This is an optimization exercise on Yosys and OpenROAD, whose aim is small area, a short achievable clock period and few clock cycles, not a production implementation.
The RTL was checked by simulation tests, not by an equivalence proof against the original design.
The series may have gaps, and a smaller design here may also do less where the tests do not look.

==> design.v <==
module LASER (
    input CLK,
    input RST,
    input [3:0] X,
    input [3:0] Y,
    output reg [3:0] C1X,
    output reg [3:0] C1Y,
    output reg [3:0] C2X,
    output reg [3:0] C2Y,
    output reg DONE
);
integer i;
genvar gv_i;
reg [2:0] state, next_state;
localparam Idle = 3'd0;
localparam ReadData = 3'd1;
localparam FindC_0 = 3'd2;
localparam FindC_1 = 3'd3;
localparam Count_0 = 3'd4;
localparam Count_1 = 3'd5;
localparam Compare = 3'd6;
localparam Output = 3'd7;
reg [3:0] pts [39:0][1:0];
reg [5:0] cnt;
wire [5:0] cnt_add_1 = cnt + 6'd1;
wire read_end = (cnt == 6'd39);
wire [4:0] cnt_mul_20 = (cnt == 0) ? 5'd0 : 5'd20;
reg [3:0] cx, cy;
wire [3:0] cx_begin_0 = 4'd15, cy_begin_0 = 4'd0;
wire [3:0] cx_begin_1 = 4'd12, cy_begin_1 = 4'd2; 
wire [3:0] cx_end = 4'd3, cy_end = 4'd12;
wire find_end = (cx == cx_end && cy == cy_end);
wire [3:0] cx_next = (cx == cx_end) ? 4'd13 : cx - 4'd1;
wire [3:0] cy_next = (cx == cx_end) ? cy + 4'd1 : cy;
reg [4:0] cx_max, cy_max;
reg in_curr [39:0];
reg in_curr_max [39:0];
reg in_circle [39:0];
wire in_both [39:0];
wire in [19:0];
generate 
    for (gv_i = 0; gv_i < 20; gv_i = gv_i + 1) begin: CK
        wire [3:0] x_sel = pts[cnt_mul_20 + gv_i][0]; 
        wire [3:0] y_sel = pts[cnt_mul_20 + gv_i][1];
        checkIn u_ck (.x(x_sel), .y(y_sel), .cx(cx), .cy(cy), .in(in[gv_i]));
    end
endgenerate
generate
    for (gv_i = 0; gv_i < 40; gv_i = gv_i + 1) begin
        assign in_both[gv_i] = (in_curr[gv_i] || in_circle[gv_i]); 
    end
endgenerate
wire [1:0] in_both_1 [19:0];
reg  [1:0] in_both_1_reg [19:0];
wire [2:0] in_both_2 [9:0];
wire [3:0] in_both_3 [4:0];
generate
    for (gv_i = 0; (gv_i << 1) < 40; gv_i = gv_i + 1) begin
        assign in_both_1[gv_i] = in_both[(gv_i << 1)] + in_both[(gv_i << 1) + 1];
    end
    for (gv_i = 0; (gv_i << 1) < 20; gv_i = gv_i + 1) begin
        assign in_both_2[gv_i] = in_both_1_reg[(gv_i << 1)] + in_both_1_reg[(gv_i << 1) + 1];
    end
    for (gv_i = 0; (gv_i << 1) < 10; gv_i = gv_i + 1) begin
        assign in_both_3[gv_i] = in_both_2[(gv_i << 1)] + in_both_2[(gv_i << 1) + 1];
    end
endgenerate
wire [4:0] t0 = (in_both_3[4] + in_both_3[3]) , t1 = (in_both_3[2] + in_both_3[1]);
wire [5:0] in_curr_total = t0 + t1 + in_both_3[0]; 
reg [5:0] in_total_max;
reg [5:0] last_in_total_max;
reg last_state;      
reg improve;
wire changeXY = (last_state) ? (C1X != cx || C1Y != cy) : (C2X != cx || C2Y != cy);
always @(*) begin
    next_state = state;
    case(state) 
        Idle:
            next_state = ReadData;
        ReadData:
            if (read_end) next_state = FindC_0;
        FindC_0:
            next_state = FindC_1;
        FindC_1:
            if (cnt == 6'd1) next_state = Count_0;
        Count_0:
            next_state = Count_1;
        Count_1:
            if (find_end) next_state = Compare;
            else next_state = FindC_1;
        Compare: begin
            if (!improve && (last_in_total_max == in_total_max)) begin
                next_state = Output;
            end
            else begin
                next_state = FindC_1;
            end
        end
        Output: begin
            if (DONE) begin
                next_state = ReadData;    
            end 
        end
    endcase
end
always@(posedge CLK or posedge RST) begin
    if (RST) begin 
        DONE <= 1'b0;
        state <= Idle;
    end
    else begin
        if (state == Output && !DONE) begin
            DONE <= 1'b1;
        end
        else begin
            DONE <= 1'b0;
        end
        state <= next_state;        
    end
end
always @(posedge CLK) begin    
    case (state)
        Idle: begin
            C1X <= 4'd0; C1Y <= 4'd0;
            C2X <= 4'd0; C2Y <= 4'd0;
            cx_max <= 0; cy_max <= 0;
            cnt <= 6'd1;
            pts[39][0] <= X;
            pts[39][1] <= Y;
            improve <= 1'b1;
            for (i = 0; i < 40; i = i + 1) begin
                in_curr[i] <= 0;
                in_curr_max[i] <= 0;
                in_circle[i] <= 0;
            end
            for (i = 0; i < 20; i = i + 1) begin
                in_both_1_reg[i] <= 0;
            end
        end
        ReadData: begin
            cnt <= cnt_add_1;
            C1X <= 4'd0; C1Y <= 4'd0;
            C2X <= 4'd0; C2Y <= 4'd0;
            cx_max <= 0; cy_max <= 0;
            improve <= 1'b1;
            for (i = 0; i < 40; i = i + 1) begin
                in_curr[i] <= 0;
                in_curr_max[i] <= 0;
                in_circle[i] <= 0;
            end
            for (i = 0; i < 20; i = i + 1) begin
                in_both_1_reg[i] <= 0;
            end
            pts[39][0] <= X;
            pts[39][1] <= Y;
            for (i = 0; i < 39; i = i + 1) begin
                pts[i][0] <= pts[i+1][0];
                pts[i][1] <= pts[i+1][1];
            end
            in_total_max <= 0;
            last_in_total_max <= 0;
            last_state <= 1'b0;
        end
        FindC_0: begin
            cx <= cx_begin_0;
            cy <= cy_begin_0;
            cnt <= 6'd0;
        end
        FindC_1: begin
            cnt <= cnt_add_1;
            for (i = 0; i < 20; i = i + 1) begin
                in_curr[cnt_mul_20 + i] <= in[i];
            end
        end
        Count_0: begin
            for (i = 0; i < 20; i = i + 1) begin
                in_both_1_reg[i] <= in_both_1[i];
            end
        end
        Count_1: begin
            cnt <= 6'd0;
            if (find_end) begin
                cx <= cx_begin_1;
                cy <= cy_begin_1;
                last_state <= ~last_state;
            end
            else begin
                cx <= cx_next;
                cy <= cy_next;
            end
            if (in_curr_total >= in_total_max) begin
                if (changeXY || (in_curr_total > in_total_max)) begin
                    for (i = 0; i < 40; i = i + 1) begin
                        in_curr_max[i] <= in_curr[i];
                    end
                    cx_max <= cx;
                    cy_max <= cy;
                    in_total_max <= in_curr_total;                    
                end
            end
        end
        Compare: begin
            if (last_state) begin
                C1X <= cx_max;
                C1Y <= cy_max;
            end
            else begin
                C2X <= cx_max;
                C2Y <= cy_max;
            end
            if (last_in_total_max == in_total_max) begin
                if (improve) begin
                    improve <= 1'b0;
                    in_total_max <= 0;
                end
                else begin
                    improve <= 1'b1;
                end
            end
            else begin
                last_in_total_max <= in_total_max;
                in_total_max <= 0;
            end
            for (i = 0; i < 40; i = i + 1) begin
                in_circle[i] <= in_curr_max[i];
            end
        end
        Output: begin
            cnt <= 6'b0;
        end
    endcase
end
endmodule
module checkIn (
    input [3:0] x, y, cx, cy,
    output in
);
    wire [3:0] xd_abs = (x > cx) ? x - cx : cx - x;
    wire [3:0] yd_abs = (y > cy) ? y - cy : cy - y;
    wire [3:0] ld, sd;
    assign ld = (xd_abs > yd_abs) ? xd_abs : yd_abs;
    assign sd = (xd_abs > yd_abs) ? yd_abs : xd_abs;
    assign in = ((ld <= 4'd4 && sd <= 4'd0) || 
                 (ld <= 4'd3 && sd <= 4'd2)); 
endmodule
==> run.sh <==
#!/bin/bash
# synth_recipe.tcl (not shown) runs the flow's synth.tcl, then flattens the netlist and writes it again
# the make line also repeats each setting of config.mk as NAME=value (left out here)
make -C /OpenROAD-flow-scripts/flow DESIGN_CONFIG=/design/flow/config.mk WORK_HOME=/design/flow/orfs CLKGATE_MAP_FILE= SYNTH_SCRIPT=/design/flow/synth_recipe.tcl finish
==> config.mk <==
export PLATFORM = sky130hd
export DESIGN_NAME = LASER
export DESIGN_NICKNAME = LASER
export VERILOG_FILES = /design/flow/design.v
export SDC_FILE = /design/flow/constraint.sdc
export NUM_CORES = 4
export LEC_CHECK = 0
export CAP_MARGIN = 20
export CORE_MARGIN = 2
export CORE_UTILIZATION = 40
export PLACE_DENSITY = 0.6
export SLEW_MARGIN = 20
==> constraint.sdc <==
create_clock -name core_clock -period 10.0 [get_ports {CLK}]
set_input_delay 2.0000 -clock core_clock [delete_from_list [all_inputs] [get_ports {CLK}]]
set_output_delay 2.0000 -clock core_clock [all_outputs]
set_load 0.01 [all_outputs]
==> results.yml, run 1 <==
status:
  outcome: "complete, no violations"
cells_and_area:
  registers.top_by_ff_count: "pts"
  flip_flop_count_of_the_largest_register_all_copies_and_words_added: 320
  final_layout_size_suffix_gt1_share_pct: 8.05
  nNetsFinal: 3590
floorplanning:
  die_height_um: 301
  initial_core_util_pct: 40.5
  die_area_um2: 90400
  placementRows: 108
  core_region_area_um2: 87000
yosys:
  yosysWarningCount: 9
  post_synth_simple_gate_area_pct: 10.2
  post-synth-top-area-fraction_pct: 42.6
  postSynthAreaPerCell_um2: 11.8
  netlist_area_um2: 35200
  xor_xnor_fraction_of_synth_area_pct: 1.89
  synth-edff-count: 499
  synth.mux.area_fraction_pct: 8.78
  ys.flop_type: "sky130_fd_sc_hd__edfxtp_1"
  ys_seq_elements: 536
timing:
  setup_viol_count_final: 0
  finalClockSkew_ns: 0.0283
  final-hold-violation-count: 0
  period_share_pct: 69.1
  setup-tns-final_ns: 0
  tightestPinTransition_ns: 1.06
  setup_slack_ns: 3.09
worst_hold_path:
  timing.hold.worst.start: "pts[68][2]$_DFFE_PP_"
  timing.hold.worst.class: "reg -> reg"
  holdPathStages: 0
  hold_end: "pts[70][2]$_DFFE_PP_"
cts:
  numClockSinks: 536
  post-cts-setup-buffer-count: 0
  cts_buffers: 60
  cts_tree: "yes"
  cts_max_path_buffers: 3
worst_setup_path:
  rr_startpoint: "in_both_1_reg[0][1]$_SDFFCE_PN0P_"
  r2r-end: "in_curr_max[25]$_DFFE_PP_"
  cp_max_fo: 48
  timing.critical_path.to_type: "register"
  timing.critical_path.slowest_cell_delay_ns: 0.55
  timing_worst_setup_path_type: "reg -> reg"
  reg2regPathDepth: 20
detailed_routing:
  route.antenna.remaining_nets: 0
  drt-total-wl_um: 82200
  route.detailed.vias_per_inst: 5.23
  drt_iter0_drc: 1389
placed_design:
  hpwl_um: 58000
  pre_cts_ws_ns: 3.04
global_route:
  grt_max_degree: 159
  grt_pass1_vias: 22200
job:
  cap_violations: 0
Testbench counts for the RTL of run 1, summed over its fixed seeds: cycles 237,757.
[run 1: stage by stage]
step | instance area [um2] | instances | hold WS (ns)
6_report | 38900 | 4260 | 0.428
5_1_grt | 38900 | 4260 | 0.446
4_1_cts | 38900 | 4260 | 0.430
3_5_place_dp | 37000 | 4155 | 0.432
3_3_place_gp | 37000 | 4155 | 0.427
2_1_floorplan | 35200 | 2994 | 0.426
[run 1: metal layers]
layer  wire length (um)  part of all wire [%]  vias to the layer above  global-route usage (%)
met5                  0                     0                        -                       0
met4               2310                   2.8                        0                    5.44
met3               3080                   3.7                      116                    2.24
met2              38200                    47                      363                    30.3
met1              38600                    47                    10900                    25.2
li1                   -                     -                    10900                       -
[run 1: kinds of logic after synthesis]
logic type      after synthesis
simple gates                664
flops                       536
fa+ha+maj                   518
compound gates              502
buf+inv                     400
mux                         298
xor+xnor                     76
[run 1: worst max-delay path: cells and delay by family (launching register included)]
kind / cells / cell delay [ns]
compound gates: 4 / 0.74
buf+inv: 3 / 0.64
flops: 1 / 0.41
fa+ha+maj: 9 / 4.09
xor+xnor: 1 / 0.12
simple gates: 3 / 0.48
[run 1: final cells by class]
type	count	area [um2]	share of cell area (%)
Tap cell	1155	1450	3.71
Clock inverter	29	313	0.803
Clock buffer	76	1590	4.09
Sequential cell	536	15700	40.4
Inverter	346	1300	3.34
Timing Repair Buffer	60	541	1.39
Multi-Input combinational cell	2058	18000	46.2
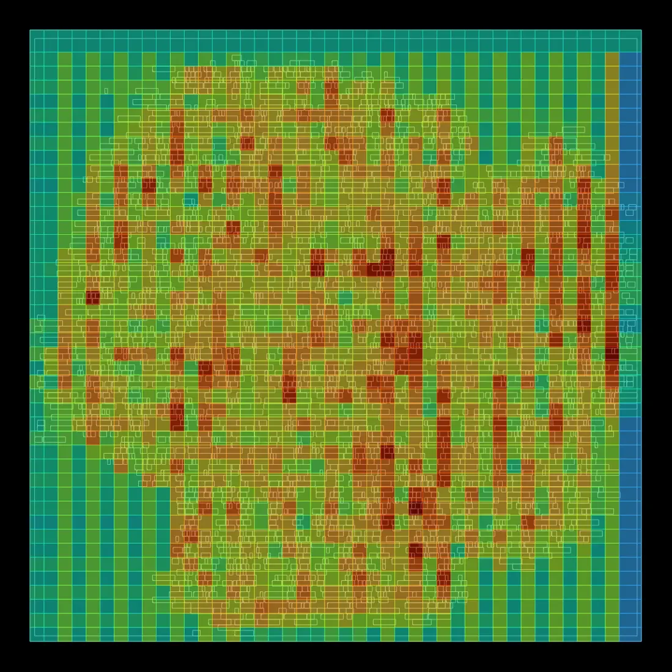
Run 1: routing congestion map
routed wire length per instance: 19.3 um
share of the core filled with cells: 44.7%
met2 Resource Use GR: 30.3%

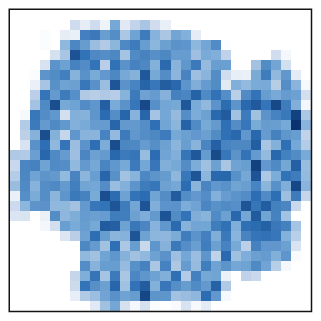
Run 1: placement density heat map
Drawn at 1 px/um. The die is cut into 30 by 30 equal tiles; white is low, dark blue is high, 0 to 100% covered.
- fullest tile: 99%
- nearly empty tiles: 23%
- mean over tiles: 42%

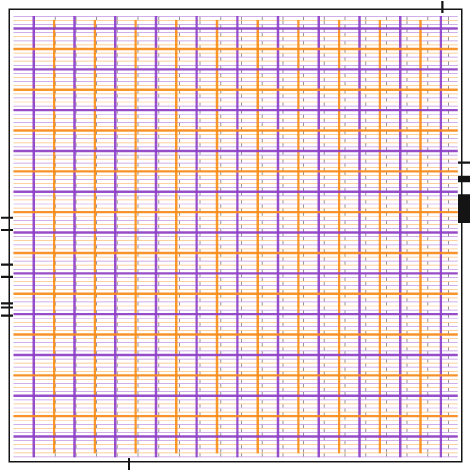
Run 1: power grid
Drawn at 1.5 px/um. Pins as bars on the die edge. Tap cells in gray.
- VDD: orange
- VSS: purple
- tap cells: 1155
- rows: 108
- met4 straps: 21
- met5 straps: 21

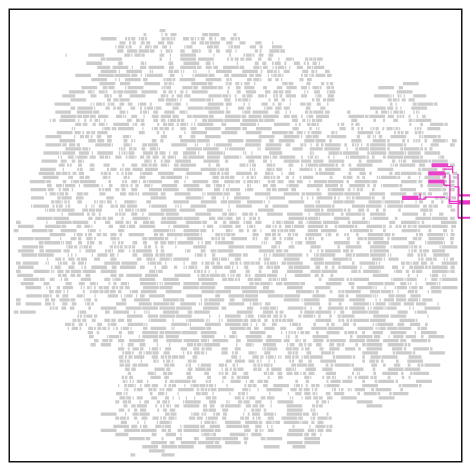
Run 1: nets reached from selected ports
Drawn at 1.5 px/um.
- `C2Y`: magenta (bits 4; direction output; end cells 4; buffers 4; wire 124 um)

Run 1, pin placement:
Drawn at 1.5 px/um. Pins as bars across the die edge, other pins in gray.
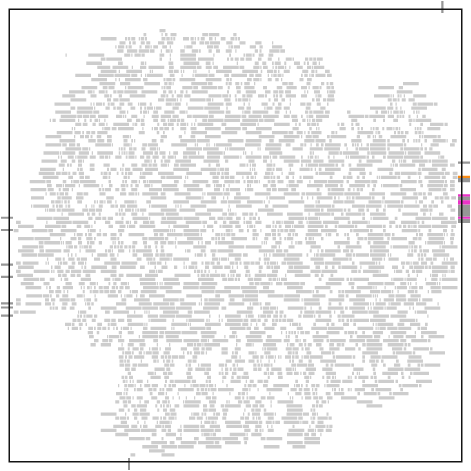

==> run 2: a larger rewrite; changed files in full <==
==> design.v <==
module LASER (
    input CLK,
    input RST,
    input [3:0] X,
    input [3:0] Y,
    output reg [3:0] C1X,
    output reg [3:0] C1Y,
    output reg [3:0] C2X,
    output reg [3:0] C2Y,
    output reg DONE
);
localparam S_LOAD = 3'd0, S_ISSUE = 3'd1, S_W1 = 3'd2,
           S_FIN = 3'd4, S_MEMO = 3'd5, S_DONE = 3'd6;
reg [2:0] st;
reg [5:0] lcnt;
reg [3:0] rcy;           
reg       p1;            
reg       rA;            
reg       ls;
reg [3:0] px [0:39];
reg [3:0] py [0:39];
reg       inc [0:39];    
reg [3:0] bx, by;        
reg [5:0] mr;            
reg [5:0] circ;          
wire [3:0] refx = ls ? C1X : C2X;
wire [3:0] refy = ls ? C1Y : C2Y;
integer i;
genvar g, u;
wire op_row = (st == S_ISSUE);
wire op_R   = (st == S_FIN);           
wire [3:0] o_cy = op_R ? by : rcy;
wire o_mode15 = op_R ? (bx > 4'd13) : rA;
wire [3:0] o_sel = o_mode15 ? 4'd15 - bx : 4'd13 - bx;
wire [10:0] o_selh = 11'd1 << o_sel;
wire [10:0] mask [0:39];
wire [39:0] inc_new;
wire [19:0] colA [0:10];
wire [19:0] colB [0:10];
generate
    for (g = 0; g < 40; g = g + 1) begin : PT
        wire [3:0] dy = (py[g] > o_cy) ? py[g] - o_cy : o_cy - py[g];
        wire keep = !(inc[g] && !op_R);
        wire a0 = keep && (dy <= 4'd4);
        wire a2 = keep && (dy <= 4'd3);
        wire a3 = keep && (dy <= 4'd2);
        wire a4 = keep && (dy == 4'd0);
        wire [24:0] T;         
        for (u = 0; u < 25; u = u + 1) begin : TH
            if (u <= 3) begin : LO assign T[u] = 1'b1; end
            else if (u >= 19) begin : HI assign T[u] = 1'b0; end
            else begin : MID assign T[u] = (px[g] >= u - 3); end
        end
        for (u = 0; u < 11; u = u + 1) begin : UN
            if (u < 2) begin : M2
                assign mask[g][u] = o_mode15 ?
                    ((a0 & T[18-u] & ~T[19-u]) | (a2 & T[16-u] & ~T[21-u]) | (a3 & T[15-u] & ~T[22-u]) | (a4 & T[14-u] & ~T[23-u])) :
                    ((a0 & T[16-u] & ~T[17-u]) | (a2 & T[14-u] & ~T[19-u]) | (a3 & T[13-u] & ~T[20-u]) | (a4 & T[12-u] & ~T[21-u]));
            end else begin : M1
                assign mask[g][u] = (a0 & T[16-u] & ~T[17-u]) | (a2 & T[14-u] & ~T[19-u]) | (a3 & T[13-u] & ~T[20-u]) | (a4 & T[12-u] & ~T[21-u]);
            end
            if (g < 20) begin : CA assign colA[u][g] = mask[g][u]; end
            else begin : CB assign colB[u][g-20] = mask[g][u]; end
        end
        assign inc_new[g] = |(mask[g] & o_selh);
    end
endgenerate
wire [4:0] pa [0:10];
wire [4:0] pb [0:10];
generate
    for (u = 0; u < 11; u = u + 1) begin : PC
        pc20 upa (.v(colA[u]), .s(pa[u]));
        pc20 upb (.v(colB[u]), .s(pb[u]));
    end
endgenerate
wire [10:0] o_valid = rA ? 11'b00000000011 :
                      (!p1 && rcy == 4'd2) ? 11'b11111111110 : 11'b11111111111;
wire [10:0] o_isref;
generate
    for (u = 0; u < 11; u = u + 1) begin : RF
        wire [3:0] cxu = o_mode15 ? (4'd15 - u) : (4'd13 - u);
        assign o_isref[u] = (cxu == refx) && (o_cy == refy);
    end
endgenerate
reg [4:0]  ca [0:10];
reg [4:0]  cb [0:10];
reg        s_v, s_R, s_mode15, s_first;
reg [10:0] s_valid, s_nonref, s_selh;
reg [3:0]  s_cy;
wire [5:0] cnt [0:10];
wire [10:0] att, cand, gtm, eqm;
generate
    for (u = 0; u < 11; u = u + 1) begin : SU
        assign cnt[u] = ca[u] + cb[u];
    end
    for (u = 0; u < 11; u = u + 1) begin : SC
        wire [10:0] ge;
        for (g = 0; g < 11; g = g + 1) begin : GE
            assign ge[g] = !s_valid[g] || (cnt[u] >= cnt[g]);
        end
        assign att[u] = s_R ? s_selh[u] : (s_valid[u] && (&ge));
        assign cand[u] = att[u] && s_nonref[u];
        assign gtm[u] = cnt[u] > mr;
        assign eqm[u] = cnt[u] == mr;
    end
endgenerate
reg [5:0] m_row;
reg [3:0] lidx;
reg       hasL;
integer k;
always @(*) begin
    m_row = 6'd0;
    for (k = 0; k < 11; k = k + 1)
        m_row = m_row | (att[k] ? cnt[k] : 6'd0);
    lidx = 4'd0;
    hasL = 1'b0;
    for (k = 0; k < 11; k = k + 1)
        if (cand[k]) begin lidx = k; hasL = 1'b1; end
end
wire rowgt = |(att & gtm);
wire roweq = |(att & eqm);
wire [3:0] lx = (s_mode15 ? 4'd15 : 4'd13) - lidx;
reg [5:0] last, mb;
reg       improve;
reg [1:0] np;            
wire fin   = (st == S_FIN) || (st == S_MEMO);
wire memo  = (st == S_MEMO);
wire [3:0] vx = ls ? C2X : C1X;      
wire [3:0] vy = ls ? C2Y : C1Y;
wire [3:0] ox = memo ? vx : bx;
wire [3:0] oy = memo ? vy : by;
wire [5:0] om = memo ? mb : mr + circ;
wire stop = (last == om) && !improve;
wire hit  = (np == 2'd2) && (ox == vx) && (oy == vy);
always @(posedge CLK or posedge RST) begin
    if (RST) begin
        st <= S_LOAD;
        lcnt <= 6'd0;
        DONE <= 1'b0;
        s_v <= 1'b0;
        s_R <= 1'b0;
    end else begin
        DONE <= 1'b0;
        s_v <= op_row;
        s_R <= op_R;
        case (st)
            S_LOAD: begin
                lcnt <= lcnt + 6'd1;
                if (lcnt == 6'd39) st <= S_ISSUE;
            end
            S_ISSUE: if (rcy == 4'd12 && !rA) st <= S_W1;
            S_W1: st <= S_FIN;
            S_FIN, S_MEMO: begin
                if (stop) begin
                    st <= S_DONE;
                    DONE <= 1'b1;
                end else if (hit) st <= S_MEMO;
                else if (st == S_FIN) st <= S_ISSUE;
            end
            S_DONE: begin
                st <= S_LOAD;
                lcnt <= 6'd0;
            end
            default: st <= S_LOAD;
        endcase
    end
end
always @(posedge CLK) begin
    for (i = 0; i < 39; i = i + 1) begin
        px[i] <= px[i+1];
        py[i] <= py[i+1];
        inc[i] <= (st == S_LOAD) ? 1'b0 : (op_R ? inc_new[i+1] : inc[i+1]);
    end
    px[39] <= (st == S_LOAD) ? X : px[0];
    py[39] <= (st == S_LOAD) ? Y : py[0];
    inc[39] <= (st == S_LOAD) ? 1'b0 : (op_R ? inc_new[0] : inc[0]);
    if (st == S_LOAD) begin
        rcy <= 4'd0;
        rA <= 1'b1;
        p1 <= 1'b1;
    end else if (st == S_ISSUE) begin
        if (rA) rA <= 1'b0;
        else rcy <= rcy + 4'd1;
    end else if (st == S_FIN) begin
        rcy <= 4'd2;
        p1 <= 1'b0;
    end
    for (i = 0; i < 11; i = i + 1) begin
        ca[i] <= pa[i];
        cb[i] <= pb[i];
    end
    s_mode15 <= o_mode15;
    s_first <= rA || (!p1 && rcy == 4'd2);
    s_valid <= o_valid;
    s_nonref <= ~o_isref;
    s_selh <= o_selh;
    s_cy <= o_cy;
    if (s_v) begin
        if (s_first || rowgt) begin
            mr <= m_row;
            bx <= hasL ? lx : refx;
            by <= hasL ? s_cy : refy;
        end else if (roweq && hasL) begin
            bx <= lx;
            by <= s_cy;
        end
    end
    if (s_R) circ <= m_row;
    if (st == S_LOAD) begin
        C1X <= 4'd0; C1Y <= 4'd0; C2X <= 4'd0; C2Y <= 4'd0;
        ls <= 1'b0;
        last <= 6'd0;
        improve <= 1'b1;
        np <= 2'd0;
        circ <= 6'd0;
    end else if (fin) begin
        ls <= ~ls;
        if (!ls) begin C1X <= ox; C1Y <= oy; end
        else begin C2X <= ox; C2Y <= oy; end
        mb <= last;
        if (np != 2'd2) np <= np + 2'd1;
        if (last == om) begin
            if (improve) improve <= 1'b0;
        end else last <= om;
    end
end
endmodule
module pc20(input [19:0] v, output [4:0] s);
  wire t1;
  wire t2;
  wire t3;
  wire t4;
  wire t5;
  wire t6;
  wire t7;
  wire t8;
  wire t9;
  wire t10;
  wire t11;
  wire t12;
  wire t13;
  wire t14;
  wire t15;
  wire t16;
  wire t17;
  wire t18;
  wire t19;
  wire t20;
  wire t21;
  wire t22;
  wire t23;
  wire t24;
  wire t25;
  wire t26;
  wire t27;
  wire t28;
  assign t1 = v[0] ^ v[1] ^ v[2];
  assign t2 = (v[0] & v[1]) | (v[0] & v[2]) | (v[1] & v[2]);
  assign t3 = v[3] ^ v[4] ^ v[5];
  assign t4 = (v[3] & v[4]) | (v[3] & v[5]) | (v[4] & v[5]);
  assign t5 = v[6] ^ v[7] ^ v[8];
  assign t6 = (v[6] & v[7]) | (v[6] & v[8]) | (v[7] & v[8]);
  assign t7 = v[9] ^ v[10] ^ v[11];
  assign t8 = (v[9] & v[10]) | (v[9] & v[11]) | (v[10] & v[11]);
  assign t9 = v[12] ^ v[13] ^ v[14];
  assign t10 = (v[12] & v[13]) | (v[12] & v[14]) | (v[13] & v[14]);
  assign t11 = v[15] ^ v[16] ^ v[17];
  assign t12 = (v[15] & v[16]) | (v[15] & v[17]) | (v[16] & v[17]);
  assign t13 = t1 ^ t3 ^ t5;
  assign t14 = (t1 & t3) | (t1 & t5) | (t3 & t5);
  assign t15 = t7 ^ t9 ^ t11;
  assign t16 = (t7 & t9) | (t7 & t11) | (t9 & t11);
  assign t17 = t2 ^ t4 ^ t6;
  assign t18 = (t2 & t4) | (t2 & t6) | (t4 & t6);
  assign t19 = t8 ^ t10 ^ t12;
  assign t20 = (t8 & t10) | (t8 & t12) | (t10 & t12);
  assign t21 = t13 ^ t15 ^ v[18];
  assign t22 = (t13 & t15) | (t13 & v[18]) | (t15 & v[18]);
  assign t23 = t14 ^ t16 ^ t17;
  assign t24 = (t14 & t16) | (t14 & t17) | (t16 & t17);
  assign t25 = t22 ^ t23 ^ t19;
  assign t26 = (t22 & t23) | (t22 & t19) | (t23 & t19);
  assign t27 = t24 ^ t18 ^ t20;
  assign t28 = (t24 & t18) | (t24 & t20) | (t18 & t20);
  assign s = {1'b0,t28,t26,t25,t21} + {1'b0,1'b0,t27,1'b0,v[19]};
endmodule
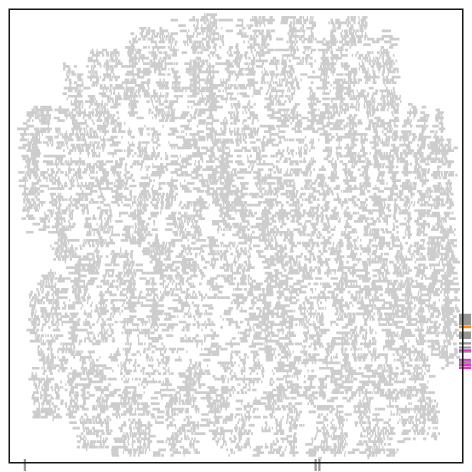
Run 2: pin placement
Drawn at 1 px/um. Pins as bars across the die edge, other pins in gray.
- `DONE`: orange (pins 1; direction output; edge right)
- `C2Y`: magenta (pins 4; direction output; edge right)
- all pins by edge: 24 right, 3 bottom

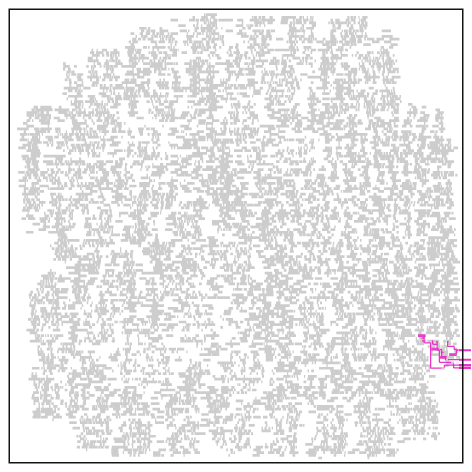
Run 2: nets reached from selected ports
Drawn at 1 px/um.
- `C2Y`: magenta (bits 4; direction output; end cells 4; buffers 4; wire 188 um)

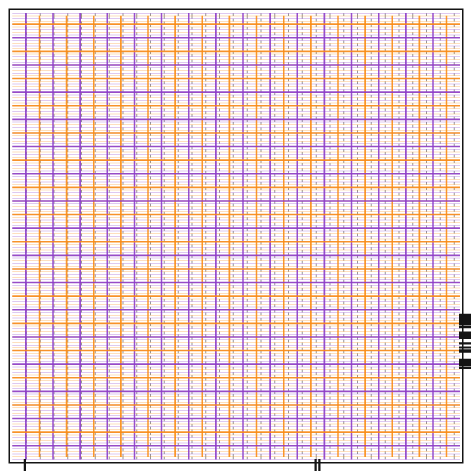
Run 2: power grid
Drawn at 1 px/um. Pins as bars on the die edge. Tap cells in gray.
- VSS: purple
- VDD: orange
- tap cells: 2656
- signal pins: 27
- rows: 164
- met1 rails: 165

==> run 2 against run 1 <==
  * First-iteration DRC count grew to 10 times the previous value
  * Sequential share of layout area shrank 27 points
  * Critical endpoint is now cb[1][3]$_DFF_P_
  * Wire length grew to 4.6 times the previous value
  * Area after synthesis grew 130%
  * Global-route usage grew 17 points
  * Critical path type unchanged
  * Highest routed layer is now met5
  * Core utilization shrank 1.9 points
  * Cell area grew 120%
==> results.yml, run 2 <==
worst_setup_path:
  cp_max_fo: 19
  worstPathRequired_ns: 10.69
  crit_chain: "or3b_4 -> inv_4 -> nor2_1 -> a21oi_4 -> clkinv_2 -> buf_12 -> ha_1 -> a41oi_1 -> mux2i_1 -> nand2_1 -> a32oi_1 -> nand2b_1 -> or4_1 -> o311ai_0 -> o31a_1 -> fa_1 -> fa_1 -> inv_1 -> fa_1 -> fa_1 -> inv_1 -> ha_1 -> a31oi_1 -> xnor2_1"
  timing.critical_path.slowest_cell_delay_ns: 0.80
  r2r-end: "cb[1][3]$_DFF_P_"
  slowest_stage: "sky130_fd_sc_hd__a32oi_1"
  worst-endpoint-arrival_ns: 9.64
  timing.critical_path.to_type: "register"
  rr_startpoint: "st[2]$_DFFE_PP0P_"
  timing_worst_setup_path_type: "reg -> reg"
  reg2regPathDepth: 24
floorplanning:
  floorplan.die.width_um: 452
  initial_core_util_pct: 40.2
  die_height_um: 452
  core_region_area_um2: 200000
  placementRows: 164
  die_area_um2: 204000
  io-pin-count: 27
yosys:
  synth-edff-count: 20
  ys.flop_type: "sky130_fd_sc_hd__dfxtp_1"
  yosysWarningCount: 11
  postSynthAreaPerCell_um2: 7.38
  synthArstFlopShare_pct: 2.11
  post-synth-top-area-fraction_pct: 13.4
  syn_inst: 10900
  netlist_area_um2: 80300
  post-synth-top-area-cell: "sky130_fd_sc_hd__dfxtp_1"
  synth_commonest_cells: "1049 x sky130_fd_sc_hd__nand2_1, 925 x sky130_fd_sc_hd__nor2_1, 893 x sky130_fd_sc_hd__a21oi_1"
  ys_seq_elements: 570
cts:
  ctsResizeCount: 0
  hold_buffers: 0
  cts_tree: "yes"
  post-cts-setup-buffer-count: 0
  numClockSinks: 570
  clock_pin_slew_of_the_registers_on_the_worst_case_setup_and_hold_paths_ns: 0.06
  cts_buffers: 82
  cts_max_path_buffers: 3
detailed_routing:
  routed-wl-met2_um: 152000
  dr_total_vias: 89700
  dr.max_layer_used: "met5"
  route.detailed.vias_per_inst: 6.79
  met3_wirelength_um: 46100
  drt-total-wl_um: 376000
  route.antenna.remaining_nets: 0
  routedWlPerCell_um: 28.5
  wl_met1_um: 155000
  drt_iter0_drc: 13900
  drc: 0
global_route:
  grt_max_degree: 95
  globalRouteOverflowTotal: 0
  grt_pass1_vias: 81600
cells_and_area:
  nNetsFinal: 11600
  flow.area_growth_from_synthesis_pct: 6.48
  final_layout_size_suffix_gt1_share_pct: 5.91
  final_design_area_no_fill_um2: 85500
placed_design:
  place_area_um2: 82400
  port_buffers: 26
  place_congestion: 1.05
  hpwl_um: 275000
timing:
  post-route-min-period_ns: 8.96
  tightestPinTransition_ns: 1.14
  setup-tns-final_ns: 0
  finalClockSkew_ns: 0.0539
  slew_viol_final: 0
  setup_viol_count_final: 0
  grt_setup_unrepaired: "false"
  final-hold-violation-count: 0
  period_share_pct: 89.6
worst_hold_path:
  holdPathStages: 0
  timing.hold.worst.start: "py[37][2]$_DFF_P_"
  timing.hold.worst.class: "reg -> reg"
status:
  outcome: "complete, no violations"
job:
  cap_violations: 0
Testbench counts for the RTL of run 2, summed over its fixed seeds: cycles 9,661.
run 2: routing by layer:
metal | up-vias | GRT usage, %
li1 | 39600 | -
met1 | 42900 | 48.1
met2 | 6094 | 50.2
met3 | 1173 | 8.93
met4 | 24 | 18.3
met5 | - | 0
run 2: critical path, delay by kind of cell, from the launching register on:
kind            cells  cell delay, ns
compound gates      6            2.09
xor+xnor            1            0.14
fa+ha+maj           6            2.57
buf+inv             5            1.23
flops               1            0.72
mux                 1            0.25
simple gates        5            1.83
run 2: stage by stage:
stage                     hold slack (ns)  util [%]  setup slack (ns)  instances
after global placement              0.340      41.3              1.47      13100
after CTS                           0.330      42.8              1.25      13200
after floorplan                     0.329         -              1.09      10900
final                               0.323      42.8              1.04      13200
after detailed placement            0.339      41.3              1.29      13100
after global routing                0.333      42.8             0.675      13200
run 2: how the worst min path moves through the flow:
| stage | to | slack, ns |
|---|---|---|
| 6_report | py[36][2]$_DFF_P_ | 0.32 |
| 3_3_place_gp | py[36][2]$_DFF_P_ | 0.34 |
| 2_1_floorplan | px[0][1]$_DFF_P_ | 0.33 |
| 5_1_grt | py[36][2]$_DFF_P_ | 0.33 |
| 4_1_cts | py[36][2]$_DFF_P_ | 0.33 |
| 3_5_place_dp | py[36][2]$_DFF_P_ | 0.34 |
run 2: area by class of cell:
class	count	area [um2]
diodes	16	40.0
repair buffers	190	1530
clock inverters	50	790
well taps	2656	3320
multi-input cells	8857	63000
inverters	780	2940
fillers	20200	114000
clock buffers	100	2220
flip-flops and latches	570	11700
run 2: kinds of logic after synthesis:
family | count (synthesis) | synth area share (%)
muxes | 87 | 1.14
xor gates and xnor gates | 188 | 2.08
adders and majority gates | 1124 | 20.7
buffers and inverters | 1461 | 7.18
and+or+nand+nor | 3526 | 21.0
DFF | 570 | 14.5
AOI/OAI and AO/OA | 3932 | 33.3
Run 2, routing congestion map:
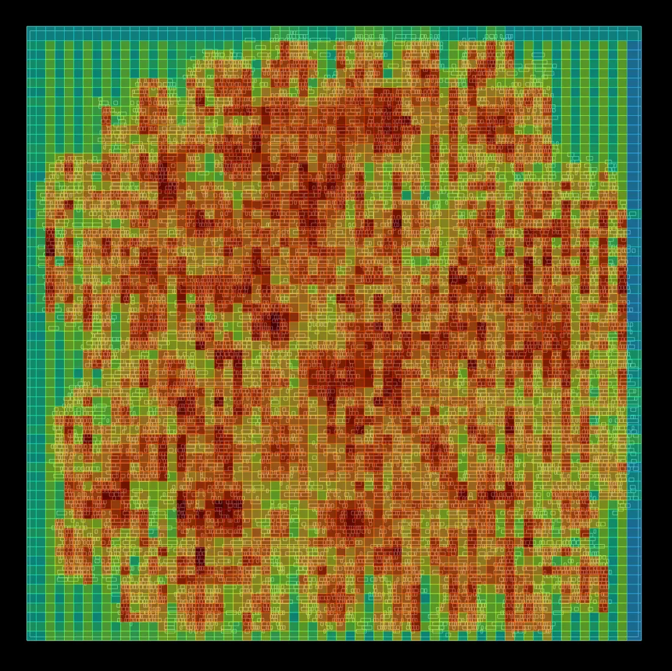

==> run 3: a larger rewrite; changed files in full <==
==> design.v <==
module LASER (
    input CLK,
    input RST,
    input [3:0] X,
    input [3:0] Y,
    output reg [3:0] C1X,
    output reg [3:0] C1Y,
    output reg [3:0] C2X,
    output reg [3:0] C2Y,
    output reg DONE
);
localparam S_LOAD = 3'd0, S_ISSUE = 3'd1, S_W1 = 3'd2, S_W2 = 3'd3,
           S_FIN = 3'd4, S_MEMO = 3'd5, S_DONE = 3'd6;
reg [2:0] st;
reg [5:0] lcnt;
reg [3:0] rcy;           
reg       p1;            
reg       rA;            
reg       selR;          
reg       ls;
reg [3:0] px [0:39];
reg [3:0] py [0:39];
reg       inc [0:39];    
reg [2:0] wc [0:39];     
reg [3:0] bx, by;        
reg [5:0] mr;            
reg [5:0] circ;          
wire [3:0] refx = ls ? C1X : C2X;
wire [3:0] refy = ls ? C1Y : C2Y;
integer i, k;
genvar g, u;
wire [3:0] w_cy = selR ? by : rcy;
function [2:0] rowcls(input [3:0] y, input [3:0] cy);
    reg [4:0] d;
    begin
        d = {1'b0, y} - {1'b0, cy};
        case (d)
            5'd0: rowcls = 3'd4;
            5'd1, 5'd2, 5'd30, 5'd31: rowcls = 3'd3;
            5'd3, 5'd29: rowcls = 3'd2;
            5'd4, 5'd28: rowcls = 3'd1;
            default: rowcls = 3'd0;
        endcase
    end
endfunction
reg        m_v, m_R, m_mode15, m_first;
reg [10:0] m_valid, m_selh;
reg [3:0]  m_cy;
function [11:0] winpat(input [1:0] l, input a0, input a2, input a3, input a4);
    integer kk, dd;
    begin
        for (kk = 0; kk < 12; kk = kk + 1) begin
            dd = kk - 4 - l;
            if (dd < 0) dd = -dd;
            winpat[kk] = (dd == 0) ? a0 : (dd <= 2) ? a2 : (dd == 3) ? a3 : (dd == 4) ? a4 : 1'b0;
        end
    end
endfunction
function covbit(input [11:0] P, input [3:0] H, input integer c);
    integer h;
    begin
        covbit = 1'b0;
        for (h = 0; h < 4; h = h + 1)
            if (c - 4*h + 4 >= 0 && c - 4*h + 4 < 12) covbit = covbit | (H[h] & P[c - 4*h + 4]);
    end
endfunction
wire [10:0] mask [0:39];
wire [39:0] inc_new;
wire [19:0] colA [0:10];
wire [19:0] colB [0:10];
generate
    for (g = 0; g < 40; g = g + 1) begin : PT
        wire keep = !inc[g] || m_R;
        wire a0 = keep && (wc[g] != 3'd0);
        wire a2 = keep && (wc[g] >= 3'd2);
        wire a3 = keep && (wc[g] >= 3'd3);
        wire a4 = keep && (wc[g] == 3'd4);
        wire [11:0] P = winpat(px[g][1:0], a0, a2, a3, a4);
        wire [3:0] H = 4'd1 << px[g][3:2];
        for (u = 0; u < 11; u = u + 1) begin : UN
            if (u < 2) begin : M2
                assign mask[g][u] = m_mode15 ? covbit(P, H, 15 - u) : covbit(P, H, 13 - u);
            end else begin : M1
                assign mask[g][u] = covbit(P, H, 13 - u);
            end
            if (g < 20) begin : CA assign colA[u][g] = mask[g][u]; end
            else begin : CB assign colB[u][g-20] = mask[g][u]; end
        end
        assign inc_new[g] = |(mask[g] & m_selh);
    end
endgenerate
wire [4:0] pa [0:10];
wire [4:0] pb [0:10];
generate
    for (u = 0; u < 11; u = u + 1) begin : PC
        pc20 upa (.v(colA[u]), .s(pa[u]));
        pc20 upb (.v(colB[u]), .s(pb[u]));
    end
endgenerate
wire [10:0] m_isref;
generate
    for (u = 0; u < 11; u = u + 1) begin : RF
        wire [3:0] cxu = m_mode15 ? (4'd15 - u) : (4'd13 - u);
        assign m_isref[u] = (cxu == refx) && (m_cy == refy);
    end
endgenerate
reg [4:0]  ca [0:10];
reg [4:0]  cb [0:10];
reg        s_v, s_R, s_mode15, s_first;
reg [10:0] s_valid, s_nonref, s_selh;
reg [3:0]  s_cy;
wire [5:0] cnt [0:10];
wire [10:0] att, cand, gtm, eqm;
generate
    for (u = 0; u < 11; u = u + 1) begin : SU
        assign cnt[u] = ca[u] + cb[u];
    end
    for (u = 0; u < 11; u = u + 1) begin : SC
        wire [10:0] ge;
        for (g = 0; g < 11; g = g + 1) begin : GE
            assign ge[g] = !s_valid[g] || (cnt[u] >= cnt[g]);
        end
        assign att[u] = s_R ? s_selh[u] : (s_valid[u] && (&ge));
        assign cand[u] = att[u] && s_nonref[u];
        assign gtm[u] = cnt[u] > mr;
        assign eqm[u] = cnt[u] == mr;
    end
endgenerate
reg [5:0] m_row;
reg [3:0] lidx;
reg       hasL;
always @(*) begin
    m_row = 6'd0;
    for (k = 0; k < 11; k = k + 1)
        m_row = m_row | (att[k] ? cnt[k] : 6'd0);
    lidx = 4'd0;
    hasL = 1'b0;
    for (k = 0; k < 11; k = k + 1)
        if (cand[k]) begin lidx = k; hasL = 1'b1; end
end
wire rowgt = |(att & gtm);
wire roweq = |(att & eqm);
wire [3:0] lx = (s_mode15 ? 4'd15 : 4'd13) - lidx;
reg [5:0] last, mb;
reg       improve;
reg [1:0] np;            
wire fin   = (st == S_FIN) || (st == S_MEMO);
wire memo  = (st == S_MEMO);
wire [3:0] vx = ls ? C2X : C1X;      
wire [3:0] vy = ls ? C2Y : C1Y;
wire [3:0] ox = memo ? vx : bx;
wire [3:0] oy = memo ? vy : by;
wire [5:0] om = memo ? mb : mr + circ;
wire stop = (last == om) && !improve;
wire hit  = (np == 2'd2) && (ox == vx) && (oy == vy);
always @(posedge CLK or posedge RST) begin
    if (RST) begin
        st <= S_LOAD;
        lcnt <= 6'd0;
        DONE <= 1'b0;
        m_v <= 1'b0;
        s_v <= 1'b0;
        m_R <= 1'b0;
        s_R <= 1'b0;
        selR <= 1'b0;
    end else begin
        DONE <= 1'b0;
        m_v <= (st == S_ISSUE);
        s_v <= m_v;
        m_R <= selR;
        s_R <= m_R;
        selR <= (st == S_W2);
        case (st)
            S_LOAD: begin
                lcnt <= lcnt + 6'd1;
                if (lcnt == 6'd39) st <= S_ISSUE;
            end
            S_ISSUE: if (rcy == 4'd12 && !rA) st <= S_W1;
            S_W1: st <= S_W2;
            S_W2: st <= S_FIN;
            S_FIN, S_MEMO: begin
                if (stop) begin
                    st <= S_DONE;
                    DONE <= 1'b1;
                end else if (hit) st <= S_MEMO;
                else if (st == S_FIN) st <= S_ISSUE;
            end
            S_DONE: begin
                st <= S_LOAD;
                lcnt <= 6'd0;
            end
            default: st <= S_LOAD;
        endcase
    end
end
always @(posedge CLK) begin
    for (i = 0; i < 39; i = i + 1) begin
        px[i] <= px[i+1];
        py[i] <= py[i+1];
        wc[i] <= rowcls(py[i+1], w_cy);
        inc[i] <= (st == S_LOAD) ? 1'b0 : (m_R ? inc_new[i+1] : inc[i+1]);
    end
    px[39] <= (st == S_LOAD) ? X : px[0];
    py[39] <= (st == S_LOAD) ? Y : py[0];
    wc[39] <= rowcls(py[0], w_cy);
    inc[39] <= (st == S_LOAD) ? 1'b0 : (m_R ? inc_new[0] : inc[0]);
    if (st == S_LOAD) begin
        rcy <= 4'd0;
        rA <= 1'b1;
        p1 <= 1'b1;
    end else if (st == S_ISSUE) begin
        if (rA) rA <= 1'b0;
        else rcy <= rcy + 4'd1;
    end else if (st == S_FIN) begin
        rcy <= 4'd2;
        p1 <= 1'b0;
    end
    m_mode15 <= selR ? (bx > 4'd13) : rA;
    m_selh <= 11'd1 << ((bx > 4'd13) ? 4'd15 - bx : 4'd13 - bx);
    m_first <= rA || (!p1 && rcy == 4'd2);
    m_valid <= rA ? 11'b00000000011 : (!p1 && rcy == 4'd2) ? 11'b11111111110 : 11'b11111111111;
    m_cy <= rcy;
    for (i = 0; i < 11; i = i + 1) begin
        ca[i] <= pa[i];
        cb[i] <= pb[i];
    end
    s_mode15 <= m_mode15;
    s_first <= m_first;
    s_valid <= m_valid;
    s_nonref <= ~m_isref;
    s_selh <= m_selh;
    s_cy <= m_cy;
    if (s_v) begin
        if (s_first || rowgt) begin
            mr <= m_row;
            bx <= hasL ? lx : refx;
            by <= hasL ? s_cy : refy;
        end else if (roweq && hasL) begin
            bx <= lx;
            by <= s_cy;
        end
    end
    if (st == S_LOAD) begin
        C1X <= 4'd0; C1Y <= 4'd0; C2X <= 4'd0; C2Y <= 4'd0;
        ls <= 1'b0;
        last <= 6'd0;
        improve <= 1'b1;
        np <= 2'd0;
        circ <= 6'd0;
    end else begin
        if (s_R) circ <= m_row;
        if (fin) begin
            ls <= ~ls;
            if (!ls) begin C1X <= ox; C1Y <= oy; end
            else begin C2X <= ox; C2Y <= oy; end
            mb <= last;
            if (np != 2'd2) np <= np + 2'd1;
            if (last == om) begin
                if (improve) improve <= 1'b0;
            end else last <= om;
        end
    end
end
endmodule
module pc20(input [19:0] v, output [4:0] s);
  wire t1;
  wire t2;
  wire t3;
  wire t4;
  wire t5;
  wire t6;
  wire t7;
  wire t8;
  wire t9;
  wire t10;
  wire t11;
  wire t12;
  wire t13;
  wire t14;
  wire t15;
  wire t16;
  wire t17;
  wire t18;
  wire t19;
  wire t20;
  wire t21;
  wire t22;
  wire t23;
  wire t24;
  wire t25;
  wire t26;
  wire t27;
  wire t28;
  assign t1 = v[0] ^ v[1] ^ v[2];
  assign t2 = (v[0] & v[1]) | (v[0] & v[2]) | (v[1] & v[2]);
  assign t3 = v[3] ^ v[4] ^ v[5];
  assign t4 = (v[3] & v[4]) | (v[3] & v[5]) | (v[4] & v[5]);
  assign t5 = v[6] ^ v[7] ^ v[8];
  assign t6 = (v[6] & v[7]) | (v[6] & v[8]) | (v[7] & v[8]);
  assign t7 = v[9] ^ v[10] ^ v[11];
  assign t8 = (v[9] & v[10]) | (v[9] & v[11]) | (v[10] & v[11]);
  assign t9 = v[12] ^ v[13] ^ v[14];
  assign t10 = (v[12] & v[13]) | (v[12] & v[14]) | (v[13] & v[14]);
  assign t11 = v[15] ^ v[16] ^ v[17];
  assign t12 = (v[15] & v[16]) | (v[15] & v[17]) | (v[16] & v[17]);
  assign t13 = t1 ^ t3 ^ t5;
  assign t14 = (t1 & t3) | (t1 & t5) | (t3 & t5);
  assign t15 = t7 ^ t9 ^ t11;
  assign t16 = (t7 & t9) | (t7 & t11) | (t9 & t11);
  assign t17 = t2 ^ t4 ^ t6;
  assign t18 = (t2 & t4) | (t2 & t6) | (t4 & t6);
  assign t19 = t8 ^ t10 ^ t12;
  assign t20 = (t8 & t10) | (t8 & t12) | (t10 & t12);
  assign t21 = t13 ^ t15 ^ v[18];
  assign t22 = (t13 & t15) | (t13 & v[18]) | (t15 & v[18]);
  assign t23 = t14 ^ t16 ^ t17;
  assign t24 = (t14 & t16) | (t14 & t17) | (t16 & t17);
  assign t25 = t22 ^ t23 ^ t19;
  assign t26 = (t22 & t23) | (t22 & t19) | (t23 & t19);
  assign t27 = t24 ^ t18 ^ t20;
  assign t28 = (t24 & t18) | (t24 & t20) | (t18 & t20);
  assign s = {1'b0,t28,t26,t25,t21} + {1'b0,1'b0,t27,1'b0,v[19]};
endmodule
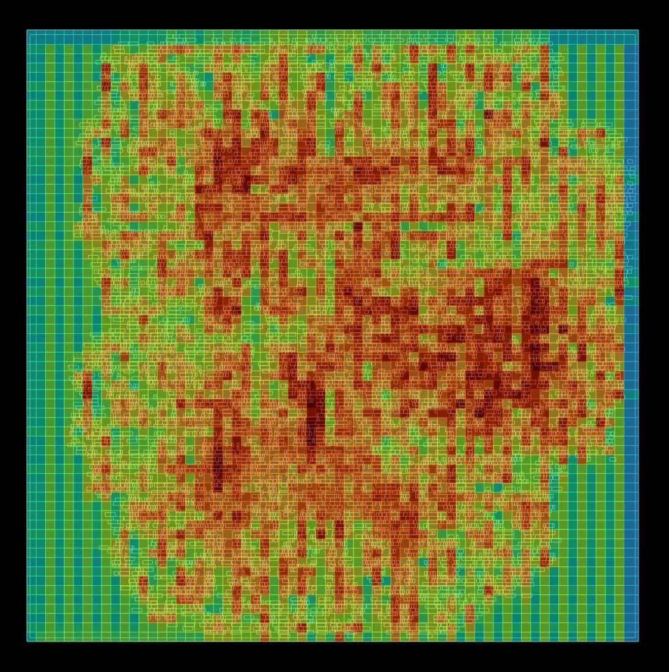
Run 3: routing congestion map
aggregate global-route resource usage: 27.1%
routed wire length per instance: 23.0 um

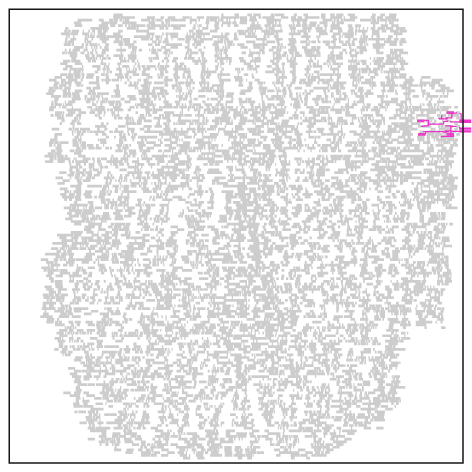
Run 3: nets reached from selected ports
Drawn at 1 px/um.
- `C2Y`: magenta (bits 4; direction output; end cells 4; buffers 4; wire 176 um)

==> run 3 against run 2 <==
  * Clock skew grew 0.012 ns
  * Largest cell class unchanged
  * Cell area grew 0.87%
  * Flip-flop and latch count grew 142
  * Final cell count shrank 5.9%
  * Global-route usage shrank 8.0 points
  * Synthesized cell count shrank 9.1%
  * Still clean on timing, DRC and antenna
  * Die area is essentially flat
  * Register-to-register slack gained 2.4 ns
  * Critical path type unchanged
==> results.yml, run 3 <==
worst_setup_path:
  crit_chain: "buf_12 -> nand2b_1 -> o21ai_1 -> nor2_1 -> nand4b_1 -> a21oi_1 -> a21oi_1 -> nor2_1 -> a21oi_1 -> mux4_2 -> nor2b_1 -> fa_1 -> fa_1 -> inv_1 -> fa_1 -> inv_1 -> fa_1 -> ha_1 -> xor2_1"
  crit_buf_inv: 3
  slowest_stage: "sky130_fd_sc_hd__dfrtp_4"
  timing.critical_path.slowest_cell_delay_ns: 0.75
  timing.critical_path.to_type: "register"
  worst-endpoint-arrival_ns: 7.12
  crit_family: "adder cells"
  cp_max_fo: 56
  worstPathRequired_ns: 10.58
  timing_worst_setup_path_type: "reg -> reg"
global_route:
  grt_pass1_wl_um: 435000
  grt_pass1_vias: 72200
  number_of_antenna_violations_at_the_first_check_in_global_routing: 6
  grt_max_degree: 81
  globalRouteOverflowTotal: 0
cts:
  cts_buffers: 90
  cts_tree: "yes"
  numClockSinks: 712
  ctsResizeCount: 0
  hold_buffers: 0
  cts_max_path_buffers: 3
  clock_pin_slew_of_the_registers_on_the_worst_case_setup_and_hold_paths_ns: 0.06
  post-cts-setup-buffer-count: 0
floorplanning:
  placementRows: 164
  die_area_um2: 205000
  io-pin-count: 27
  initial_core_util_pct: 40.3
  die_height_um: 452
  core_region_area_um2: 200000
  floorplan.die.width_um: 452
yosys:
  synthArstFlopShare_pct: 2.11
  post-synth-top-area-cell: "sky130_fd_sc_hd__ha_1"
  yosysWarningCount: 13
  netlist_area_um2: 80400
  synth_commonest_cells: "1172 x sky130_fd_sc_hd__ha_1, 948 x sky130_fd_sc_hd__a21oi_1, 927 x sky130_fd_sc_hd__inv_1"
  synth_area_leaders: "sky130_fd_sc_hd__ha_1 18%, sky130_fd_sc_hd__dfxtp_1 17%, sky130_fd_sc_hd__fa_1 9.0%"
  yosys.cell_count.top_type: "sky130_fd_sc_hd__ha_1"
  synth-edff-count: 20
  synth.yosys.seq_area_share_pct: 18.1
  ys.flop_type: "sky130_fd_sc_hd__dfxtp_1"
  postSynthAreaPerCell_um2: 8.12
  post-synth-top-area-fraction_pct: 18.2
  ys_seq_elements: 712
  syn_inst: 9897
placed_design:
  dpl.cell_count: 12300
  port_buffers: 26
  place_congestion: 1.02
  hpwl_um: 217000
timing:
  relSlewSlack_pct: 25.8
  setup_viol_count_final: 0
  setup-tns-final_ns: 0
  post-route-min-period_ns: 6.54
  tightestPinTransition_ns: 1.10
  final-hold-violation-count: 0
  grt_setup_unrepaired: "false"
  period_share_pct: 65.4
  finalClockSkew_ns: 0.0657
  slew_viol_final: 0
cells_and_area:
  fin_cells: 12400
  final_layout_size_suffix_gt1_share_pct: 5.15
  mostFrequentLayoutCell: "sky130_fd_sc_hd__ha_1"
  flow.area_growth_from_synthesis_pct: 7.34
  layout.core_utilization_pct: 43.2
  nNetsFinal: 11300
job:
  cap_violations: 0
detailed_routing:
  drt_iter0_drc: 7463
  drc: 0
  drt-total-wl_um: 286000
  route.antenna.remaining_nets: 0
  dr_total_vias: 75600
  route.detailed.vias_per_inst: 6.08
worst_hold_path:
  timing.hold.worst.class: "reg -> reg"
status:
  outcome: "complete, no violations"
Testbench counts for the RTL of run 3, summed over its fixed seeds: cycles 10,017.
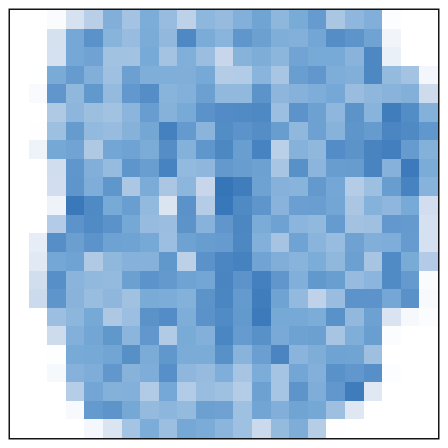
Run 3: placement density heat map
The die is cut into 23 by 23 equal tiles; white is low, dark blue is high, 0 to 100% covered.
- fullest tile: 72%
- mean over tiles: 41%
- nearly empty tiles: 14%

[run 3: per-stage QoR]
step           cell area, um2  hold slack (ns)  setup slack [ns]
6_report                86300            0.328              3.46
5_1_grt                 86300            0.334              3.27
4_1_cts                 86300            0.329              3.63
3_5_place_dp            83200            0.315              3.71
3_3_place_gp            83200            0.318              3.58
2_1_floorplan           80400            0.310              2.03
[run 3: layout make-up]
| type | count | area [um2] |
|---|---|---|
| diodes | 1 | 2.50 |
| clock buffers | 125 | 2550 |
| clock inverters | 43 | 522 |
| multi-input cells | 7835 | 60800 |
| flip-flops and latches | 712 | 14500 |
| fillers | 19600 | 113000 |
| well taps | 2656 | 3320 |
| repair buffers | 112 | 931 |
| inverters | 957 | 3600 |
[run 3: cells by family after synthesis]
| group | share of synthesized area, % |
|---|---|
| mux | 4.28 |
| compound gates | 25.2 |
| simple gates | 16.2 |
| xor+xnor | 2.51 |
| flops | 18.1 |
| fa+ha+maj | 27.4 |
| buf+inv | 6.39 |
[run 3: metal layers]
| metal | global-route usage [%] | routed length (um) |
|---|---|---|
| met1 | 36.2 | 122000 |
| met2 | 41.8 | 124000 |
| met3 | 5.36 | 24900 |
| met4 | 12.7 | 14800 |
| met5 | 0 | 0 |
[run 3: path summary, 6_finish.rpt]
kind                                            start                 end  slack, ns  depth (start not counted)
worst min register to register  m_valid[9]$_SDFF_PP0_  s_valid[9]$_DFF_P_       0.33                          0
worst min-delay path            m_valid[9]$_SDFF_PP0_  s_valid[9]$_DFF_P_       0.33                          0
worst max-delay path                    m_R$_DFF_PP0_    ca[1][2]$_DFF_P_       3.46                         19
worst max register to register          m_R$_DFF_PP0_    ca[1][2]$_DFF_P_       3.46                         19
max in group asynchronous                         RST       m_R$_DFF_PP0_       7.70                          2
min in group asynchronous                         RST      selR$_DFF_PP0_       1.70                          2
Run 3, pin placement:
Drawn at 1 px/um. Pins as bars across the die edge, other pins in gray.
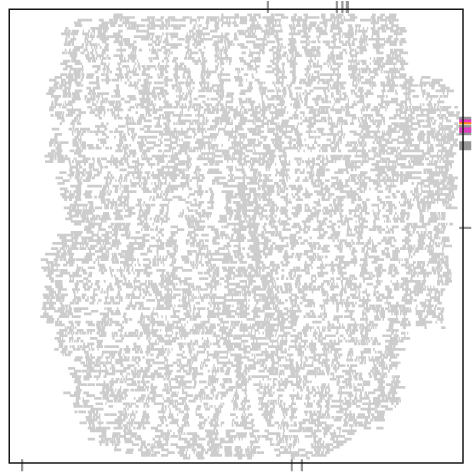

==> run 4: a larger rewrite; changed files in full <==
==> design.v <==
module LASER (
    input CLK,
    input RST,
    input [3:0] X,
    input [3:0] Y,
    output reg [3:0] C1X,
    output reg [3:0] C1Y,
    output reg [3:0] C2X,
    output reg [3:0] C2Y,
    output reg DONE
);
localparam S_LOAD = 3'd0, S_ISSUE = 3'd1, S_W1 = 3'd2, S_W2 = 3'd3,
           S_FIN = 3'd4, S_MEMO = 3'd5, S_DONE = 3'd6, S_W3 = 3'd7;
reg [2:0] st;
reg [5:0] lcnt;
reg [3:0] rcy;           
reg       p1;            
reg       rA;            
reg       selR;          
reg       ls;
reg [3:0] px [0:39];
reg [3:0] py [0:39];
reg       inc [0:39];    
reg [2:0] wc [0:39];     
reg [3:0] bx, by;        
reg [5:0] mr;            
reg [5:0] circ;          
wire [3:0] refx = ls ? C1X : C2X;
wire [3:0] refy = ls ? C1Y : C2Y;
integer i, k;
genvar g, u;
wire [39:0] inc_new;
wire [39:0] inc_d;
generate
    for (g = 0; g < 40; g = g + 1) begin : ID
        assign inc_d[g] = (st == S_LOAD) ? 1'b0 : (m_R ? inc_new[(g+1)%40] : inc[(g+1)%40]);
    end
endgenerate
wire [3:0] w_cy = selR ? by : rcy;
function [2:0] rowcls(input [3:0] y, input [3:0] cy);
    reg [4:0] d;
    begin
        d = {1'b0, y} - {1'b0, cy};
        case (d)
            5'd0: rowcls = 3'b111;
            5'd1, 5'd2, 5'd30, 5'd31: rowcls = 3'b110;
            5'd3, 5'd29: rowcls = 3'b100;
            5'd4, 5'd28: rowcls = 3'b001;
            default: rowcls = 3'b000;
        endcase
    end
endfunction
reg        m_v, m_R, m_mode15, m_first;
reg [10:0] m_valid, m_selh;
reg [3:0]  m_cy;
function [11:0] winpat(input [1:0] l, input a0, input a2, input a3, input a4);
    integer kk, ll, dd;
    reg [11:0] r [0:3];
    begin
        for (ll = 0; ll < 4; ll = ll + 1)
            for (kk = 0; kk < 12; kk = kk + 1) begin
                dd = kk - 4 - ll;
                if (dd < 0) dd = -dd;
                r[ll][kk] = (dd == 0) ? a0 : (dd <= 2) ? a2 : (dd == 3) ? a3 : (dd == 4) ? a4 : 1'b0;
            end
        winpat = r[l];
    end
endfunction
function covbit(input [11:0] P, input [3:0] H, input integer c);
    integer h;
    begin
        covbit = 1'b0;
        for (h = 0; h < 4; h = h + 1)
            if (c - 4*h + 4 >= 0 && c - 4*h + 4 < 12) covbit = covbit | (H[h] & P[c - 4*h + 4]);
    end
endfunction
wire [10:0] mask [0:39];
wire [19:0] colA [0:10];
wire [19:0] colB [0:10];
generate
    for (g = 0; g < 40; g = g + 1) begin : PT
        wire a0 = wc[g][2] | wc[g][0];
        wire a2 = wc[g][2];
        wire a3 = wc[g][1];
        wire a4 = wc[g][1] & wc[g][0];
        wire [11:0] P = winpat(px[g][1:0], a0, a2, a3, a4);
        wire [3:0] H = 4'd1 << px[g][3:2];
        for (u = 0; u < 11; u = u + 1) begin : UN
            if (u < 2) begin : M2
                assign mask[g][u] = m_mode15 ? covbit(P, H, 15 - u) : covbit(P, H, 13 - u);
            end else begin : M1
                assign mask[g][u] = covbit(P, H, 13 - u);
            end
            if (g < 20) begin : CA assign colA[u][g] = mask[g][u]; end
            else begin : CB assign colB[u][g-20] = mask[g][u]; end
        end
        assign inc_new[g] = |(mask[g] & m_selh);
    end
endgenerate
wire [4:0] pa [0:10];
wire [4:0] pb [0:10];
generate
    for (u = 0; u < 11; u = u + 1) begin : PC
        pc20 upa (.v(colA[u]), .s(pa[u]));
        pc20 upb (.v(colB[u]), .s(pb[u]));
    end
endgenerate
wire [10:0] m_isref;
generate
    for (u = 0; u < 11; u = u + 1) begin : RF
        wire [3:0] cxu = m_mode15 ? (4'd15 - u) : (4'd13 - u);
        assign m_isref[u] = (cxu == refx) && (m_cy == refy);
    end
endgenerate
reg [4:0]  ca [0:10];
reg [4:0]  cb [0:10];
reg        s_v, s_R, s_mode15, s_first;
reg [10:0] s_valid, s_nonref;
reg [3:0]  s_cy;
function [10:0] join2(input [10:0] a, input [10:0] b);
    begin
        if (b[10:5] > a[10:5]) join2 = b;
        else if (b[10:5] == a[10:5]) join2 = {a[10:5], b[0] ? b[4:1] : a[4:1], a[0] | b[0]};
        else join2 = a;
    end
endfunction
wire [10:0] leaf [0:10];
generate
    for (u = 0; u < 11; u = u + 1) begin : LF
        wire [5:0] cnt = ca[u] + cb[u];
        assign leaf[u] = {s_valid[u] ? cnt : 6'd0, u[3:0], s_valid[u] & s_nonref[u]};
    end
endgenerate
wire [10:0] g0 = join2(join2(leaf[0], leaf[1]), join2(leaf[2], leaf[3]));
wire [10:0] g1 = join2(join2(leaf[4], leaf[5]), join2(leaf[6], leaf[7]));
wire [10:0] g2 = join2(join2(leaf[8], leaf[9]), leaf[10]);
reg [10:0] t0, t1, t2;
reg        t_v, t_R, t_mode15, t_first;
reg [3:0]  t_cy;
wire [10:0] row = join2(join2(t0, t1), t2);
wire [5:0] m_row = row[10:5];
wire [3:0] lidx = row[4:1];
wire       hasL = row[0];
wire rowgt = m_row > mr;
wire roweq = m_row == mr;
wire [3:0] lx = (t_mode15 ? 4'd15 : 4'd13) - lidx;
reg [5:0] last, mb;
reg       improve;
reg [1:0] np;            
wire fin   = (st == S_FIN) || (st == S_MEMO);
wire memo  = (st == S_MEMO);
wire [3:0] vx = ls ? C2X : C1X;      
wire [3:0] vy = ls ? C2Y : C1Y;
wire [3:0] ox = memo ? vx : bx;
wire [3:0] oy = memo ? vy : by;
wire [5:0] om = memo ? mb : mr + circ;
wire stop = (last == om) && !improve;
wire hit  = (np == 2'd2) && (ox == vx) && (oy == vy);
always @(posedge CLK or posedge RST) begin
    if (RST) begin
        st <= S_LOAD;
        lcnt <= 6'd0;
        DONE <= 1'b0;
        m_v <= 1'b0;
        s_v <= 1'b0;
        t_v <= 1'b0;
        m_R <= 1'b0;
        s_R <= 1'b0;
        t_R <= 1'b0;
        selR <= 1'b0;
    end else begin
        DONE <= 1'b0;
        m_v <= (st == S_ISSUE);
        s_v <= m_v;
        t_v <= s_v;
        m_R <= selR;
        s_R <= m_R;
        t_R <= s_R;
        selR <= (st == S_W3);
        case (st)
            S_LOAD: begin
                lcnt <= lcnt + 6'd1;
                if (lcnt == 6'd39) st <= S_ISSUE;
            end
            S_ISSUE: if (rcy == 4'd12 && !rA) st <= S_W1;
            S_W1: st <= S_W2;
            S_W2: st <= S_W3;
            S_W3: st <= S_FIN;
            S_FIN, S_MEMO: begin
                if (stop) begin
                    st <= S_DONE;
                    DONE <= 1'b1;
                end else if (hit) st <= S_MEMO;
                else if (st == S_FIN) st <= S_ISSUE;
            end
            S_DONE: begin
                st <= S_LOAD;
                lcnt <= 6'd0;
            end
            default: st <= S_LOAD;
        endcase
    end
end
always @(posedge CLK) begin
    for (i = 0; i < 40; i = i + 1) begin
        px[i] <= (i == 39) ? ((st == S_LOAD) ? X : px[0]) : px[i+1];
        py[i] <= (i == 39) ? ((st == S_LOAD) ? Y : py[0]) : py[i+1];
        inc[i] <= inc_d[i];
        wc[i] <= (selR || !inc_d[i]) ? rowcls(py[(i+1)%40], w_cy) : 3'b000;
    end
    if (st == S_LOAD) begin
        rcy <= 4'd0;
        rA <= 1'b1;
        p1 <= 1'b1;
    end else if (st == S_ISSUE) begin
        if (rA) rA <= 1'b0;
        else rcy <= rcy + 4'd1;
    end else if (st == S_FIN) begin
        rcy <= 4'd2;
        p1 <= 1'b0;
    end
    m_mode15 <= selR ? (bx > 4'd13) : rA;
    m_selh <= 11'd1 << ((bx > 4'd13) ? 4'd15 - bx : 4'd13 - bx);
    m_first <= rA || (!p1 && rcy == 4'd2);
    m_valid <= rA ? 11'b00000000011 : (!p1 && rcy == 4'd2) ? 11'b11111111110 : 11'b11111111111;
    m_cy <= rcy;
    for (i = 0; i < 11; i = i + 1) begin
        ca[i] <= pa[i];
        cb[i] <= pb[i];
    end
    s_mode15 <= m_mode15;
    s_first <= m_first;
    s_valid <= m_R ? m_selh : m_valid;
    s_nonref <= ~m_isref;
    s_cy <= m_cy;
    t0 <= g0; t1 <= g1; t2 <= g2;
    t_mode15 <= s_mode15;
    t_first <= s_first;
    t_cy <= s_cy;
    if (t_v) begin
        if (t_first || rowgt) begin
            mr <= m_row;
            bx <= hasL ? lx : refx;
            by <= hasL ? t_cy : refy;
        end else if (roweq && hasL) begin
            bx <= lx;
            by <= t_cy;
        end
    end
    if (st == S_LOAD) begin
        C1X <= 4'd0; C1Y <= 4'd0; C2X <= 4'd0; C2Y <= 4'd0;
        ls <= 1'b0;
        last <= 6'd0;
        improve <= 1'b1;
        np <= 2'd0;
        circ <= 6'd0;
    end else begin
        if (t_R) circ <= m_row;
        if (fin) begin
            ls <= ~ls;
            if (!ls) begin C1X <= ox; C1Y <= oy; end
            else begin C2X <= ox; C2Y <= oy; end
            mb <= last;
            if (np != 2'd2) np <= np + 2'd1;
            if (last == om) begin
                if (improve) improve <= 1'b0;
            end else last <= om;
        end
    end
end
endmodule
module pc20(input [19:0] v, output [4:0] s);
  wire t1;
  wire t2;
  wire t3;
  wire t4;
  wire t5;
  wire t6;
  wire t7;
  wire t8;
  wire t9;
  wire t10;
  wire t11;
  wire t12;
  wire t13;
  wire t14;
  wire t15;
  wire t16;
  wire t17;
  wire t18;
  wire t19;
  wire t20;
  wire t21;
  wire t22;
  wire t23;
  wire t24;
  wire t25;
  wire t26;
  wire t27;
  wire t28;
  assign t1 = v[0] ^ v[1] ^ v[2];
  assign t2 = (v[0] & v[1]) | (v[0] & v[2]) | (v[1] & v[2]);
  assign t3 = v[3] ^ v[4] ^ v[5];
  assign t4 = (v[3] & v[4]) | (v[3] & v[5]) | (v[4] & v[5]);
  assign t5 = v[6] ^ v[7] ^ v[8];
  assign t6 = (v[6] & v[7]) | (v[6] & v[8]) | (v[7] & v[8]);
  assign t7 = v[9] ^ v[10] ^ v[11];
  assign t8 = (v[9] & v[10]) | (v[9] & v[11]) | (v[10] & v[11]);
  assign t9 = v[12] ^ v[13] ^ v[14];
  assign t10 = (v[12] & v[13]) | (v[12] & v[14]) | (v[13] & v[14]);
  assign t11 = v[15] ^ v[16] ^ v[17];
  assign t12 = (v[15] & v[16]) | (v[15] & v[17]) | (v[16] & v[17]);
  assign t13 = t1 ^ t3 ^ t5;
  assign t14 = (t1 & t3) | (t1 & t5) | (t3 & t5);
  assign t15 = t7 ^ t9 ^ t11;
  assign t16 = (t7 & t9) | (t7 & t11) | (t9 & t11);
  assign t17 = t2 ^ t4 ^ t6;
  assign t18 = (t2 & t4) | (t2 & t6) | (t4 & t6);
  assign t19 = t8 ^ t10 ^ t12;
  assign t20 = (t8 & t10) | (t8 & t12) | (t10 & t12);
  assign t21 = t13 ^ t15 ^ v[18];
  assign t22 = (t13 & t15) | (t13 & v[18]) | (t15 & v[18]);
  assign t23 = t14 ^ t16 ^ t17;
  assign t24 = (t14 & t16) | (t14 & t17) | (t16 & t17);
  assign t25 = t22 ^ t23 ^ t19;
  assign t26 = (t22 & t23) | (t22 & t19) | (t23 & t19);
  assign t27 = t24 ^ t18 ^ t20;
  assign t28 = (t24 & t18) | (t24 & t20) | (t18 & t20);
  assign s = {1'b0,t28,t26,t25,t21} + {1'b0,1'b0,t27,1'b0,v[19]};
endmodule
==> config.mk <==
export PLATFORM = sky130hd
export DESIGN_NAME = LASER
export DESIGN_NICKNAME = LASER
export VERILOG_FILES = /design/flow/design.v
export SDC_FILE = /design/flow/constraint.sdc
export NUM_CORES = 4
export LEC_CHECK = 0
export CAP_MARGIN = 20
export CORE_MARGIN = 2
export CORE_UTILIZATION = 55
export PLACE_DENSITY = 0.65
export SLEW_MARGIN = 20
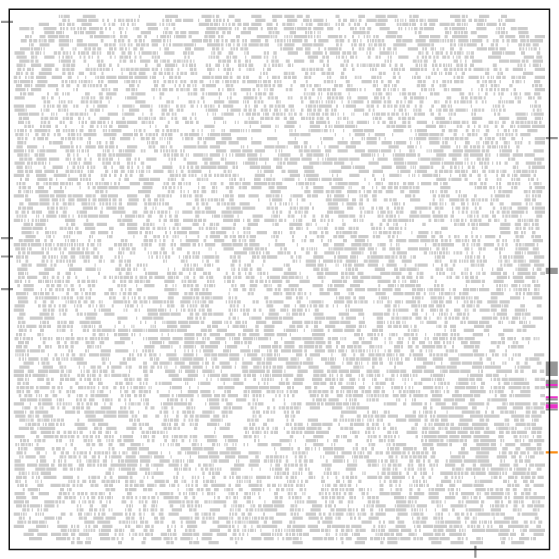
Run 4: pin placement
Drawn at 1.5 px/um. Pins as bars across the die edge, other pins in gray.
- `C2Y`: magenta (pins 4; direction output; edge right)
- `DONE`: orange (pins 1; direction output; edge right)
- all pins by edge: 22 right, 4 left, 1 bottom

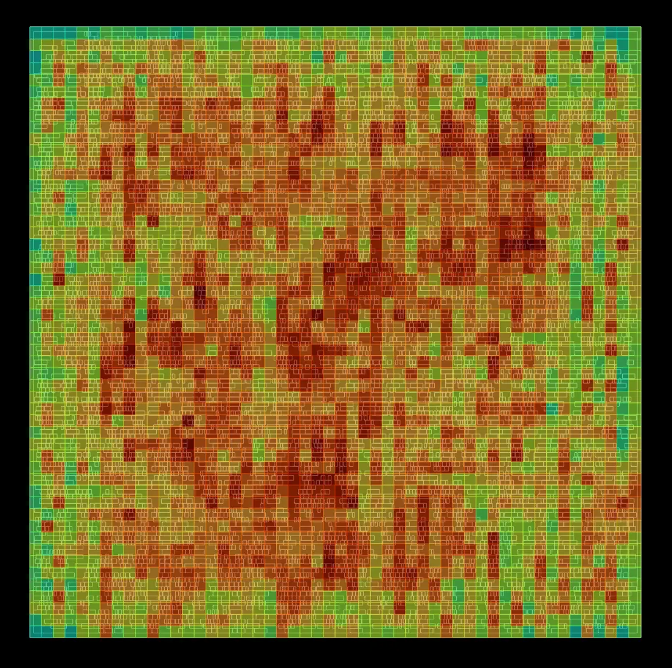
Run 4: routing congestion map
routed wire length per instance: 25.7 um
aggregate global-route resource usage: 38.3%
grt met1 use: 55.3%
share of the core filled with cells: 58.1%

==> run 4 against run 3 <==
  * Die area decreased by 37%
  * Flip-flop and latch count increased by 33
  * Core utilization increased by 15 points
==> results.yml, run 4 <==
worst_hold_path:
  timing.hold.worst.class: "reg -> reg"
worst_setup_path:
  crit_chain: "inv_1 -> ha_1 -> o21ai_0 -> a21oi_1 -> o41ai_1 -> nor2_1 -> mux2i_1 -> ha_1 -> or2_2 -> a21oi_1 -> a21oi_1 -> nand2_1 -> a21oi_1 -> ha_1 -> nor2b_1 -> o21a_1 -> o21a_1 -> o21ai_0 -> a221oi_1 -> nand2_1 -> mux2_2"
  worst-endpoint-arrival_ns: 6.12
  timing.critical_path.to_type: "register"
  slowest_stage: "sky130_fd_sc_hd__o41ai_1"
  worstPathRequired_ns: 10.49
  cp_max_fo: 12
  timing_worst_setup_path_type: "reg -> reg"
  crit_family: "compound AO/OA/AOI/OAI gates"
cts:
  ctsResizeCount: 0
  hold_buffers: 0
  cts_buffers: 91
  cts_max_path_buffers: 3
  numClockSinks: 745
detailed_routing:
  drt_iter0_drc: 10300
  route.detailed.vias_per_inst: 6.71
  drt-total-wl_um: 256000
  dr_total_vias: 67100
  drc: 0
  route.antenna.remaining_nets: 0
yosys:
  yosys.cell_count.top_type: "sky130_fd_sc_hd__dfxtp_1"
  post-synth-top-area-fraction_pct: 20.4
  post-synth-top-area-cell: "sky130_fd_sc_hd__dfxtp_1"
  postSynthAreaPerCell_um2: 7.95
  yosysWarningCount: 93
  synthArstFlopShare_pct: 2.28
  synth-edff-count: 20
  syn_inst: 8725
  dominant_combinational_cell_family_by_area_after_synthesis: "compound AO/OA/AOI/OAI gates"
  synth.yosys.seq_area_share_pct: 21.9
  post_synth_simple_gate_area_pct: 21.8
  ys.flop_type: "sky130_fd_sc_hd__dfxtp_1"
  ys_seq_elements: 745
  synth_commonest_cells: "708 x sky130_fd_sc_hd__dfxtp_1, 682 x sky130_fd_sc_hd__inv_1, 660 x sky130_fd_sc_hd__nand2_1"
timing:
  setup-tns-final_ns: 0
  tightestPinTransition_ns: 1.08
  relSlewSlack_pct: 27.8
  grt_setup_unrepaired: "false"
  final-hold-violation-count: 0
  setup_viol_count_final: 0
  post-route-min-period_ns: 5.63
global_route:
  grt_pass1_wl_um: 383000
  grt_max_degree: 49
  globalRouteOverflowTotal: 0
  number_of_antenna_violations_at_the_first_check_in_global_routing: 15
cells_and_area:
  flow.area_growth_from_synthesis_pct: 5.08
  fin_cells: 9996
  num-fill-cells: 11500
  mostFrequentLayoutCell: "sky130_fd_sc_hd__dfxtp_1"
placed_design:
  dpl.cell_count: 9822
  place_congestion: 1.03
status:
  outcome: "complete, no violations"
floorplanning:
  core_region_area_um2: 125000
  floorplan.die.width_um: 359
  initial_core_util_pct: 55.3
  die_area_um2: 129000
job:
  cap_violations: 0
Testbench counts for the RTL of run 4, summed over its fixed seeds: cycles 10,373.
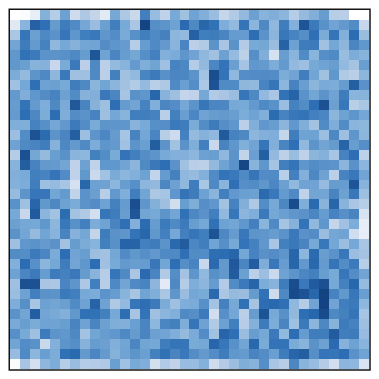
Run 4: placement density heat map
Drawn at 1 px/um. The die is cut into 36 by 36 equal tiles; white is low, dark blue is high, 0 to 100% covered.
- mean over tiles: 55%
- fullest tile: 92%
- tiles over 75% full: 7.3%
- nearly empty tiles: 0.30%

## run 4: per-stage QoR
step / hold WS (ns) / utilization (%) / area [um2] / setup slack (ns)
2_1_floorplan: 0.310 / - / 69400 / 1.75
3_3_place_gp: 0.310 / 55.5 / 69500 / 4.51
3_5_place_dp: 0.312 / 55.5 / 69500 / 4.50
4_1_cts: 0.326 / 58.1 / 72900 / 4.41
5_1_grt: 0.333 / 58.1 / 72900 / 3.93
6_report: 0.326 / 58.1 / 72900 / 4.37
## run 4: layout make-up
class / count / area (um2) / share of cell area [%]
Multi-Input combinational cell: 6640 / 48900 / 67.1
Timing Repair Buffer: 84 / 696 / 0.954
Clock inverter: 44 / 669 / 0.918
Clock buffer: 125 / 2670 / 3.66
Inverter: 703 / 2640 / 3.62
Tap cell: 1650 / 2060 / 2.83
Sequential cell: 745 / 15200 / 20.9
Antenna cell: 5 / 12.5 / 0.0172
## run 4: logic make-up after synthesis
family,Yosys count
muxes,150
AOI/OAI and AO/OA,2753
and+or+nand+nor,2831
buffers and inverters,1340
adders and majority gates,720
xor gates and xnor gates,186
DFF,745
## run 4: layer usage
| layer | part of all wire [%] | global-route usage (%) | vias up | wire length [um] |
|---|---|---|---|---|
| met2 | 41 | 54.5 | 3742 | 105000 |
| met3 | 11 | 7.95 | 688 | 27700 |
| met5 | 0.023 | 0 | - | 59 |
| met1 | 43 | 55.3 | 31900 | 111000 |
| met4 | 5.3 | 17.6 | 8 | 13600 |
| li1 | - | - | 30700 | - |
## run 4: path summary, 6_finish.rpt
path | depth (start not counted) | slack [ns] | startpoint | end
min in group asynchronous | 2 | 1.67 | RST | lcnt[3]$_DFFE_PP0P_
max reg2reg | 21 | 4.37 | t0[7]$_DFF_P_ | by[1]$_DFFE_PP_
max | 21 | 4.37 | t0[7]$_DFF_P_ | by[1]$_DFFE_PP_
min | 0 | 0.33 | s_cy[3]$_DFF_P_ | t_cy[3]$_DFF_P_
min reg2reg | 0 | 0.33 | s_cy[3]$_DFF_P_ | t_cy[3]$_DFF_P_
max in group asynchronous | 2 | 7.79 | RST | m_R$_DFF_PP0_
Run 4, nets reached from selected ports:
Drawn at 1.5 px/um.
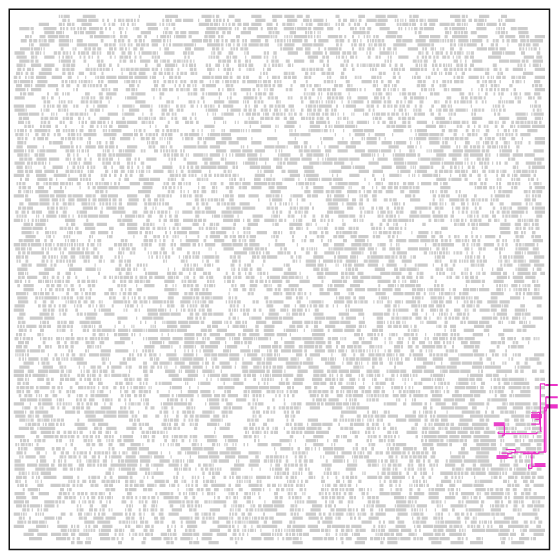

--- run 5 (diff from run 4) ---
--- a/design.v
+++ b/design.v
@@ -119,10 +119,13 @@
 reg [3:0]  s_cy;
-function [10:0] join2(input [10:0] a, input [10:0] b);
+function gt6(input [5:0] x, input [5:0] y);
+    integer i;
+    reg c;
     begin
-        if (b[10:5] > a[10:5]) join2 = b;
-        else if (b[10:5] == a[10:5]) join2 = {a[10:5], b[0] ? b[4:1] : a[4:1], a[0] | b[0]};
-        else join2 = a;
+        c = 1'b0;
+        for (i = 0; i < 6; i = i + 1) c = (x[i] & ~y[i]) | (x[i] & c) | (~y[i] & c);
+        gt6 = c;
     end
 endfunction
-wire [10:0] leaf [0:10];
+wire [5:0] lm [0:10];    
+wire [10:0] lh;          
 generate
@@ -130,8 +133,23 @@
         wire [5:0] cnt = ca[u] + cb[u];
-        assign leaf[u] = {s_valid[u] ? cnt : 6'd0, u[3:0], s_valid[u] & s_nonref[u]};
+        assign lm[u] = s_valid[u] ? cnt : 6'd0;
+        assign lh[u] = s_valid[u] & s_nonref[u];
     end
 endgenerate
-wire [10:0] g0 = join2(join2(leaf[0], leaf[1]), join2(leaf[2], leaf[3]));
-wire [10:0] g1 = join2(join2(leaf[4], leaf[5]), join2(leaf[6], leaf[7]));
-wire [10:0] g2 = join2(join2(leaf[8], leaf[9]), leaf[10]);
+reg [10:0] gs [0:2];
+reg [10:0] win;
+integer q, r, gi;
+always @(*) begin
+    for (gi = 0; gi < 3; gi = gi + 1) begin
+        for (q = 4*gi; q < 4*gi + 4 && q < 11; q = q + 1) begin
+            win[q] = 1'b1;
+            for (r = 4*gi; r < 4*gi + 4 && r < 11; r = r + 1)
+                if (r != q) win[q] = win[q] & !gt6(lm[r], lm[q]);
+        end
+        gs[gi] = 11'd0;
+        for (q = 4*gi; q < 4*gi + 4 && q < 11; q = q + 1) begin
+            if (win[q]) gs[gi][10:5] = gs[gi][10:5] | lm[q];
+            if (win[q] & lh[q]) begin gs[gi][4:1] = q; gs[gi][0] = 1'b1; end
+        end
+    end
+end
 reg [10:0] t0, t1, t2;
@@ -139,8 +157,17 @@
 reg [3:0]  t_cy;
-wire [10:0] row = join2(join2(t0, t1), t2);
-wire [5:0] m_row = row[10:5];
-wire [3:0] lidx = row[4:1];
-wire       hasL = row[0];
-wire rowgt = m_row > mr;
-wire roweq = m_row == mr;
+wire [5:0] m0 = t0[10:5], m1 = t1[10:5], m2 = t2[10:5];
+wire g10 = gt6(m1, m0), g01 = gt6(m0, m1);
+wire g20 = gt6(m2, m0), g02 = gt6(m0, m2);
+wire g21 = gt6(m2, m1), g12 = gt6(m1, m2);
+wire w0 = !g10 && !g20;
+wire w1 = !g01 && !g21;
+wire w2 = !g02 && !g12;
+wire [5:0] m_row = (w0 ? m0 : 6'd0) | (w1 ? m1 : 6'd0) | (w2 ? m2 : 6'd0);
+wire h0 = w0 && t0[0], h1 = w1 && t1[0], h2 = w2 && t2[0];
+wire hasL = h0 || h1 || h2;
+wire [3:0] lidx = h2 ? t2[4:1] : h1 ? t1[4:1] : t0[4:1];
+wire x0 = gt6(m0, mr), x1 = gt6(m1, mr), x2 = gt6(m2, mr);
+wire y0 = gt6(mr, m0), y1 = gt6(mr, m1), y2 = gt6(mr, m2);
+wire rowgt = x0 || x1 || x2;
+wire roweq = !rowgt && (!y0 || !y1 || !y2);
 wire [3:0] lx = (t_mode15 ? 4'd15 : 4'd13) - lidx;
@@ -156,3 +183,3 @@
 wire [5:0] om = memo ? mb : mr + circ;
-wire stop = (last == om) && !improve;
+wire stop = (last == om) && !improve;    
 wire hit  = (np == 2'd2) && (ox == vx) && (oy == vy);
@@ -189,3 +216,3 @@
             S_FIN, S_MEMO: begin
-                if (stop) begin
+                if (stop || (hit && (last == om))) begin
                     st <= S_DONE;
@@ -235,3 +262,3 @@
     s_cy <= m_cy;
-    t0 <= g0; t1 <= g1; t2 <= g2;
+    t0 <= gs[0]; t1 <= gs[1]; t2 <= gs[2];
     t_mode15 <= s_mode15;
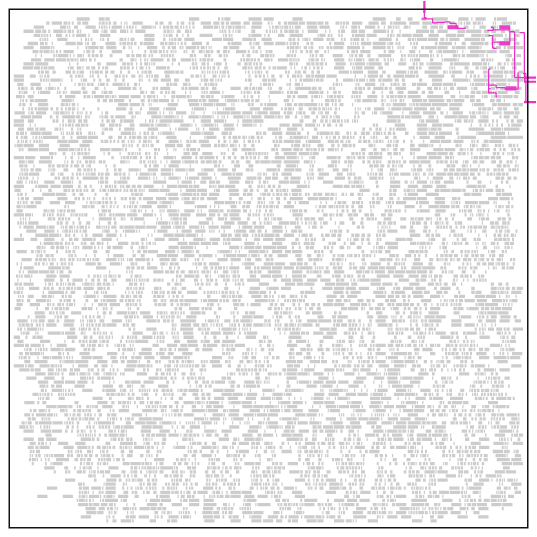
Run 5: nets reached from selected ports
Drawn at 1.5 px/um.
- `C2Y`: magenta (bits 4; direction output; end cells 4; buffers 4; wire 258 um)

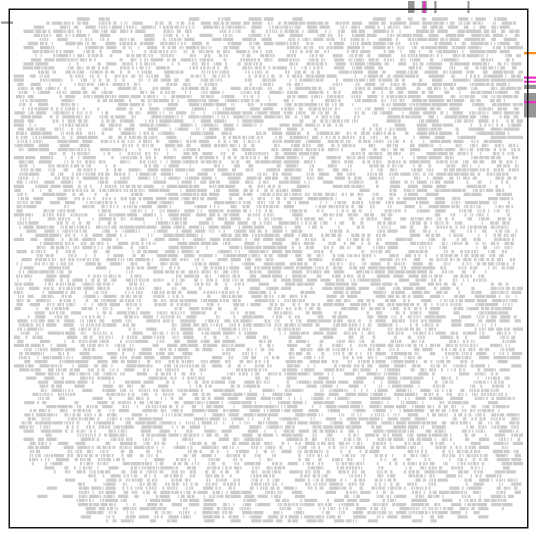
Run 5: pin placement
Drawn at 1.5 px/um. Pins as bars across the die edge, other pins in gray.
- `C2Y`: magenta (pins 4; direction output; edge 3 right, 1 top)
- `DONE`: orange (pins 1; direction output; edge right)
- all pins by edge: 17 right, 9 top, 1 left

==> run 5 against run 4 <==
  * Wire length is 16% lower
  * Synthesized cell count is 7.4% lower
  * Core utilization is 0.60 points higher
  * Largest cell class unchanged
  * Highest routed layer is now met4
==> results.yml, run 5 <==
cts:
  cts_buffers: 87
  post-cts-setup-buffer-count: 0
  hold_buffers: 0
  htree_levels: 3
  cts_max_path_buffers: 3
  numClockSinks: 745
  cts_tree: "yes"
  clock_pin_slew_of_the_registers_on_the_worst_case_setup_and_hold_paths_ns: 0.07
  ctsResizeCount: 0
  root_cell_of_the_clock_tree: "sky130_fd_sc_hd__clkbuf_16"
  clock_latency_ns: 0.71
worst_setup_path:
  crit_family: "adder cells"
  crit_buf_inv: 3
  crit_chain: "inv_2 -> buf_4 -> mux2_2 -> nand2_1 -> fa_1 -> fa_1 -> fa_1 -> fa_1 -> inv_1 -> ha_1 -> a31oi_1 -> xor2_1"
  worst-endpoint-arrival_ns: 5.71
  rr_startpoint: "m_mode15$_DFF_P_"
  timing.critical_path.slowest_cell_delay_ns: 0.67
  worst_reg_to_reg_setup_slack_ns: 4.92
  worstPathRequired_ns: 10.63
  slowest_stage: "sky130_fd_sc_hd__buf_4"
  reg2regPathDepth: 12
  crit_start: "m_mode15$_DFF_P_"
  timing.critical_path.to_type: "register"
  timing_worst_setup_path_type: "reg -> reg"
  r2r-end: "ca[1][3]$_DFF_P_"
  worst-path-stages: 12
  cp_max_fo: 38
cells_and_area:
  flow.area_growth_from_synthesis_pct: 5.50
  num-fill-cells: 10500
  nNetsFinal: 8375
  final_layout_size_suffix_gt1_share_pct: 4.68
  largest_registers: "px x160, py x160, wc x120"
  multi_input_comb_area_um2: 44000
  mostFrequentLayoutCell: "sky130_fd_sc_hd__dfxtp_1"
  final_design_area_no_fill_um2: 67300
  seqCellArea_um2: 15200
  layout.cells.most_common_list: "705 x sky130_fd_sc_hd__dfxtp_1, 703 x sky130_fd_sc_hd__inv_1, 653 x sky130_fd_sc_hd__a21oi_1"
  fin_cells: 9295
placed_design:
  pre_cts_ws_ns: 5.07
  port_buffers: 26
  place_congestion: 1.05
  hpwl_um: 159000
  dpl.cell_count: 9134
  place_area_um2: 64300
timing:
  tightestPinTransition_ns: 1.10
  setup_slack_ns: 4.92
  max_freq_mhz: 197
  final-hold-violation-count: 0
  finalClockSkew_ns: 0.0283
  grt_setup_unrepaired: "false"
  whs_ns: 0.326
  slew_viol_final: 0
  relSlewSlack_pct: 25.5
  post-route-min-period_ns: 5.08
  setup-tns-final_ns: 0
  period_share_pct: 50.8
  setup_viol_count_final: 0
yosys:
  syn_inst: 8077
  synth.yosys.seq_area_share_pct: 23.8
  yosysWarningCount: 95
  yosys.cell_count.top_type: "sky130_fd_sc_hd__dfxtp_1"
  compound_cell_area_share_of_the_yosys_netlist_pct: 26.8
  synth_area_leaders: "sky130_fd_sc_hd__dfxtp_1 22%, sky130_fd_sc_hd__fa_1 11%, sky130_fd_sc_hd__ha_1 5.8%"
  netlist_area_um2: 63800
  xor_xnor_fraction_of_synth_area_pct: 2.39
  post-synth-top-area-fraction_pct: 22.2
  synth_commonest_cells: "708 x sky130_fd_sc_hd__dfxtp_1, 706 x sky130_fd_sc_hd__inv_1, 653 x sky130_fd_sc_hd__a21oi_1"
  synth.mux.area_fraction_pct: 2.72
  synth-adder-area-share_pct: 17.6
  dominant_combinational_cell_family_by_area_after_synthesis: "compound AO/OA/AOI/OAI gates"
  synth_cell_types: 104
  synth-edff-count: 20
  post-synth-top-area-cell: "sky130_fd_sc_hd__dfxtp_1"
  synthArstFlopShare_pct: 2.28
  postSynthAreaPerCell_um2: 7.90
  ys.flop_type: "sky130_fd_sc_hd__dfxtp_1"
  post_synth_simple_gate_area_pct: 19.4
  ys_seq_elements: 745
detailed_routing:
  route.antenna.remaining_nets: 0
  drt_iter0_drc: 7045
  drc: 0
  routedWlPerCell_um: 23.3
  dr_total_vias: 59900
  route.detailed.vias_per_inst: 6.45
  drt-total-wl_um: 217000
global_route:
  global_route.usage.met2_pct: 51.1
  grt_pass1_vias: 54300
  number_of_antenna_violations_at_the_first_check_in_global_routing: 2
  grt_util_met3_pct: 8.35
  grt_pass1_wl_um: 329000
  grt_max_degree: 45
  globalRouteOverflowTotal: 0
  global_route.usage.total_pct: 35.7
floorplanning:
  placementRows: 124
  core_region_area_um2: 115000
  io-pin-count: 27
  die_area_um2: 119000
  die_height_um: 345
  floorplan.die.width_um: 345
  initial_core_util_pct: 55.7
job:
  cap_violations: 0
worst_hold_path:
  timing.hold.worst.start: "s_cy[1]$_DFF_P_"
  hold_end: "t_cy[1]$_DFF_P_"
  timing.hold.worst.class: "reg -> reg"
  holdPathStages: 0
status:
  outcome: "complete, no violations"
Testbench counts for the RTL of run 5, summed over its fixed seeds: cycles 10,268.
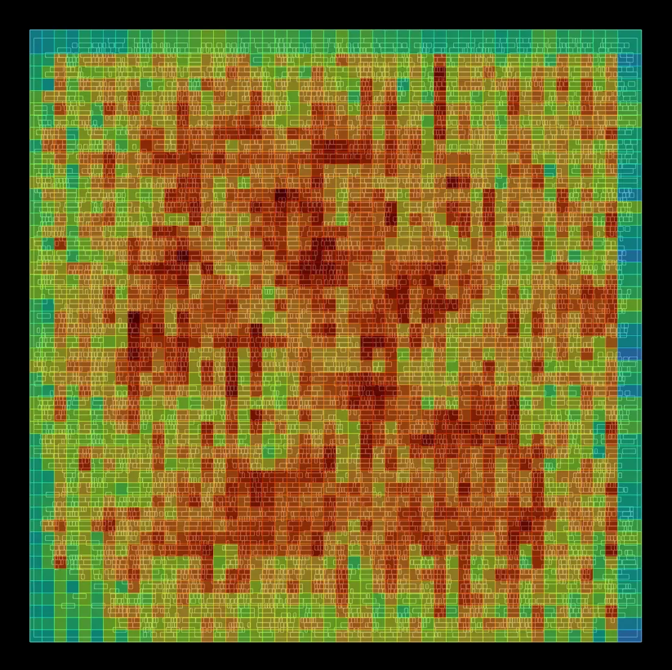
Run 5: routing congestion map
routing layer with the top usage in global route: met2
grt met1 use: 50.8%

[run 5: cell types whose count changed in the layout (fill, tap and decap cells not counted), moves of 40 or more]
cell                       previous run  this run
sky130_fd_sc_hd__a211oi_1            94        38
sky130_fd_sc_hd__a21oi_1            591       653
sky130_fd_sc_hd__a31oi_1            137       188
sky130_fd_sc_hd__ha_1               360       294
sky130_fd_sc_hd__nand2_1            657       574
sky130_fd_sc_hd__nand3_1            244       184
sky130_fd_sc_hd__nand4_1             96        42
sky130_fd_sc_hd__nor2_1             505       617
sky130_fd_sc_hd__nor3_1             171       211
sky130_fd_sc_hd__nor3b_1             98        28
[run 5: worst max-delay path by stage]
stage	endpoint
after floorplan	wc[29][1]$_SDFF_PN0_
after global placement	ca[1][3]$_DFF_P_
after detailed placement	ca[1][3]$_DFF_P_
after CTS	ca[1][3]$_DFF_P_
after global routing	ca[1][3]$_DFF_P_
final	ca[1][3]$_DFF_P_
[run 5: cells by family after synthesis]
group           after synthesis
flops                       745
mux                         165
simple gates               2469
compound gates             2597
fa+ha+maj                   687
buf+inv                    1240
xor+xnor                    174
[run 5: cell type report]
cell class | count | area share [%]
Multi-Input combinational cell | 6092 | 65.3
Sequential cell | 745 | 22.6
Inverter | 719 | 4.01
Clock buffer | 113 | 3.57
Tap cell | 1512 | 2.81
Clock inverter | 47 | 0.859
Timing Repair Buffer | 66 | 0.832
Antenna cell | 1 | 0.00372
[run 5: worst register-to-register path: cells and delay by family (launching register included)]
kind            cells  cell delay, ns
xor+xnor            1            0.15
fa+ha+maj           5            2.36
buf+inv             3            1.35
flops               1            0.34
compound gates      1            0.22
simple gates        1            0.11
mux                 1            0.47
[run 5: stage by stage]
stage                     util [%]
after CTS                     58.7
after floorplan                  -
after global placement        56.1
final                         58.7
after detailed placement      56.1
after global routing          58.7
[run 5: per-layer routing]
| metal | vias to the layer above | part of all wire (%) |
|---|---|---|
| met5 | - | 0 |
| met2 | 3153 | 41 |
| met4 | 0 | 5.1 |
| met1 | 28200 | 43 |
| met3 | 511 | 11 |
| li1 | 28100 | - |
Run 5, placement density heat map:
Drawn at 1 px/um. The die is cut into 34 by 34 equal tiles; white is low, dark blue is high, 0 to 100% covered.
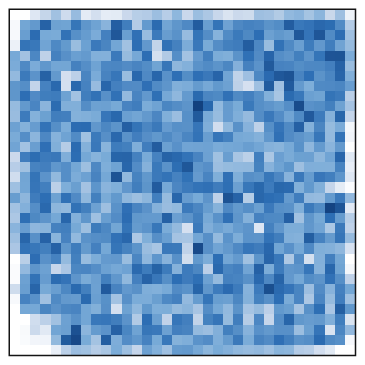

--- run 6 (diff from run 5) ---
--- a/design.v
+++ b/design.v
@@ -23,3 +23,3 @@
 reg       inc [0:39];    
-reg [2:0] wc [0:39];     
+reg [3:0] wc [0:39];     
 reg [3:0] bx, by;        
@@ -33,2 +33,9 @@
 wire [39:0] inc_d;
+wire [3:0] pyn [0:39];
+generate
+    for (g = 0; g < 40; g = g + 1) begin : PN
+        if (g == 39) begin : T assign pyn[g] = (st == S_LOAD) ? Y : py[0]; end
+        else begin : R assign pyn[g] = py[g+1]; end
+    end
+endgenerate
 generate
@@ -38,12 +45,13 @@
 endgenerate
-wire [3:0] w_cy = selR ? by : rcy;
+reg  [3:0] w_cy;         
+wire w_mode15 = selR ? (bx > 4'd13) : rA;
 function [2:0] rowcls(input [3:0] y, input [3:0] cy);
-    reg [4:0] d;
+    reg [4:0] e;
     begin
-        d = {1'b0, y} - {1'b0, cy};
-        case (d)
-            5'd0: rowcls = 3'b111;
-            5'd1, 5'd2, 5'd30, 5'd31: rowcls = 3'b110;
-            5'd3, 5'd29: rowcls = 3'b100;
-            5'd4, 5'd28: rowcls = 3'b001;
+        e = {1'b0, y} + {1'b0, ~cy};
+        case (e)
+            5'd15: rowcls = 3'b111;
+            5'd13, 5'd14, 5'd16, 5'd17: rowcls = 3'b110;
+            5'd12, 5'd18: rowcls = 3'b100;
+            5'd11, 5'd19: rowcls = 3'b001;
             default: rowcls = 3'b000;
@@ -55,23 +63,2 @@
 reg [3:0]  m_cy;
-function [11:0] winpat(input [1:0] l, input a0, input a2, input a3, input a4);
-    integer kk, ll, dd;
-    reg [11:0] r [0:3];
-    begin
-        for (ll = 0; ll < 4; ll = ll + 1)
-            for (kk = 0; kk < 12; kk = kk + 1) begin
-                dd = kk - 4 - ll;
-                if (dd < 0) dd = -dd;
-                r[ll][kk] = (dd == 0) ? a0 : (dd <= 2) ? a2 : (dd == 3) ? a3 : (dd == 4) ? a4 : 1'b0;
-            end
-        winpat = r[l];
-    end
-endfunction
-function covbit(input [11:0] P, input [3:0] H, input integer c);
-    integer h;
-    begin
-        covbit = 1'b0;
-        for (h = 0; h < 4; h = h + 1)
-            if (c - 4*h + 4 >= 0 && c - 4*h + 4 < 12) covbit = covbit | (H[h] & P[c - 4*h + 4]);
-    end
-endfunction
 wire [10:0] mask [0:39];
@@ -85,10 +72,29 @@
         wire a4 = wc[g][1] & wc[g][0];
-        wire [11:0] P = winpat(px[g][1:0], a0, a2, a3, a4);
+        wire [3:0] L = 4'd1 << px[g][1:0];
         wire [3:0] H = 4'd1 << px[g][3:2];
+        wire [11:0] P;
+        assign P[0] = (L[0] & a4);
+        assign P[1] = (L[0] & a3) | (L[1] & a4);
+        assign P[2] = (L[0] & a2) | (L[1] & a3) | (L[2] & a4);
+        assign P[3] = (L[0] & a2) | (L[1] & a2) | (L[2] & a3) | (L[3] & a4);
+        assign P[4] = (L[0] & a0) | (L[1] & a2) | (L[2] & a2) | (L[3] & a3);
+        assign P[5] = (L[0] & a2) | (L[1] & a0) | (L[2] & a2) | (L[3] & a2);
+        assign P[6] = (L[0] & a2) | (L[1] & a2) | (L[2] & a0) | (L[3] & a2);
+        assign P[7] = (L[0] & a3) | (L[1] & a2) | (L[2] & a2) | (L[3] & a0);
+        assign P[8] = (L[0] & a4) | (L[1] & a3) | (L[2] & a2) | (L[3] & a2);
+        assign P[9] = (L[1] & a4) | (L[2] & a3) | (L[3] & a2);
+        assign P[10] = (L[2] & a4) | (L[3] & a3);
+        assign P[11] = (L[3] & a4);
+        assign mask[g][0] = wc[g][3] ? ((H[2] & P[11]) | (H[3] & P[7])) : ((H[2] & P[9]) | (H[3] & P[5]));
+        assign mask[g][1] = wc[g][3] ? ((H[2] & P[10]) | (H[3] & P[6])) : ((H[2] & P[8]) | (H[3] & P[4]));
+        assign mask[g][2] = (H[1] & P[11]) | (H[2] & P[7]) | (H[3] & P[3]);
+        assign mask[g][3] = (H[1] & P[10]) | (H[2] & P[6]) | (H[3] & P[2]);
+        assign mask[g][4] = (H[1] & P[9]) | (H[2] & P[5]) | (H[3] & P[1]);
+        assign mask[g][5] = (H[1] & P[8]) | (H[2] & P[4]) | (H[3] & P[0]);
+        assign mask[g][6] = (H[0] & P[11]) | (H[1] & P[7]) | (H[2] & P[3]);
+        assign mask[g][7] = (H[0] & P[10]) | (H[1] & P[6]) | (H[2] & P[2]);
+        assign mask[g][8] = (H[0] & P[9]) | (H[1] & P[5]) | (H[2] & P[1]);
+        assign mask[g][9] = (H[0] & P[8]) | (H[1] & P[4]) | (H[2] & P[0]);
+        assign mask[g][10] = (H[0] & P[7]) | (H[1] & P[3]);
         for (u = 0; u < 11; u = u + 1) begin : UN
-            if (u < 2) begin : M2
-                assign mask[g][u] = m_mode15 ? covbit(P, H, 15 - u) : covbit(P, H, 13 - u);
-            end else begin : M1
-                assign mask[g][u] = covbit(P, H, 13 - u);
-            end
             if (g < 20) begin : CA assign colA[u][g] = mask[g][u]; end
@@ -173,2 +179,11 @@
 wire [3:0] lx = (t_mode15 ? 4'd15 : 4'd13) - lidx;
+wire take_new = t_v && (t_first || rowgt);
+wire take_eq  = t_v && !(t_first || rowgt) && roweq && hasL;
+wire [3:0] bx_next = take_new ? (hasL ? lx : refx) : take_eq ? lx : bx;
+wire [3:0] by_next = take_new ? (hasL ? t_cy : refy) : take_eq ? t_cy : by;
+reg spec_ok_r;
+wire spec_ok_next = (bx_next == bx) && (by_next == by);
+wire [3:0] rcy_next = (st == S_LOAD) ? 4'd0 :
+                      (st == S_ISSUE) ? (rA ? rcy : rcy + 4'd1) :
+                      (st == S_FIN) ? (spec_ok_r ? 4'd3 : 4'd2) : rcy;
 reg [5:0] last, mb;
@@ -199,3 +214,4 @@
         DONE <= 1'b0;
-        m_v <= (st == S_ISSUE);
+        m_v <= (st == S_ISSUE) || ((st == S_LOAD) && (lcnt == 6'd39)) ||
+               ((st == S_FIN) && spec_ok_r && !(stop || hit));
         s_v <= m_v;
@@ -205,3 +221,3 @@
         t_R <= s_R;
-        selR <= (st == S_W3);
+        selR <= (st == S_W2) || ((st == S_W3) && !spec_ok_next);
         case (st)
@@ -235,20 +251,19 @@
         inc[i] <= inc_d[i];
-        wc[i] <= (selR || !inc_d[i]) ? rowcls(py[(i+1)%40], w_cy) : 3'b000;
+        wc[i][2:0] <= (selR || !inc_d[i]) ? rowcls(pyn[i], w_cy) : 3'b000;
+        wc[i][3] <= w_mode15 && (selR || !inc_d[i]) && (rowcls(pyn[i], w_cy) != 3'b000);
     end
+    rcy <= rcy_next;
     if (st == S_LOAD) begin
-        rcy <= 4'd0;
-        rA <= 1'b1;
+        rA <= (lcnt != 6'd39);
         p1 <= 1'b1;
-    end else if (st == S_ISSUE) begin
-        if (rA) rA <= 1'b0;
-        else rcy <= rcy + 4'd1;
+    end else if (st == S_DONE) begin
+        rA <= 1'b1;
     end else if (st == S_FIN) begin
-        rcy <= 4'd2;
         p1 <= 1'b0;
     end
-    m_mode15 <= selR ? (bx > 4'd13) : rA;
+    m_mode15 <= w_mode15;
     m_selh <= 11'd1 << ((bx > 4'd13) ? 4'd15 - bx : 4'd13 - bx);
-    m_first <= rA || (!p1 && rcy == 4'd2);
-    m_valid <= rA ? 11'b00000000011 : (!p1 && rcy == 4'd2) ? 11'b11111111110 : 11'b11111111111;
-    m_cy <= rcy;
+    m_first <= (st == S_FIN) || rA || (!p1 && rcy == 4'd2);
+    m_valid <= rA ? 11'b00000000011 : ((st == S_FIN) || (!p1 && rcy == 4'd2)) ? 11'b11111111110 : 11'b11111111111;
+    m_cy <= (st == S_FIN) ? 4'd2 : rcy;
     for (i = 0; i < 11; i = i + 1) begin
@@ -266,12 +281,7 @@
     t_cy <= s_cy;
-    if (t_v) begin
-        if (t_first || rowgt) begin
-            mr <= m_row;
-            bx <= hasL ? lx : refx;
-            by <= hasL ? t_cy : refy;
-        end else if (roweq && hasL) begin
-            bx <= lx;
-            by <= t_cy;
-        end
-    end
+    if (t_v && (t_first || rowgt)) mr <= m_row;
+    bx <= bx_next;
+    by <= by_next;
+    w_cy <= (st == S_W2) ? by_next : (st == S_W3) ? (spec_ok_next ? 4'd2 : by_next) : rcy_next;
+    if (st == S_W3) spec_ok_r <= spec_ok_next;
     if (st == S_LOAD) begin
--- a/config.mk
+++ b/config.mk
@@ -9,4 +9,4 @@
 export CORE_MARGIN = 2
-export CORE_UTILIZATION = 55
-export PLACE_DENSITY = 0.65
+export CORE_UTILIZATION = 65
+export PLACE_DENSITY = 0.72
 export SLEW_MARGIN = 20
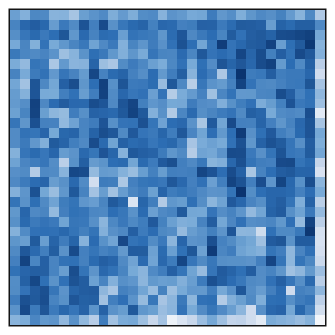
Run 6: placement density heat map
Drawn at 1 px/um. The die is cut into 32 by 32 equal tiles; white is low, dark blue is high, 0 to 100% covered.
- fullest tile: 98%
- tiles over 75% full: 28%
- mean over tiles: 65%

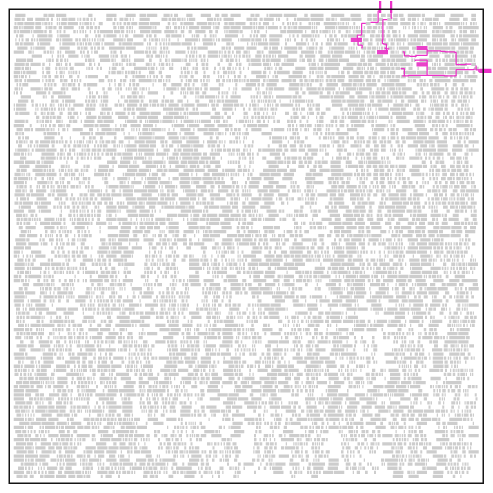
Run 6: nets reached from selected ports
Drawn at 1.5 px/um.
- `C2Y`: magenta (bits 4; direction output; end cells 4; buffers 4; wire 231 um)

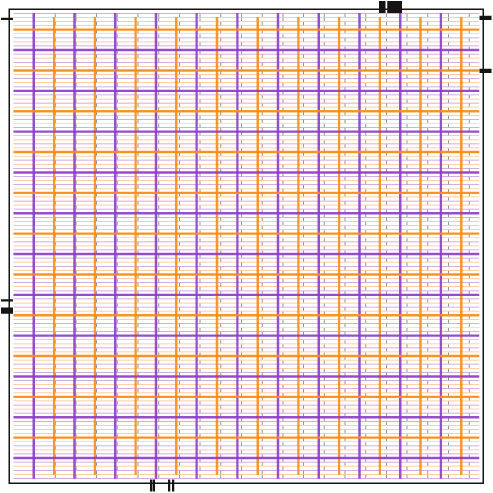
Run 6: power grid
Drawn at 1.5 px/um. Pins as bars on the die edge. Tap cells in gray.
- VSS: purple
- VDD: orange
- signal pins: 27
- rows: 114

==> run 6 against run 5 <==
  * Die area fell by 16%
  * Synthesized cell count fell by 2.2%
  * Worst hold slack barely moved
  * Area after synthesis fell by 1.5%
  * Still clean
  * Final cell count fell by 4.0%
  * Via count fell by 1.7%
  * Cell area fell by 1.5%
  * Flip-flop and latch count rose by 45
  * Global-route usage rose by 5.0 points
==> results.yml, run 6 <==
status:
  outcome: "complete, no violations"
placed_design:
  place_congestion: 1.05
  hpwl_um: 155000
  place_area_um2: 63200
  port_buffers: 26
yosys:
  post-synth-top-area-cell: "sky130_fd_sc_hd__dfxtp_1"
  postSynthAreaPerCell_um2: 7.96
  post-synth-top-area-fraction_pct: 24.2
  ys_seq_elements: 790
  netlist_area_um2: 62900
  syn_inst: 7897
  synth_area_leaders: "sky130_fd_sc_hd__dfxtp_1 24%, sky130_fd_sc_hd__fa_1 11%, sky130_fd_sc_hd__ha_1 5.9%"
  synth-edff-count: 14
  synth.yosys.seq_area_share_pct: 25.5
  ys.flop_type: "sky130_fd_sc_hd__dfxtp_1"
  yosysWarningCount: 15
  synth_cell_types: 101
  synthArstFlopShare_pct: 2.15
  yosys.cell_count.top_type: "sky130_fd_sc_hd__nand2_1"
global_route:
  grt_max_degree: 50
  grt_pass1_wl_um: 313000
  number_of_antenna_violations_at_the_first_check_in_global_routing: 7
  grt_pass1_vias: 54000
  globalRouteOverflowTotal: 0
timing:
  setup_viol_count_final: 0
  max_freq_mhz: 205
  relSlewSlack_pct: 19.2
  tightestPinTransition_ns: 1.20
  slew_viol_final: 0
  period_share_pct: 48.9
  post-route-min-period_ns: 4.89
  finalClockSkew_ns: 0.0415
  setup-tns-final_ns: 0
  final-hold-violation-count: 0
worst_setup_path:
  crit_chain: "clkinv_1 -> a211oi_1 -> a21oi_1 -> o21ai_0 -> o32a_1 -> fa_1 -> fa_1 -> fa_1 -> fa_1 -> inv_1 -> ha_1 -> a31oi_1 -> xor2_1"
  timing.critical_path.to_type: "register"
  crit_start: "px[28][2]$_DFF_P_"
  worstPathRequired_ns: 10.62
  crit_family: "adder cells"
  timing_worst_setup_path_type: "reg -> reg"
  crit_buf_inv: 2
  worst-endpoint-arrival_ns: 5.50
  timing.critical_path.slowest_cell_delay_ns: 0.72
  cp_max_fo: 20
  rr_startpoint: "px[28][2]$_DFF_P_"
floorplanning:
  placementRows: 114
  initial_core_util_pct: 65.3
  io-pin-count: 27
  core_region_area_um2: 96300
  die_height_um: 315
  die_area_um2: 99200
cells_and_area:
  nNetsFinal: 8240
  final_design_area_no_fill_um2: 66300
  layout.cells.most_common_list: "800 x sky130_fd_sc_hd__nand2_1, 758 x sky130_fd_sc_hd__dfxtp_1, 656 x sky130_fd_sc_hd__a21oi_1"
  mostFrequentLayoutCell: "sky130_fd_sc_hd__nand2_1"
  layout.core_utilization_pct: 68.9
  flow.area_growth_from_synthesis_pct: 5.49
detailed_routing:
  drc: 0
  route.antenna.remaining_nets: 0
  dr_total_vias: 58900
  drt-total-wl_um: 208000
  drt_iter0_drc: 8100
  route.detailed.vias_per_inst: 6.60
  detailedRoute.firstPassIterationCount: 9
  routedWlPerCell_um: 23.3
cts:
  cts_buffers: 88
  clock_pin_slew_of_the_registers_on_the_worst_case_setup_and_hold_paths_ns: 0.07
  numClockSinks: 790
  hold_buffers: 0
  cts_max_path_buffers: 3
  root_cell_of_the_clock_tree: "sky130_fd_sc_hd__clkbuf_16"
  ctsResizeCount: 0
  htree_levels: 3
  cts_tree: "yes"
job:
  cap_violations: 0
worst_hold_path:
  timing.hold.worst.start: "s_cy[2]$_DFF_P_"
  timing.hold.worst.class: "reg -> reg"
Testbench counts for the RTL of run 6, summed over its fixed seeds: cycles 10,001.
-- run 6: worst paths after layout --
kind	end	cells past startpoint
max in group asynchronous	selR$_DFF_PP0_	2
min in group asynchronous	st[1]$_DFFE_PP0P_	2
worst max register to register	cb[9][3]$_DFF_P_	13
worst min-delay path	t_cy[2]$_DFF_P_	0
worst max-delay path	cb[9][3]$_DFF_P_	13
worst min register to register	t_cy[2]$_DFF_P_	0
-- run 6: cell type report --
cell class | instances | area [um2]
Antenna cell | 1 | 2.50
Clock buffer | 111 | 2440
Clock inverter | 51 | 638
Fill cell | 7917 | 30000
Inverter | 642 | 2410
Multi-Input combinational cell | 5988 | 42600
Sequential cell | 790 | 16000
Tap cell | 1276 | 1600
Timing Repair Buffer | 66 | 581
-- run 6: logic make-up after synthesis --
kind of cell / synth area share, %
simple gates: 17.7
flops: 25.5
mux: 2.11
compound gates: 26.5
buf+inv: 6.75
fa+ha+maj: 18.6
xor+xnor: 2.80
-- run 6: stage by stage --
step | std cells | hold slack, ns | setup WS (ns)
6_report | 8925 | 0.326 | 5.11
2_1_floorplan | 7897 | 0.310 | 4.75
3_5_place_dp | 8762 | 0.314 | 5.29
4_1_cts | 8924 | 0.327 | 5.21
5_1_grt | 8924 | 0.329 | 4.85
3_3_place_gp | 8761 | 0.311 | 5.32
-- run 6: routing by layer --
layer | track usage [%] | up-vias | part of all wire (%)
met3 | 11.8 | 638 | 12
met1 | 55.3 | 27600 | 41
met5 | 0 | - | 0.027
li1 | - | 27300 | -
met2 | 58.3 | 3291 | 41
met4 | 21.8 | 2 | 5.8
Run 6, pin placement:
Drawn at 1.5 px/um. Pins as bars across the die edge, other pins in gray.
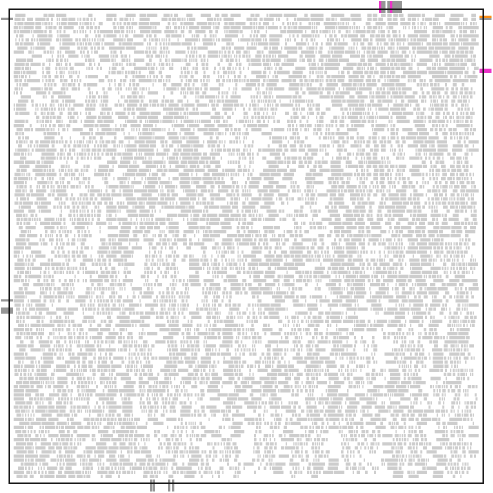

--- run 7 (diff from run 6) ---
--- a/design.v
+++ b/design.v
@@ -64,4 +64,6 @@
 wire [10:0] mask [0:39];
-wire [19:0] colA [0:10];
-wire [19:0] colB [0:10];
+wire [9:0] colA [0:10];
+wire [9:0] colB [0:10];
+wire [9:0] colC [0:10];
+wire [9:0] colD [0:10];
 generate
@@ -99,4 +101,6 @@
         for (u = 0; u < 11; u = u + 1) begin : UN
-            if (g < 20) begin : CA assign colA[u][g] = mask[g][u]; end
-            else begin : CB assign colB[u][g-20] = mask[g][u]; end
+            if (g < 10) begin : CA assign colA[u][g] = mask[g][u]; end
+            else if (g < 20) begin : CB assign colB[u][g-10] = mask[g][u]; end
+            else if (g < 30) begin : CC assign colC[u][g-20] = mask[g][u]; end
+            else begin : CD assign colD[u][g-30] = mask[g][u]; end
         end
@@ -105,8 +109,12 @@
 endgenerate
-wire [4:0] pa [0:10];
-wire [4:0] pb [0:10];
+wire [3:0] pa [0:10];
+wire [3:0] pb [0:10];
+wire [3:0] pc [0:10];
+wire [3:0] pd [0:10];
 generate
     for (u = 0; u < 11; u = u + 1) begin : PC
-        pc20 upa (.v(colA[u]), .s(pa[u]));
-        pc20 upb (.v(colB[u]), .s(pb[u]));
+        pc10 upa (.v(colA[u]), .s(pa[u]));
+        pc10 upb (.v(colB[u]), .s(pb[u]));
+        pc10 upc (.v(colC[u]), .s(pc[u]));
+        pc10 upd (.v(colD[u]), .s(pd[u]));
     end
@@ -120,4 +128,6 @@
 endgenerate
-reg [4:0]  ca [0:10];
-reg [4:0]  cb [0:10];
+reg [3:0]  ca [0:10];
+reg [3:0]  cb [0:10];
+reg [3:0]  cc [0:10];
+reg [3:0]  cd [0:10];
 reg        s_v, s_R, s_mode15, s_first;
@@ -138,3 +148,3 @@
     for (u = 0; u < 11; u = u + 1) begin : LF
-        wire [5:0] cnt = ca[u] + cb[u];
+        wire [5:0] cnt = ({1'b0, ca[u]} + {1'b0, cb[u]}) + ({1'b0, cc[u]} + {1'b0, cd[u]});
         assign lm[u] = s_valid[u] ? cnt : 6'd0;
@@ -271,2 +281,4 @@
         cb[i] <= pb[i];
+        cc[i] <= pc[i];
+        cd[i] <= pd[i];
     end
@@ -308,3 +320,3 @@
 endmodule
-module pc20(input [19:0] v, output [4:0] s);
+module pc10(input [9:0] v, output [3:0] s);
   wire t1;
@@ -319,20 +331,2 @@
   wire t10;
-  wire t11;
-  wire t12;
-  wire t13;
-  wire t14;
-  wire t15;
-  wire t16;
-  wire t17;
-  wire t18;
-  wire t19;
-  wire t20;
-  wire t21;
-  wire t22;
-  wire t23;
-  wire t24;
-  wire t25;
-  wire t26;
-  wire t27;
-  wire t28;
   assign t1 = v[0] ^ v[1] ^ v[2];
@@ -343,25 +337,7 @@
   assign t6 = (v[6] & v[7]) | (v[6] & v[8]) | (v[7] & v[8]);
-  assign t7 = v[9] ^ v[10] ^ v[11];
-  assign t8 = (v[9] & v[10]) | (v[9] & v[11]) | (v[10] & v[11]);
-  assign t9 = v[12] ^ v[13] ^ v[14];
-  assign t10 = (v[12] & v[13]) | (v[12] & v[14]) | (v[13] & v[14]);
-  assign t11 = v[15] ^ v[16] ^ v[17];
-  assign t12 = (v[15] & v[16]) | (v[15] & v[17]) | (v[16] & v[17]);
-  assign t13 = t1 ^ t3 ^ t5;
-  assign t14 = (t1 & t3) | (t1 & t5) | (t3 & t5);
-  assign t15 = t7 ^ t9 ^ t11;
-  assign t16 = (t7 & t9) | (t7 & t11) | (t9 & t11);
-  assign t17 = t2 ^ t4 ^ t6;
-  assign t18 = (t2 & t4) | (t2 & t6) | (t4 & t6);
-  assign t19 = t8 ^ t10 ^ t12;
-  assign t20 = (t8 & t10) | (t8 & t12) | (t10 & t12);
-  assign t21 = t13 ^ t15 ^ v[18];
-  assign t22 = (t13 & t15) | (t13 & v[18]) | (t15 & v[18]);
-  assign t23 = t14 ^ t16 ^ t17;
-  assign t24 = (t14 & t16) | (t14 & t17) | (t16 & t17);
-  assign t25 = t22 ^ t23 ^ t19;
-  assign t26 = (t22 & t23) | (t22 & t19) | (t23 & t19);
-  assign t27 = t24 ^ t18 ^ t20;
-  assign t28 = (t24 & t18) | (t24 & t20) | (t18 & t20);
-  assign s = {1'b0,t28,t26,t25,t21} + {1'b0,1'b0,t27,1'b0,v[19]};
+  assign t7 = t1 ^ t3 ^ t5;
+  assign t8 = (t1 & t3) | (t1 & t5) | (t3 & t5);
+  assign t9 = t2 ^ t4 ^ t6;
+  assign t10 = (t2 & t4) | (t2 & t6) | (t4 & t6);
+  assign s = {1'b0,t10,t8,t7} + {1'b0,1'b0,t9,v[9]};
 endmodule
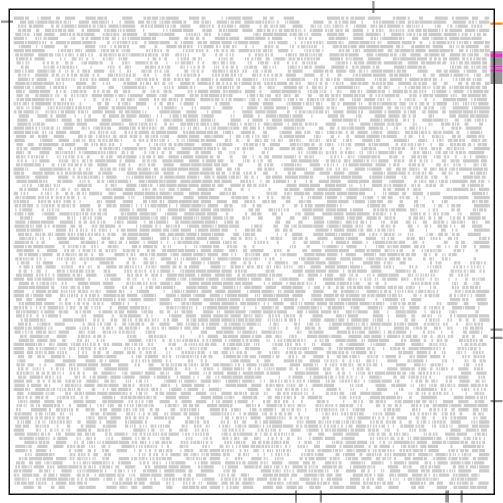
Run 7: pin placement
Drawn at 1.5 px/um. Pins as bars across the die edge, other pins in gray.
- `DONE`: orange (pins 1; direction output; edge right)
- `C2Y`: magenta (pins 4; direction output; edge right)
- all pins by edge: 20 right, 5 bottom, 1 left, 1 top

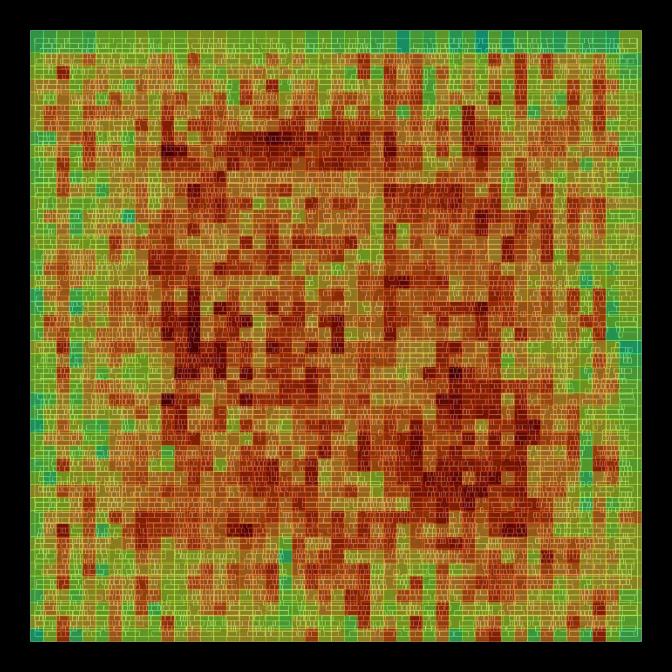
Run 7: routing congestion map
share of the core filled with cells: 69.4%
grt met1 use: 54.4%
routed wire length per instance: 22.7 um
met3 track demand over resource in global routing: 9.28%
met2 Resource Use GR: 60.2%

==> run 7 against run 6 <==
  * Still clean
  * Critical endpoint is now t0[1]$_SDFF_PP1_
  * Fmax rose by 1.5%
  * Via count rose by 3.7%
  * Die area rose by 4.6%
  * Final cell count rose by 4.9%
  * Register-to-register slack improved by 0.07 ns
  * Flip-flop and latch count rose by 66
  * Non-clock buffer count fell by 2
  * Worst hold slack got worse by 0.0029 ns
  * Largest cell class unchanged
==> results.yml, run 7 <==
worst_setup_path:
  timing_worst_setup_path_type: "reg -> reg"
  r2r-end: "t0[1]$_SDFF_PP1_"
  timing.critical_path.to_type: "register"
  cp_max_fo: 7
  worst-endpoint-arrival_ns: 5.42
yosys:
  synth-edff-count: 14
  ys_seq_elements: 856
  synthArstFlopShare_pct: 1.99
  post-synth-top-area-cell: "sky130_fd_sc_hd__dfxtp_1"
  synth.yosys.seq_area_share_pct: 26.4
  netlist_area_um2: 65800
  yosysWarningCount: 19
cells_and_area:
  num-fill-cells: 8220
  fin_cells: 9363
  final_layout_size_suffix_gt1_share_pct: 3.71
  nNetsFinal: 8640
  largest_registers: "px x160, py x160, wc x160"
  flow.area_growth_from_synthesis_pct: 5.68
detailed_routing:
  drt_iter0_drc: 9052
  route.antenna.remaining_nets: 0
  dr.max_layer_used: "met5"
  route.detailed.vias_per_inst: 6.52
floorplanning:
  floorplan.die.width_um: 322
  io-pin-count: 27
  initial_core_util_pct: 65.6
  placementRows: 116
placed_design:
  hpwl_um: 158000
  place_congestion: 1.04
timing:
  setup_viol_count_final: 0
  tightestPinTransition_ns: 1.20
  grt_setup_unrepaired: "false"
  slew_viol_final: 0
  setup-tns-final_ns: 0
cts:
  root_cell_of_the_clock_tree: "sky130_fd_sc_hd__clkbuf_16"
  clock_latency_ns: 0.72
  numClockSinks: 856
  cts_buffers: 94
job:
  cap_violations: 0
global_route:
  global_route.usage.total_pct: 40.0
  globalRouteOverflowTotal: 0
  grt_pass1_wl_um: 324000
worst_hold_path:
  timing.hold.worst.start: "m_first$_DFF_P_"
status:
  outcome: "complete, no violations"
Testbench counts for the RTL of run 7, summed over its fixed seeds: cycles 10,001.
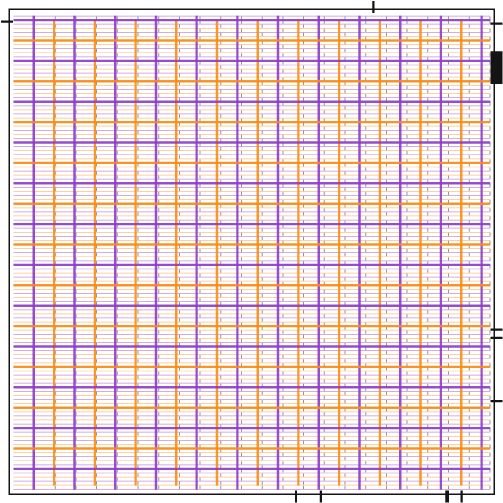
Run 7: power grid
Drawn at 1.5 px/um. Pins as bars on the die edge. Tap cells in gray.
- VDD: orange
- VSS: purple
- rows: 116
- met5 straps: 23

==> run 7: worst max-delay path: cells and delay by family (launching register included) <==
| family | cells | cell delay [ns] |
|---|---|---|
| simple gates | 2 | 0.39 |
| flops | 1 | 0.32 |
| buf+inv | 2 | 0.09 |
| fa+ha+maj | 7 | 2.77 |
| compound gates | 4 | 1.15 |
==> run 7: cell families after synthesis <==
kind of cell,Yosys count,synth area share (%)
adders and majority gates,776,19.0
and+or+nand+nor,2405,17.7
muxes,109,1.70
xor gates and xnor gates,179,2.38
DFF,856,26.4
AOI/OAI and AO/OA,2625,25.5
buffers and inverters,1287,7.37
==> run 7: final cells by class <==
type                    count  area, um2  share of cell area (%)
multi-input cells        6094      43600                    62.7
flip-flops and latches    856      17400                    25.0
inverters                 811       3040                    4.38
clock buffers             126       2660                    3.82
well taps                1357       1700                    2.44
clock inverters            50        606                   0.870
repair buffers             64        546                   0.784
diodes                      5       12.5                  0.0180
==> run 7: layer usage <==
layer,global-route usage (%),vias up
met5,0.278,-
met4,19.1,12
met3,9.28,638
met2,60.2,3442
met1,54.4,28700
li1,-,28300
==> run 7: worst max-delay path by stage <==
stage / from / end / slack, ns / cells past startpoint
floorplan: w_cy[1]$_DFF_P_ / wc[10][3]$_DFF_P_ / 4.75 / 9
global placement: ca[1][1]$_DFF_P_ / t0[0]$_SDFF_PP1_ / 5.38 / 15
detailed placement: ca[1][1]$_DFF_P_ / t0[0]$_SDFF_PP1_ / 5.31 / 15
CTS: ca[0][1]$_DFF_P_ / t0[1]$_SDFF_PP1_ / 5.32 / 15
global route: ca[3][1]$_DFF_P_ / t0[9]$_DFF_P_ / 4.93 / 16
finish: ca[0][1]$_DFF_P_ / t0[1]$_SDFF_PP1_ / 5.18 / 15
==> run 7: stage by stage <==
| stage | setup slack [ns] | hold WS (ns) | util (%) | cell area (um2) |
|---|---|---|---|---|
| after floorplan | 4.75 | 0.310 | - | 65800 |
| after global placement | 5.38 | 0.311 | 66.1 | 66300 |
| after detailed placement | 5.31 | 0.312 | 66.1 | 66300 |
| after CTS | 5.32 | 0.322 | 69.4 | 69600 |
| after global routing | 4.93 | 0.334 | 69.4 | 69600 |
| final | 5.18 | 0.323 | 69.4 | 69600 |
Run 7, nets reached from selected ports:
Drawn at 1.5 px/um.
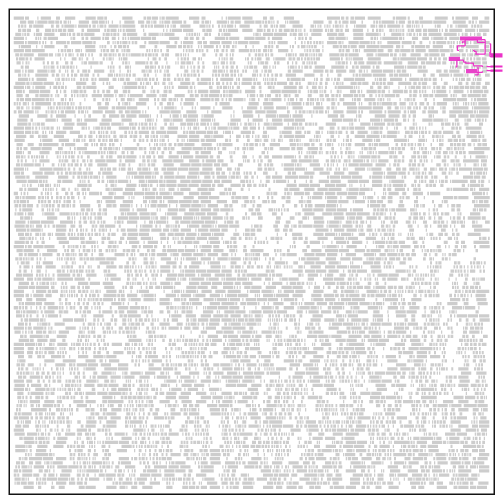

--- run 8 (diff from run 7) ---
--- a/design.v
+++ b/design.v
@@ -27,4 +27,3 @@
 reg [5:0] circ;          
-wire [3:0] refx = ls ? C1X : C2X;
-wire [3:0] refy = ls ? C1Y : C2Y;
+reg  [3:0] refx, refy;    
 integer i, k;
@@ -194,6 +193,7 @@
 reg spec_ok_r;
-wire spec_ok_next = (bx_next == bx) && (by_next == by);
+reg [3:0] sx, sy;
+wire spec_ok_next = (bx_next == sx) && (by_next == sy);
 wire [3:0] rcy_next = (st == S_LOAD) ? 4'd0 :
                       (st == S_ISSUE) ? (rA ? rcy : rcy + 4'd1) :
-                      (st == S_FIN) ? (spec_ok_r ? 4'd3 : 4'd2) : rcy;
+                      (st == S_FIN) ? (spec_ok_r ? 4'd4 : 4'd2) : rcy;
 reg [5:0] last, mb;
@@ -224,5 +224,5 @@
         DONE <= 1'b0;
-        m_v <= (st == S_ISSUE) || ((st == S_LOAD) && (lcnt == 6'd39)) ||
+        m_v <= (st == S_ISSUE) || ((st == S_LOAD) && (lcnt == 6'd39)) || (st == S_W3) ||
                ((st == S_FIN) && spec_ok_r && !(stop || hit));
-        s_v <= m_v;
+        s_v <= m_v && !((st == S_FIN) && !(spec_ok_r && !(stop || hit)));
         t_v <= s_v;
@@ -231,3 +231,3 @@
         t_R <= s_R;
-        selR <= (st == S_W2) || ((st == S_W3) && !spec_ok_next);
+        selR <= (st == S_W1) || ((st == S_W3) && !spec_ok_next);
         case (st)
@@ -275,5 +275,5 @@
     m_selh <= 11'd1 << ((bx > 4'd13) ? 4'd15 - bx : 4'd13 - bx);
-    m_first <= (st == S_FIN) || rA || (!p1 && rcy == 4'd2);
-    m_valid <= rA ? 11'b00000000011 : ((st == S_FIN) || (!p1 && rcy == 4'd2)) ? 11'b11111111110 : 11'b11111111111;
-    m_cy <= (st == S_FIN) ? 4'd2 : rcy;
+    m_first <= (st == S_W3) || rA || (!p1 && rcy == 4'd2);
+    m_valid <= rA ? 11'b00000000011 : ((st == S_W3) || (!p1 && rcy == 4'd2)) ? 11'b11111111110 : 11'b11111111111;
+    m_cy <= (st == S_W3) ? 4'd2 : (st == S_FIN) ? 4'd3 : rcy;
     for (i = 0; i < 11; i = i + 1) begin
@@ -296,4 +296,8 @@
     by <= by_next;
-    w_cy <= (st == S_W2) ? by_next : (st == S_W3) ? (spec_ok_next ? 4'd2 : by_next) : rcy_next;
+    w_cy <= (st == S_W1) ? by_next : (st == S_W2) ? 4'd2 :
+            (st == S_W3) ? (spec_ok_next ? 4'd3 : by_next) : rcy_next;
+    if (st == S_W1) begin sx <= bx_next; sy <= by_next; end
     if (st == S_W3) spec_ok_r <= spec_ok_next;
+    if (st == S_LOAD) begin refx <= 4'd0; refy <= 4'd0; end
+    else if (st == S_W3) begin refx <= bx_next; refy <= by_next; end
     if (st == S_LOAD) begin
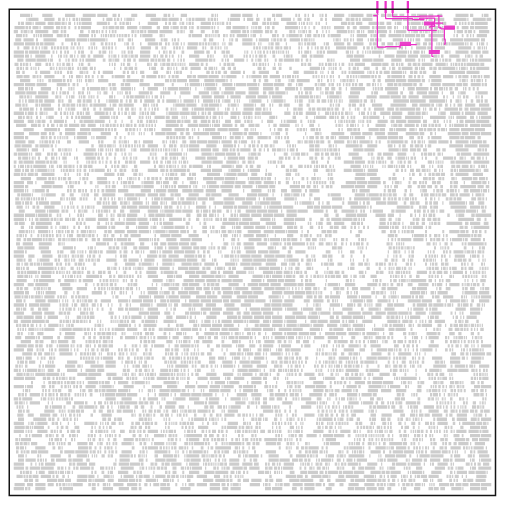
Run 8: nets reached from selected ports
Drawn at 1.5 px/um.
- `C2Y`: magenta (bits 4; direction output; end cells 4; buffers 4; wire 245 um)

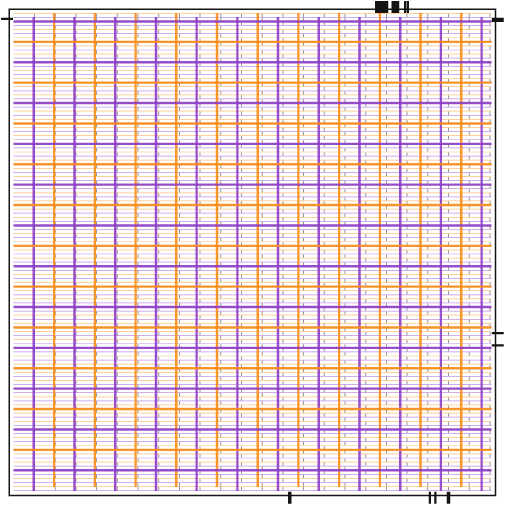
Run 8: power grid
Drawn at 1.5 px/um. Pins as bars on the die edge. Tap cells in gray.
- VDD: orange
- VSS: purple
- signal pins: 27
- met1 rails: 118
- met4 straps: 23

==> run 8 against run 7 <==
  * Setup slack worse by 0.075 ns
  * Global-route usage is 0.42 points lower
  * Largest cell class unchanged
  * Sequential share of layout area is 0.33 points higher
  * Cell area is 0.94% higher
==> results.yml, run 8 <==
timing:
  setup_slack_ns: 5.11
  period_share_pct: 48.9
  finalClockSkew_ns: 0.0313
yosys:
  synth.yosys.seq_area_share_pct: 26.8
  post-synth-top-area-cell: "sky130_fd_sc_hd__dfxtp_1"
  post-synth-top-area-fraction_pct: 25.2
  syn_inst: 8380
worst_setup_path:
  worst_reg_to_reg_setup_slack_ns: 5.11
  rr_startpoint: "ca[3][1]$_DFF_P_"
  setup.worst_path.end: "t0[8]$_DFF_P_"
cts:
  cts_tree: "yes"
  clock_latency_ns: 0.72
  ctsResizeCount: 0
  post-cts-setup-buffer-count: 0
  hold_buffers: 0
cells_and_area:
  mostFrequentLayoutCell: "sky130_fd_sc_hd__nand2_1"
  final_design_area_no_fill_um2: 70200
  flow.area_growth_from_synthesis_pct: 6.09
status:
  outcome: "complete, no violations"
global_route:
  global_route.usage.total_pct: 39.6
placed_design:
  dpl.cell_count: 9347
  pre_cts_ws_ns: 5.22
floorplanning:
  io-pin-count: 27
detailed_routing:
  drt_iter0_drc: 6811
Testbench counts for the RTL of run 8, summed over its fixed seeds: cycles 9,898.
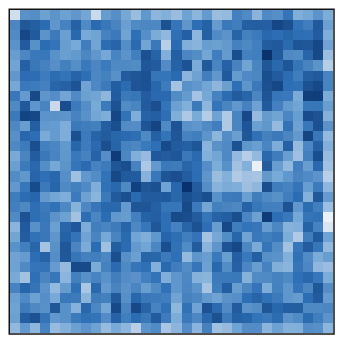
Run 8: placement density heat map
Drawn at 1 px/um. The die is cut into 32 by 32 equal tiles; white is low, dark blue is high, 0 to 100% covered.
- fullest tile: 99%
- tiles over 75% full: 27%
- mean over tiles: 66%

## run 8: changes by cell type after synthesis, sizes merged, moves of 22 or more
cell	previous run	this run
a21oi	714	768
nor2b	273	246
xnor2	157	135
nor2	589	617
nand2	751	855
o21ai	641	705
nand2b	128	151
## run 8: cell families after synthesis
group / count (synthesis) / share of synthesized area (%)
AO/OA/AOI/OAI: 2624 / 24.7
XOR/XNOR: 169 / 2.24
adder cells (fa/ha/maj): 778 / 18.9
buffers and inverters: 1280 / 7.28
flip-flops: 872 / 26.8
multiplexers: 114 / 1.77
AND/OR/NAND/NOR: 2543 / 18.2
## run 8: routing by layer
metal	part of all wire (%)	GRT usage (%)	vias to the layer above
li1	-	-	28600
met1	41	52.8	28600
met2	42	58.2	3178
met3	10	9.84	707
met4	6.8	23.2	20
met5	0.13	1.44	-
## run 8: layout make-up
cell class / instances / area (um2)
antenna: 1 / 2.50
sequential: 872 / 17800
inverter: 810 / 3040
clock buffer: 120 / 2640
fill: 8356 / 31200
multi-input combinational: 6228 / 43600
tap: 1368 / 1710
timing repair buffer: 69 / 603
clock inverter: 61 / 815

-- what the ideal ports hide --
How much do the figures lean on ideal ports? The routed layouts below were timed once more, with nothing changed but the port constraints. Step 1 assumes that a clkbuf_16 drives the clock port and a buf_2 every other input. Step 2 adds t to the input delays and takes it off the output delays; t is the mean of the earliest and latest rising clock arrival at the registers after step 1. Input paths then give back, and output paths get back, about the clock's delay inside the block. Slacks: ideal / step 1 / step 2; pairs: ideal / step 1.
run	t, ns	slack for setup (ns)	clock arrival spread, ns	worst data-port slew with drivers (ns)
run 1	0.691	3.092 / 3.092 / 3.092	0.028 / 0.029	0.03
run 2	0.832	1.043 / 1.043 / 1.043	0.061 / 0.061	0.04
run 3	0.829	3.463 / 3.463 / 3.463	0.067 / 0.067	0.04
run 4	0.805	4.369 / 4.369 / 4.369	0.059 / 0.059	0.04
run 5	0.774	4.920 / 4.920 / 4.920	0.029 / 0.029	0.07
run 6	0.775	5.112 / 5.112 / 5.112	0.042 / 0.042	0.07
run 7	0.781	5.183 / 5.183 / 5.183	0.036 / 0.036	0.05
run 8	0.778	5.107 / 5.107 / 5.107	0.032 / 0.032	0.05
After both steps every run listed still meets setup and hold.
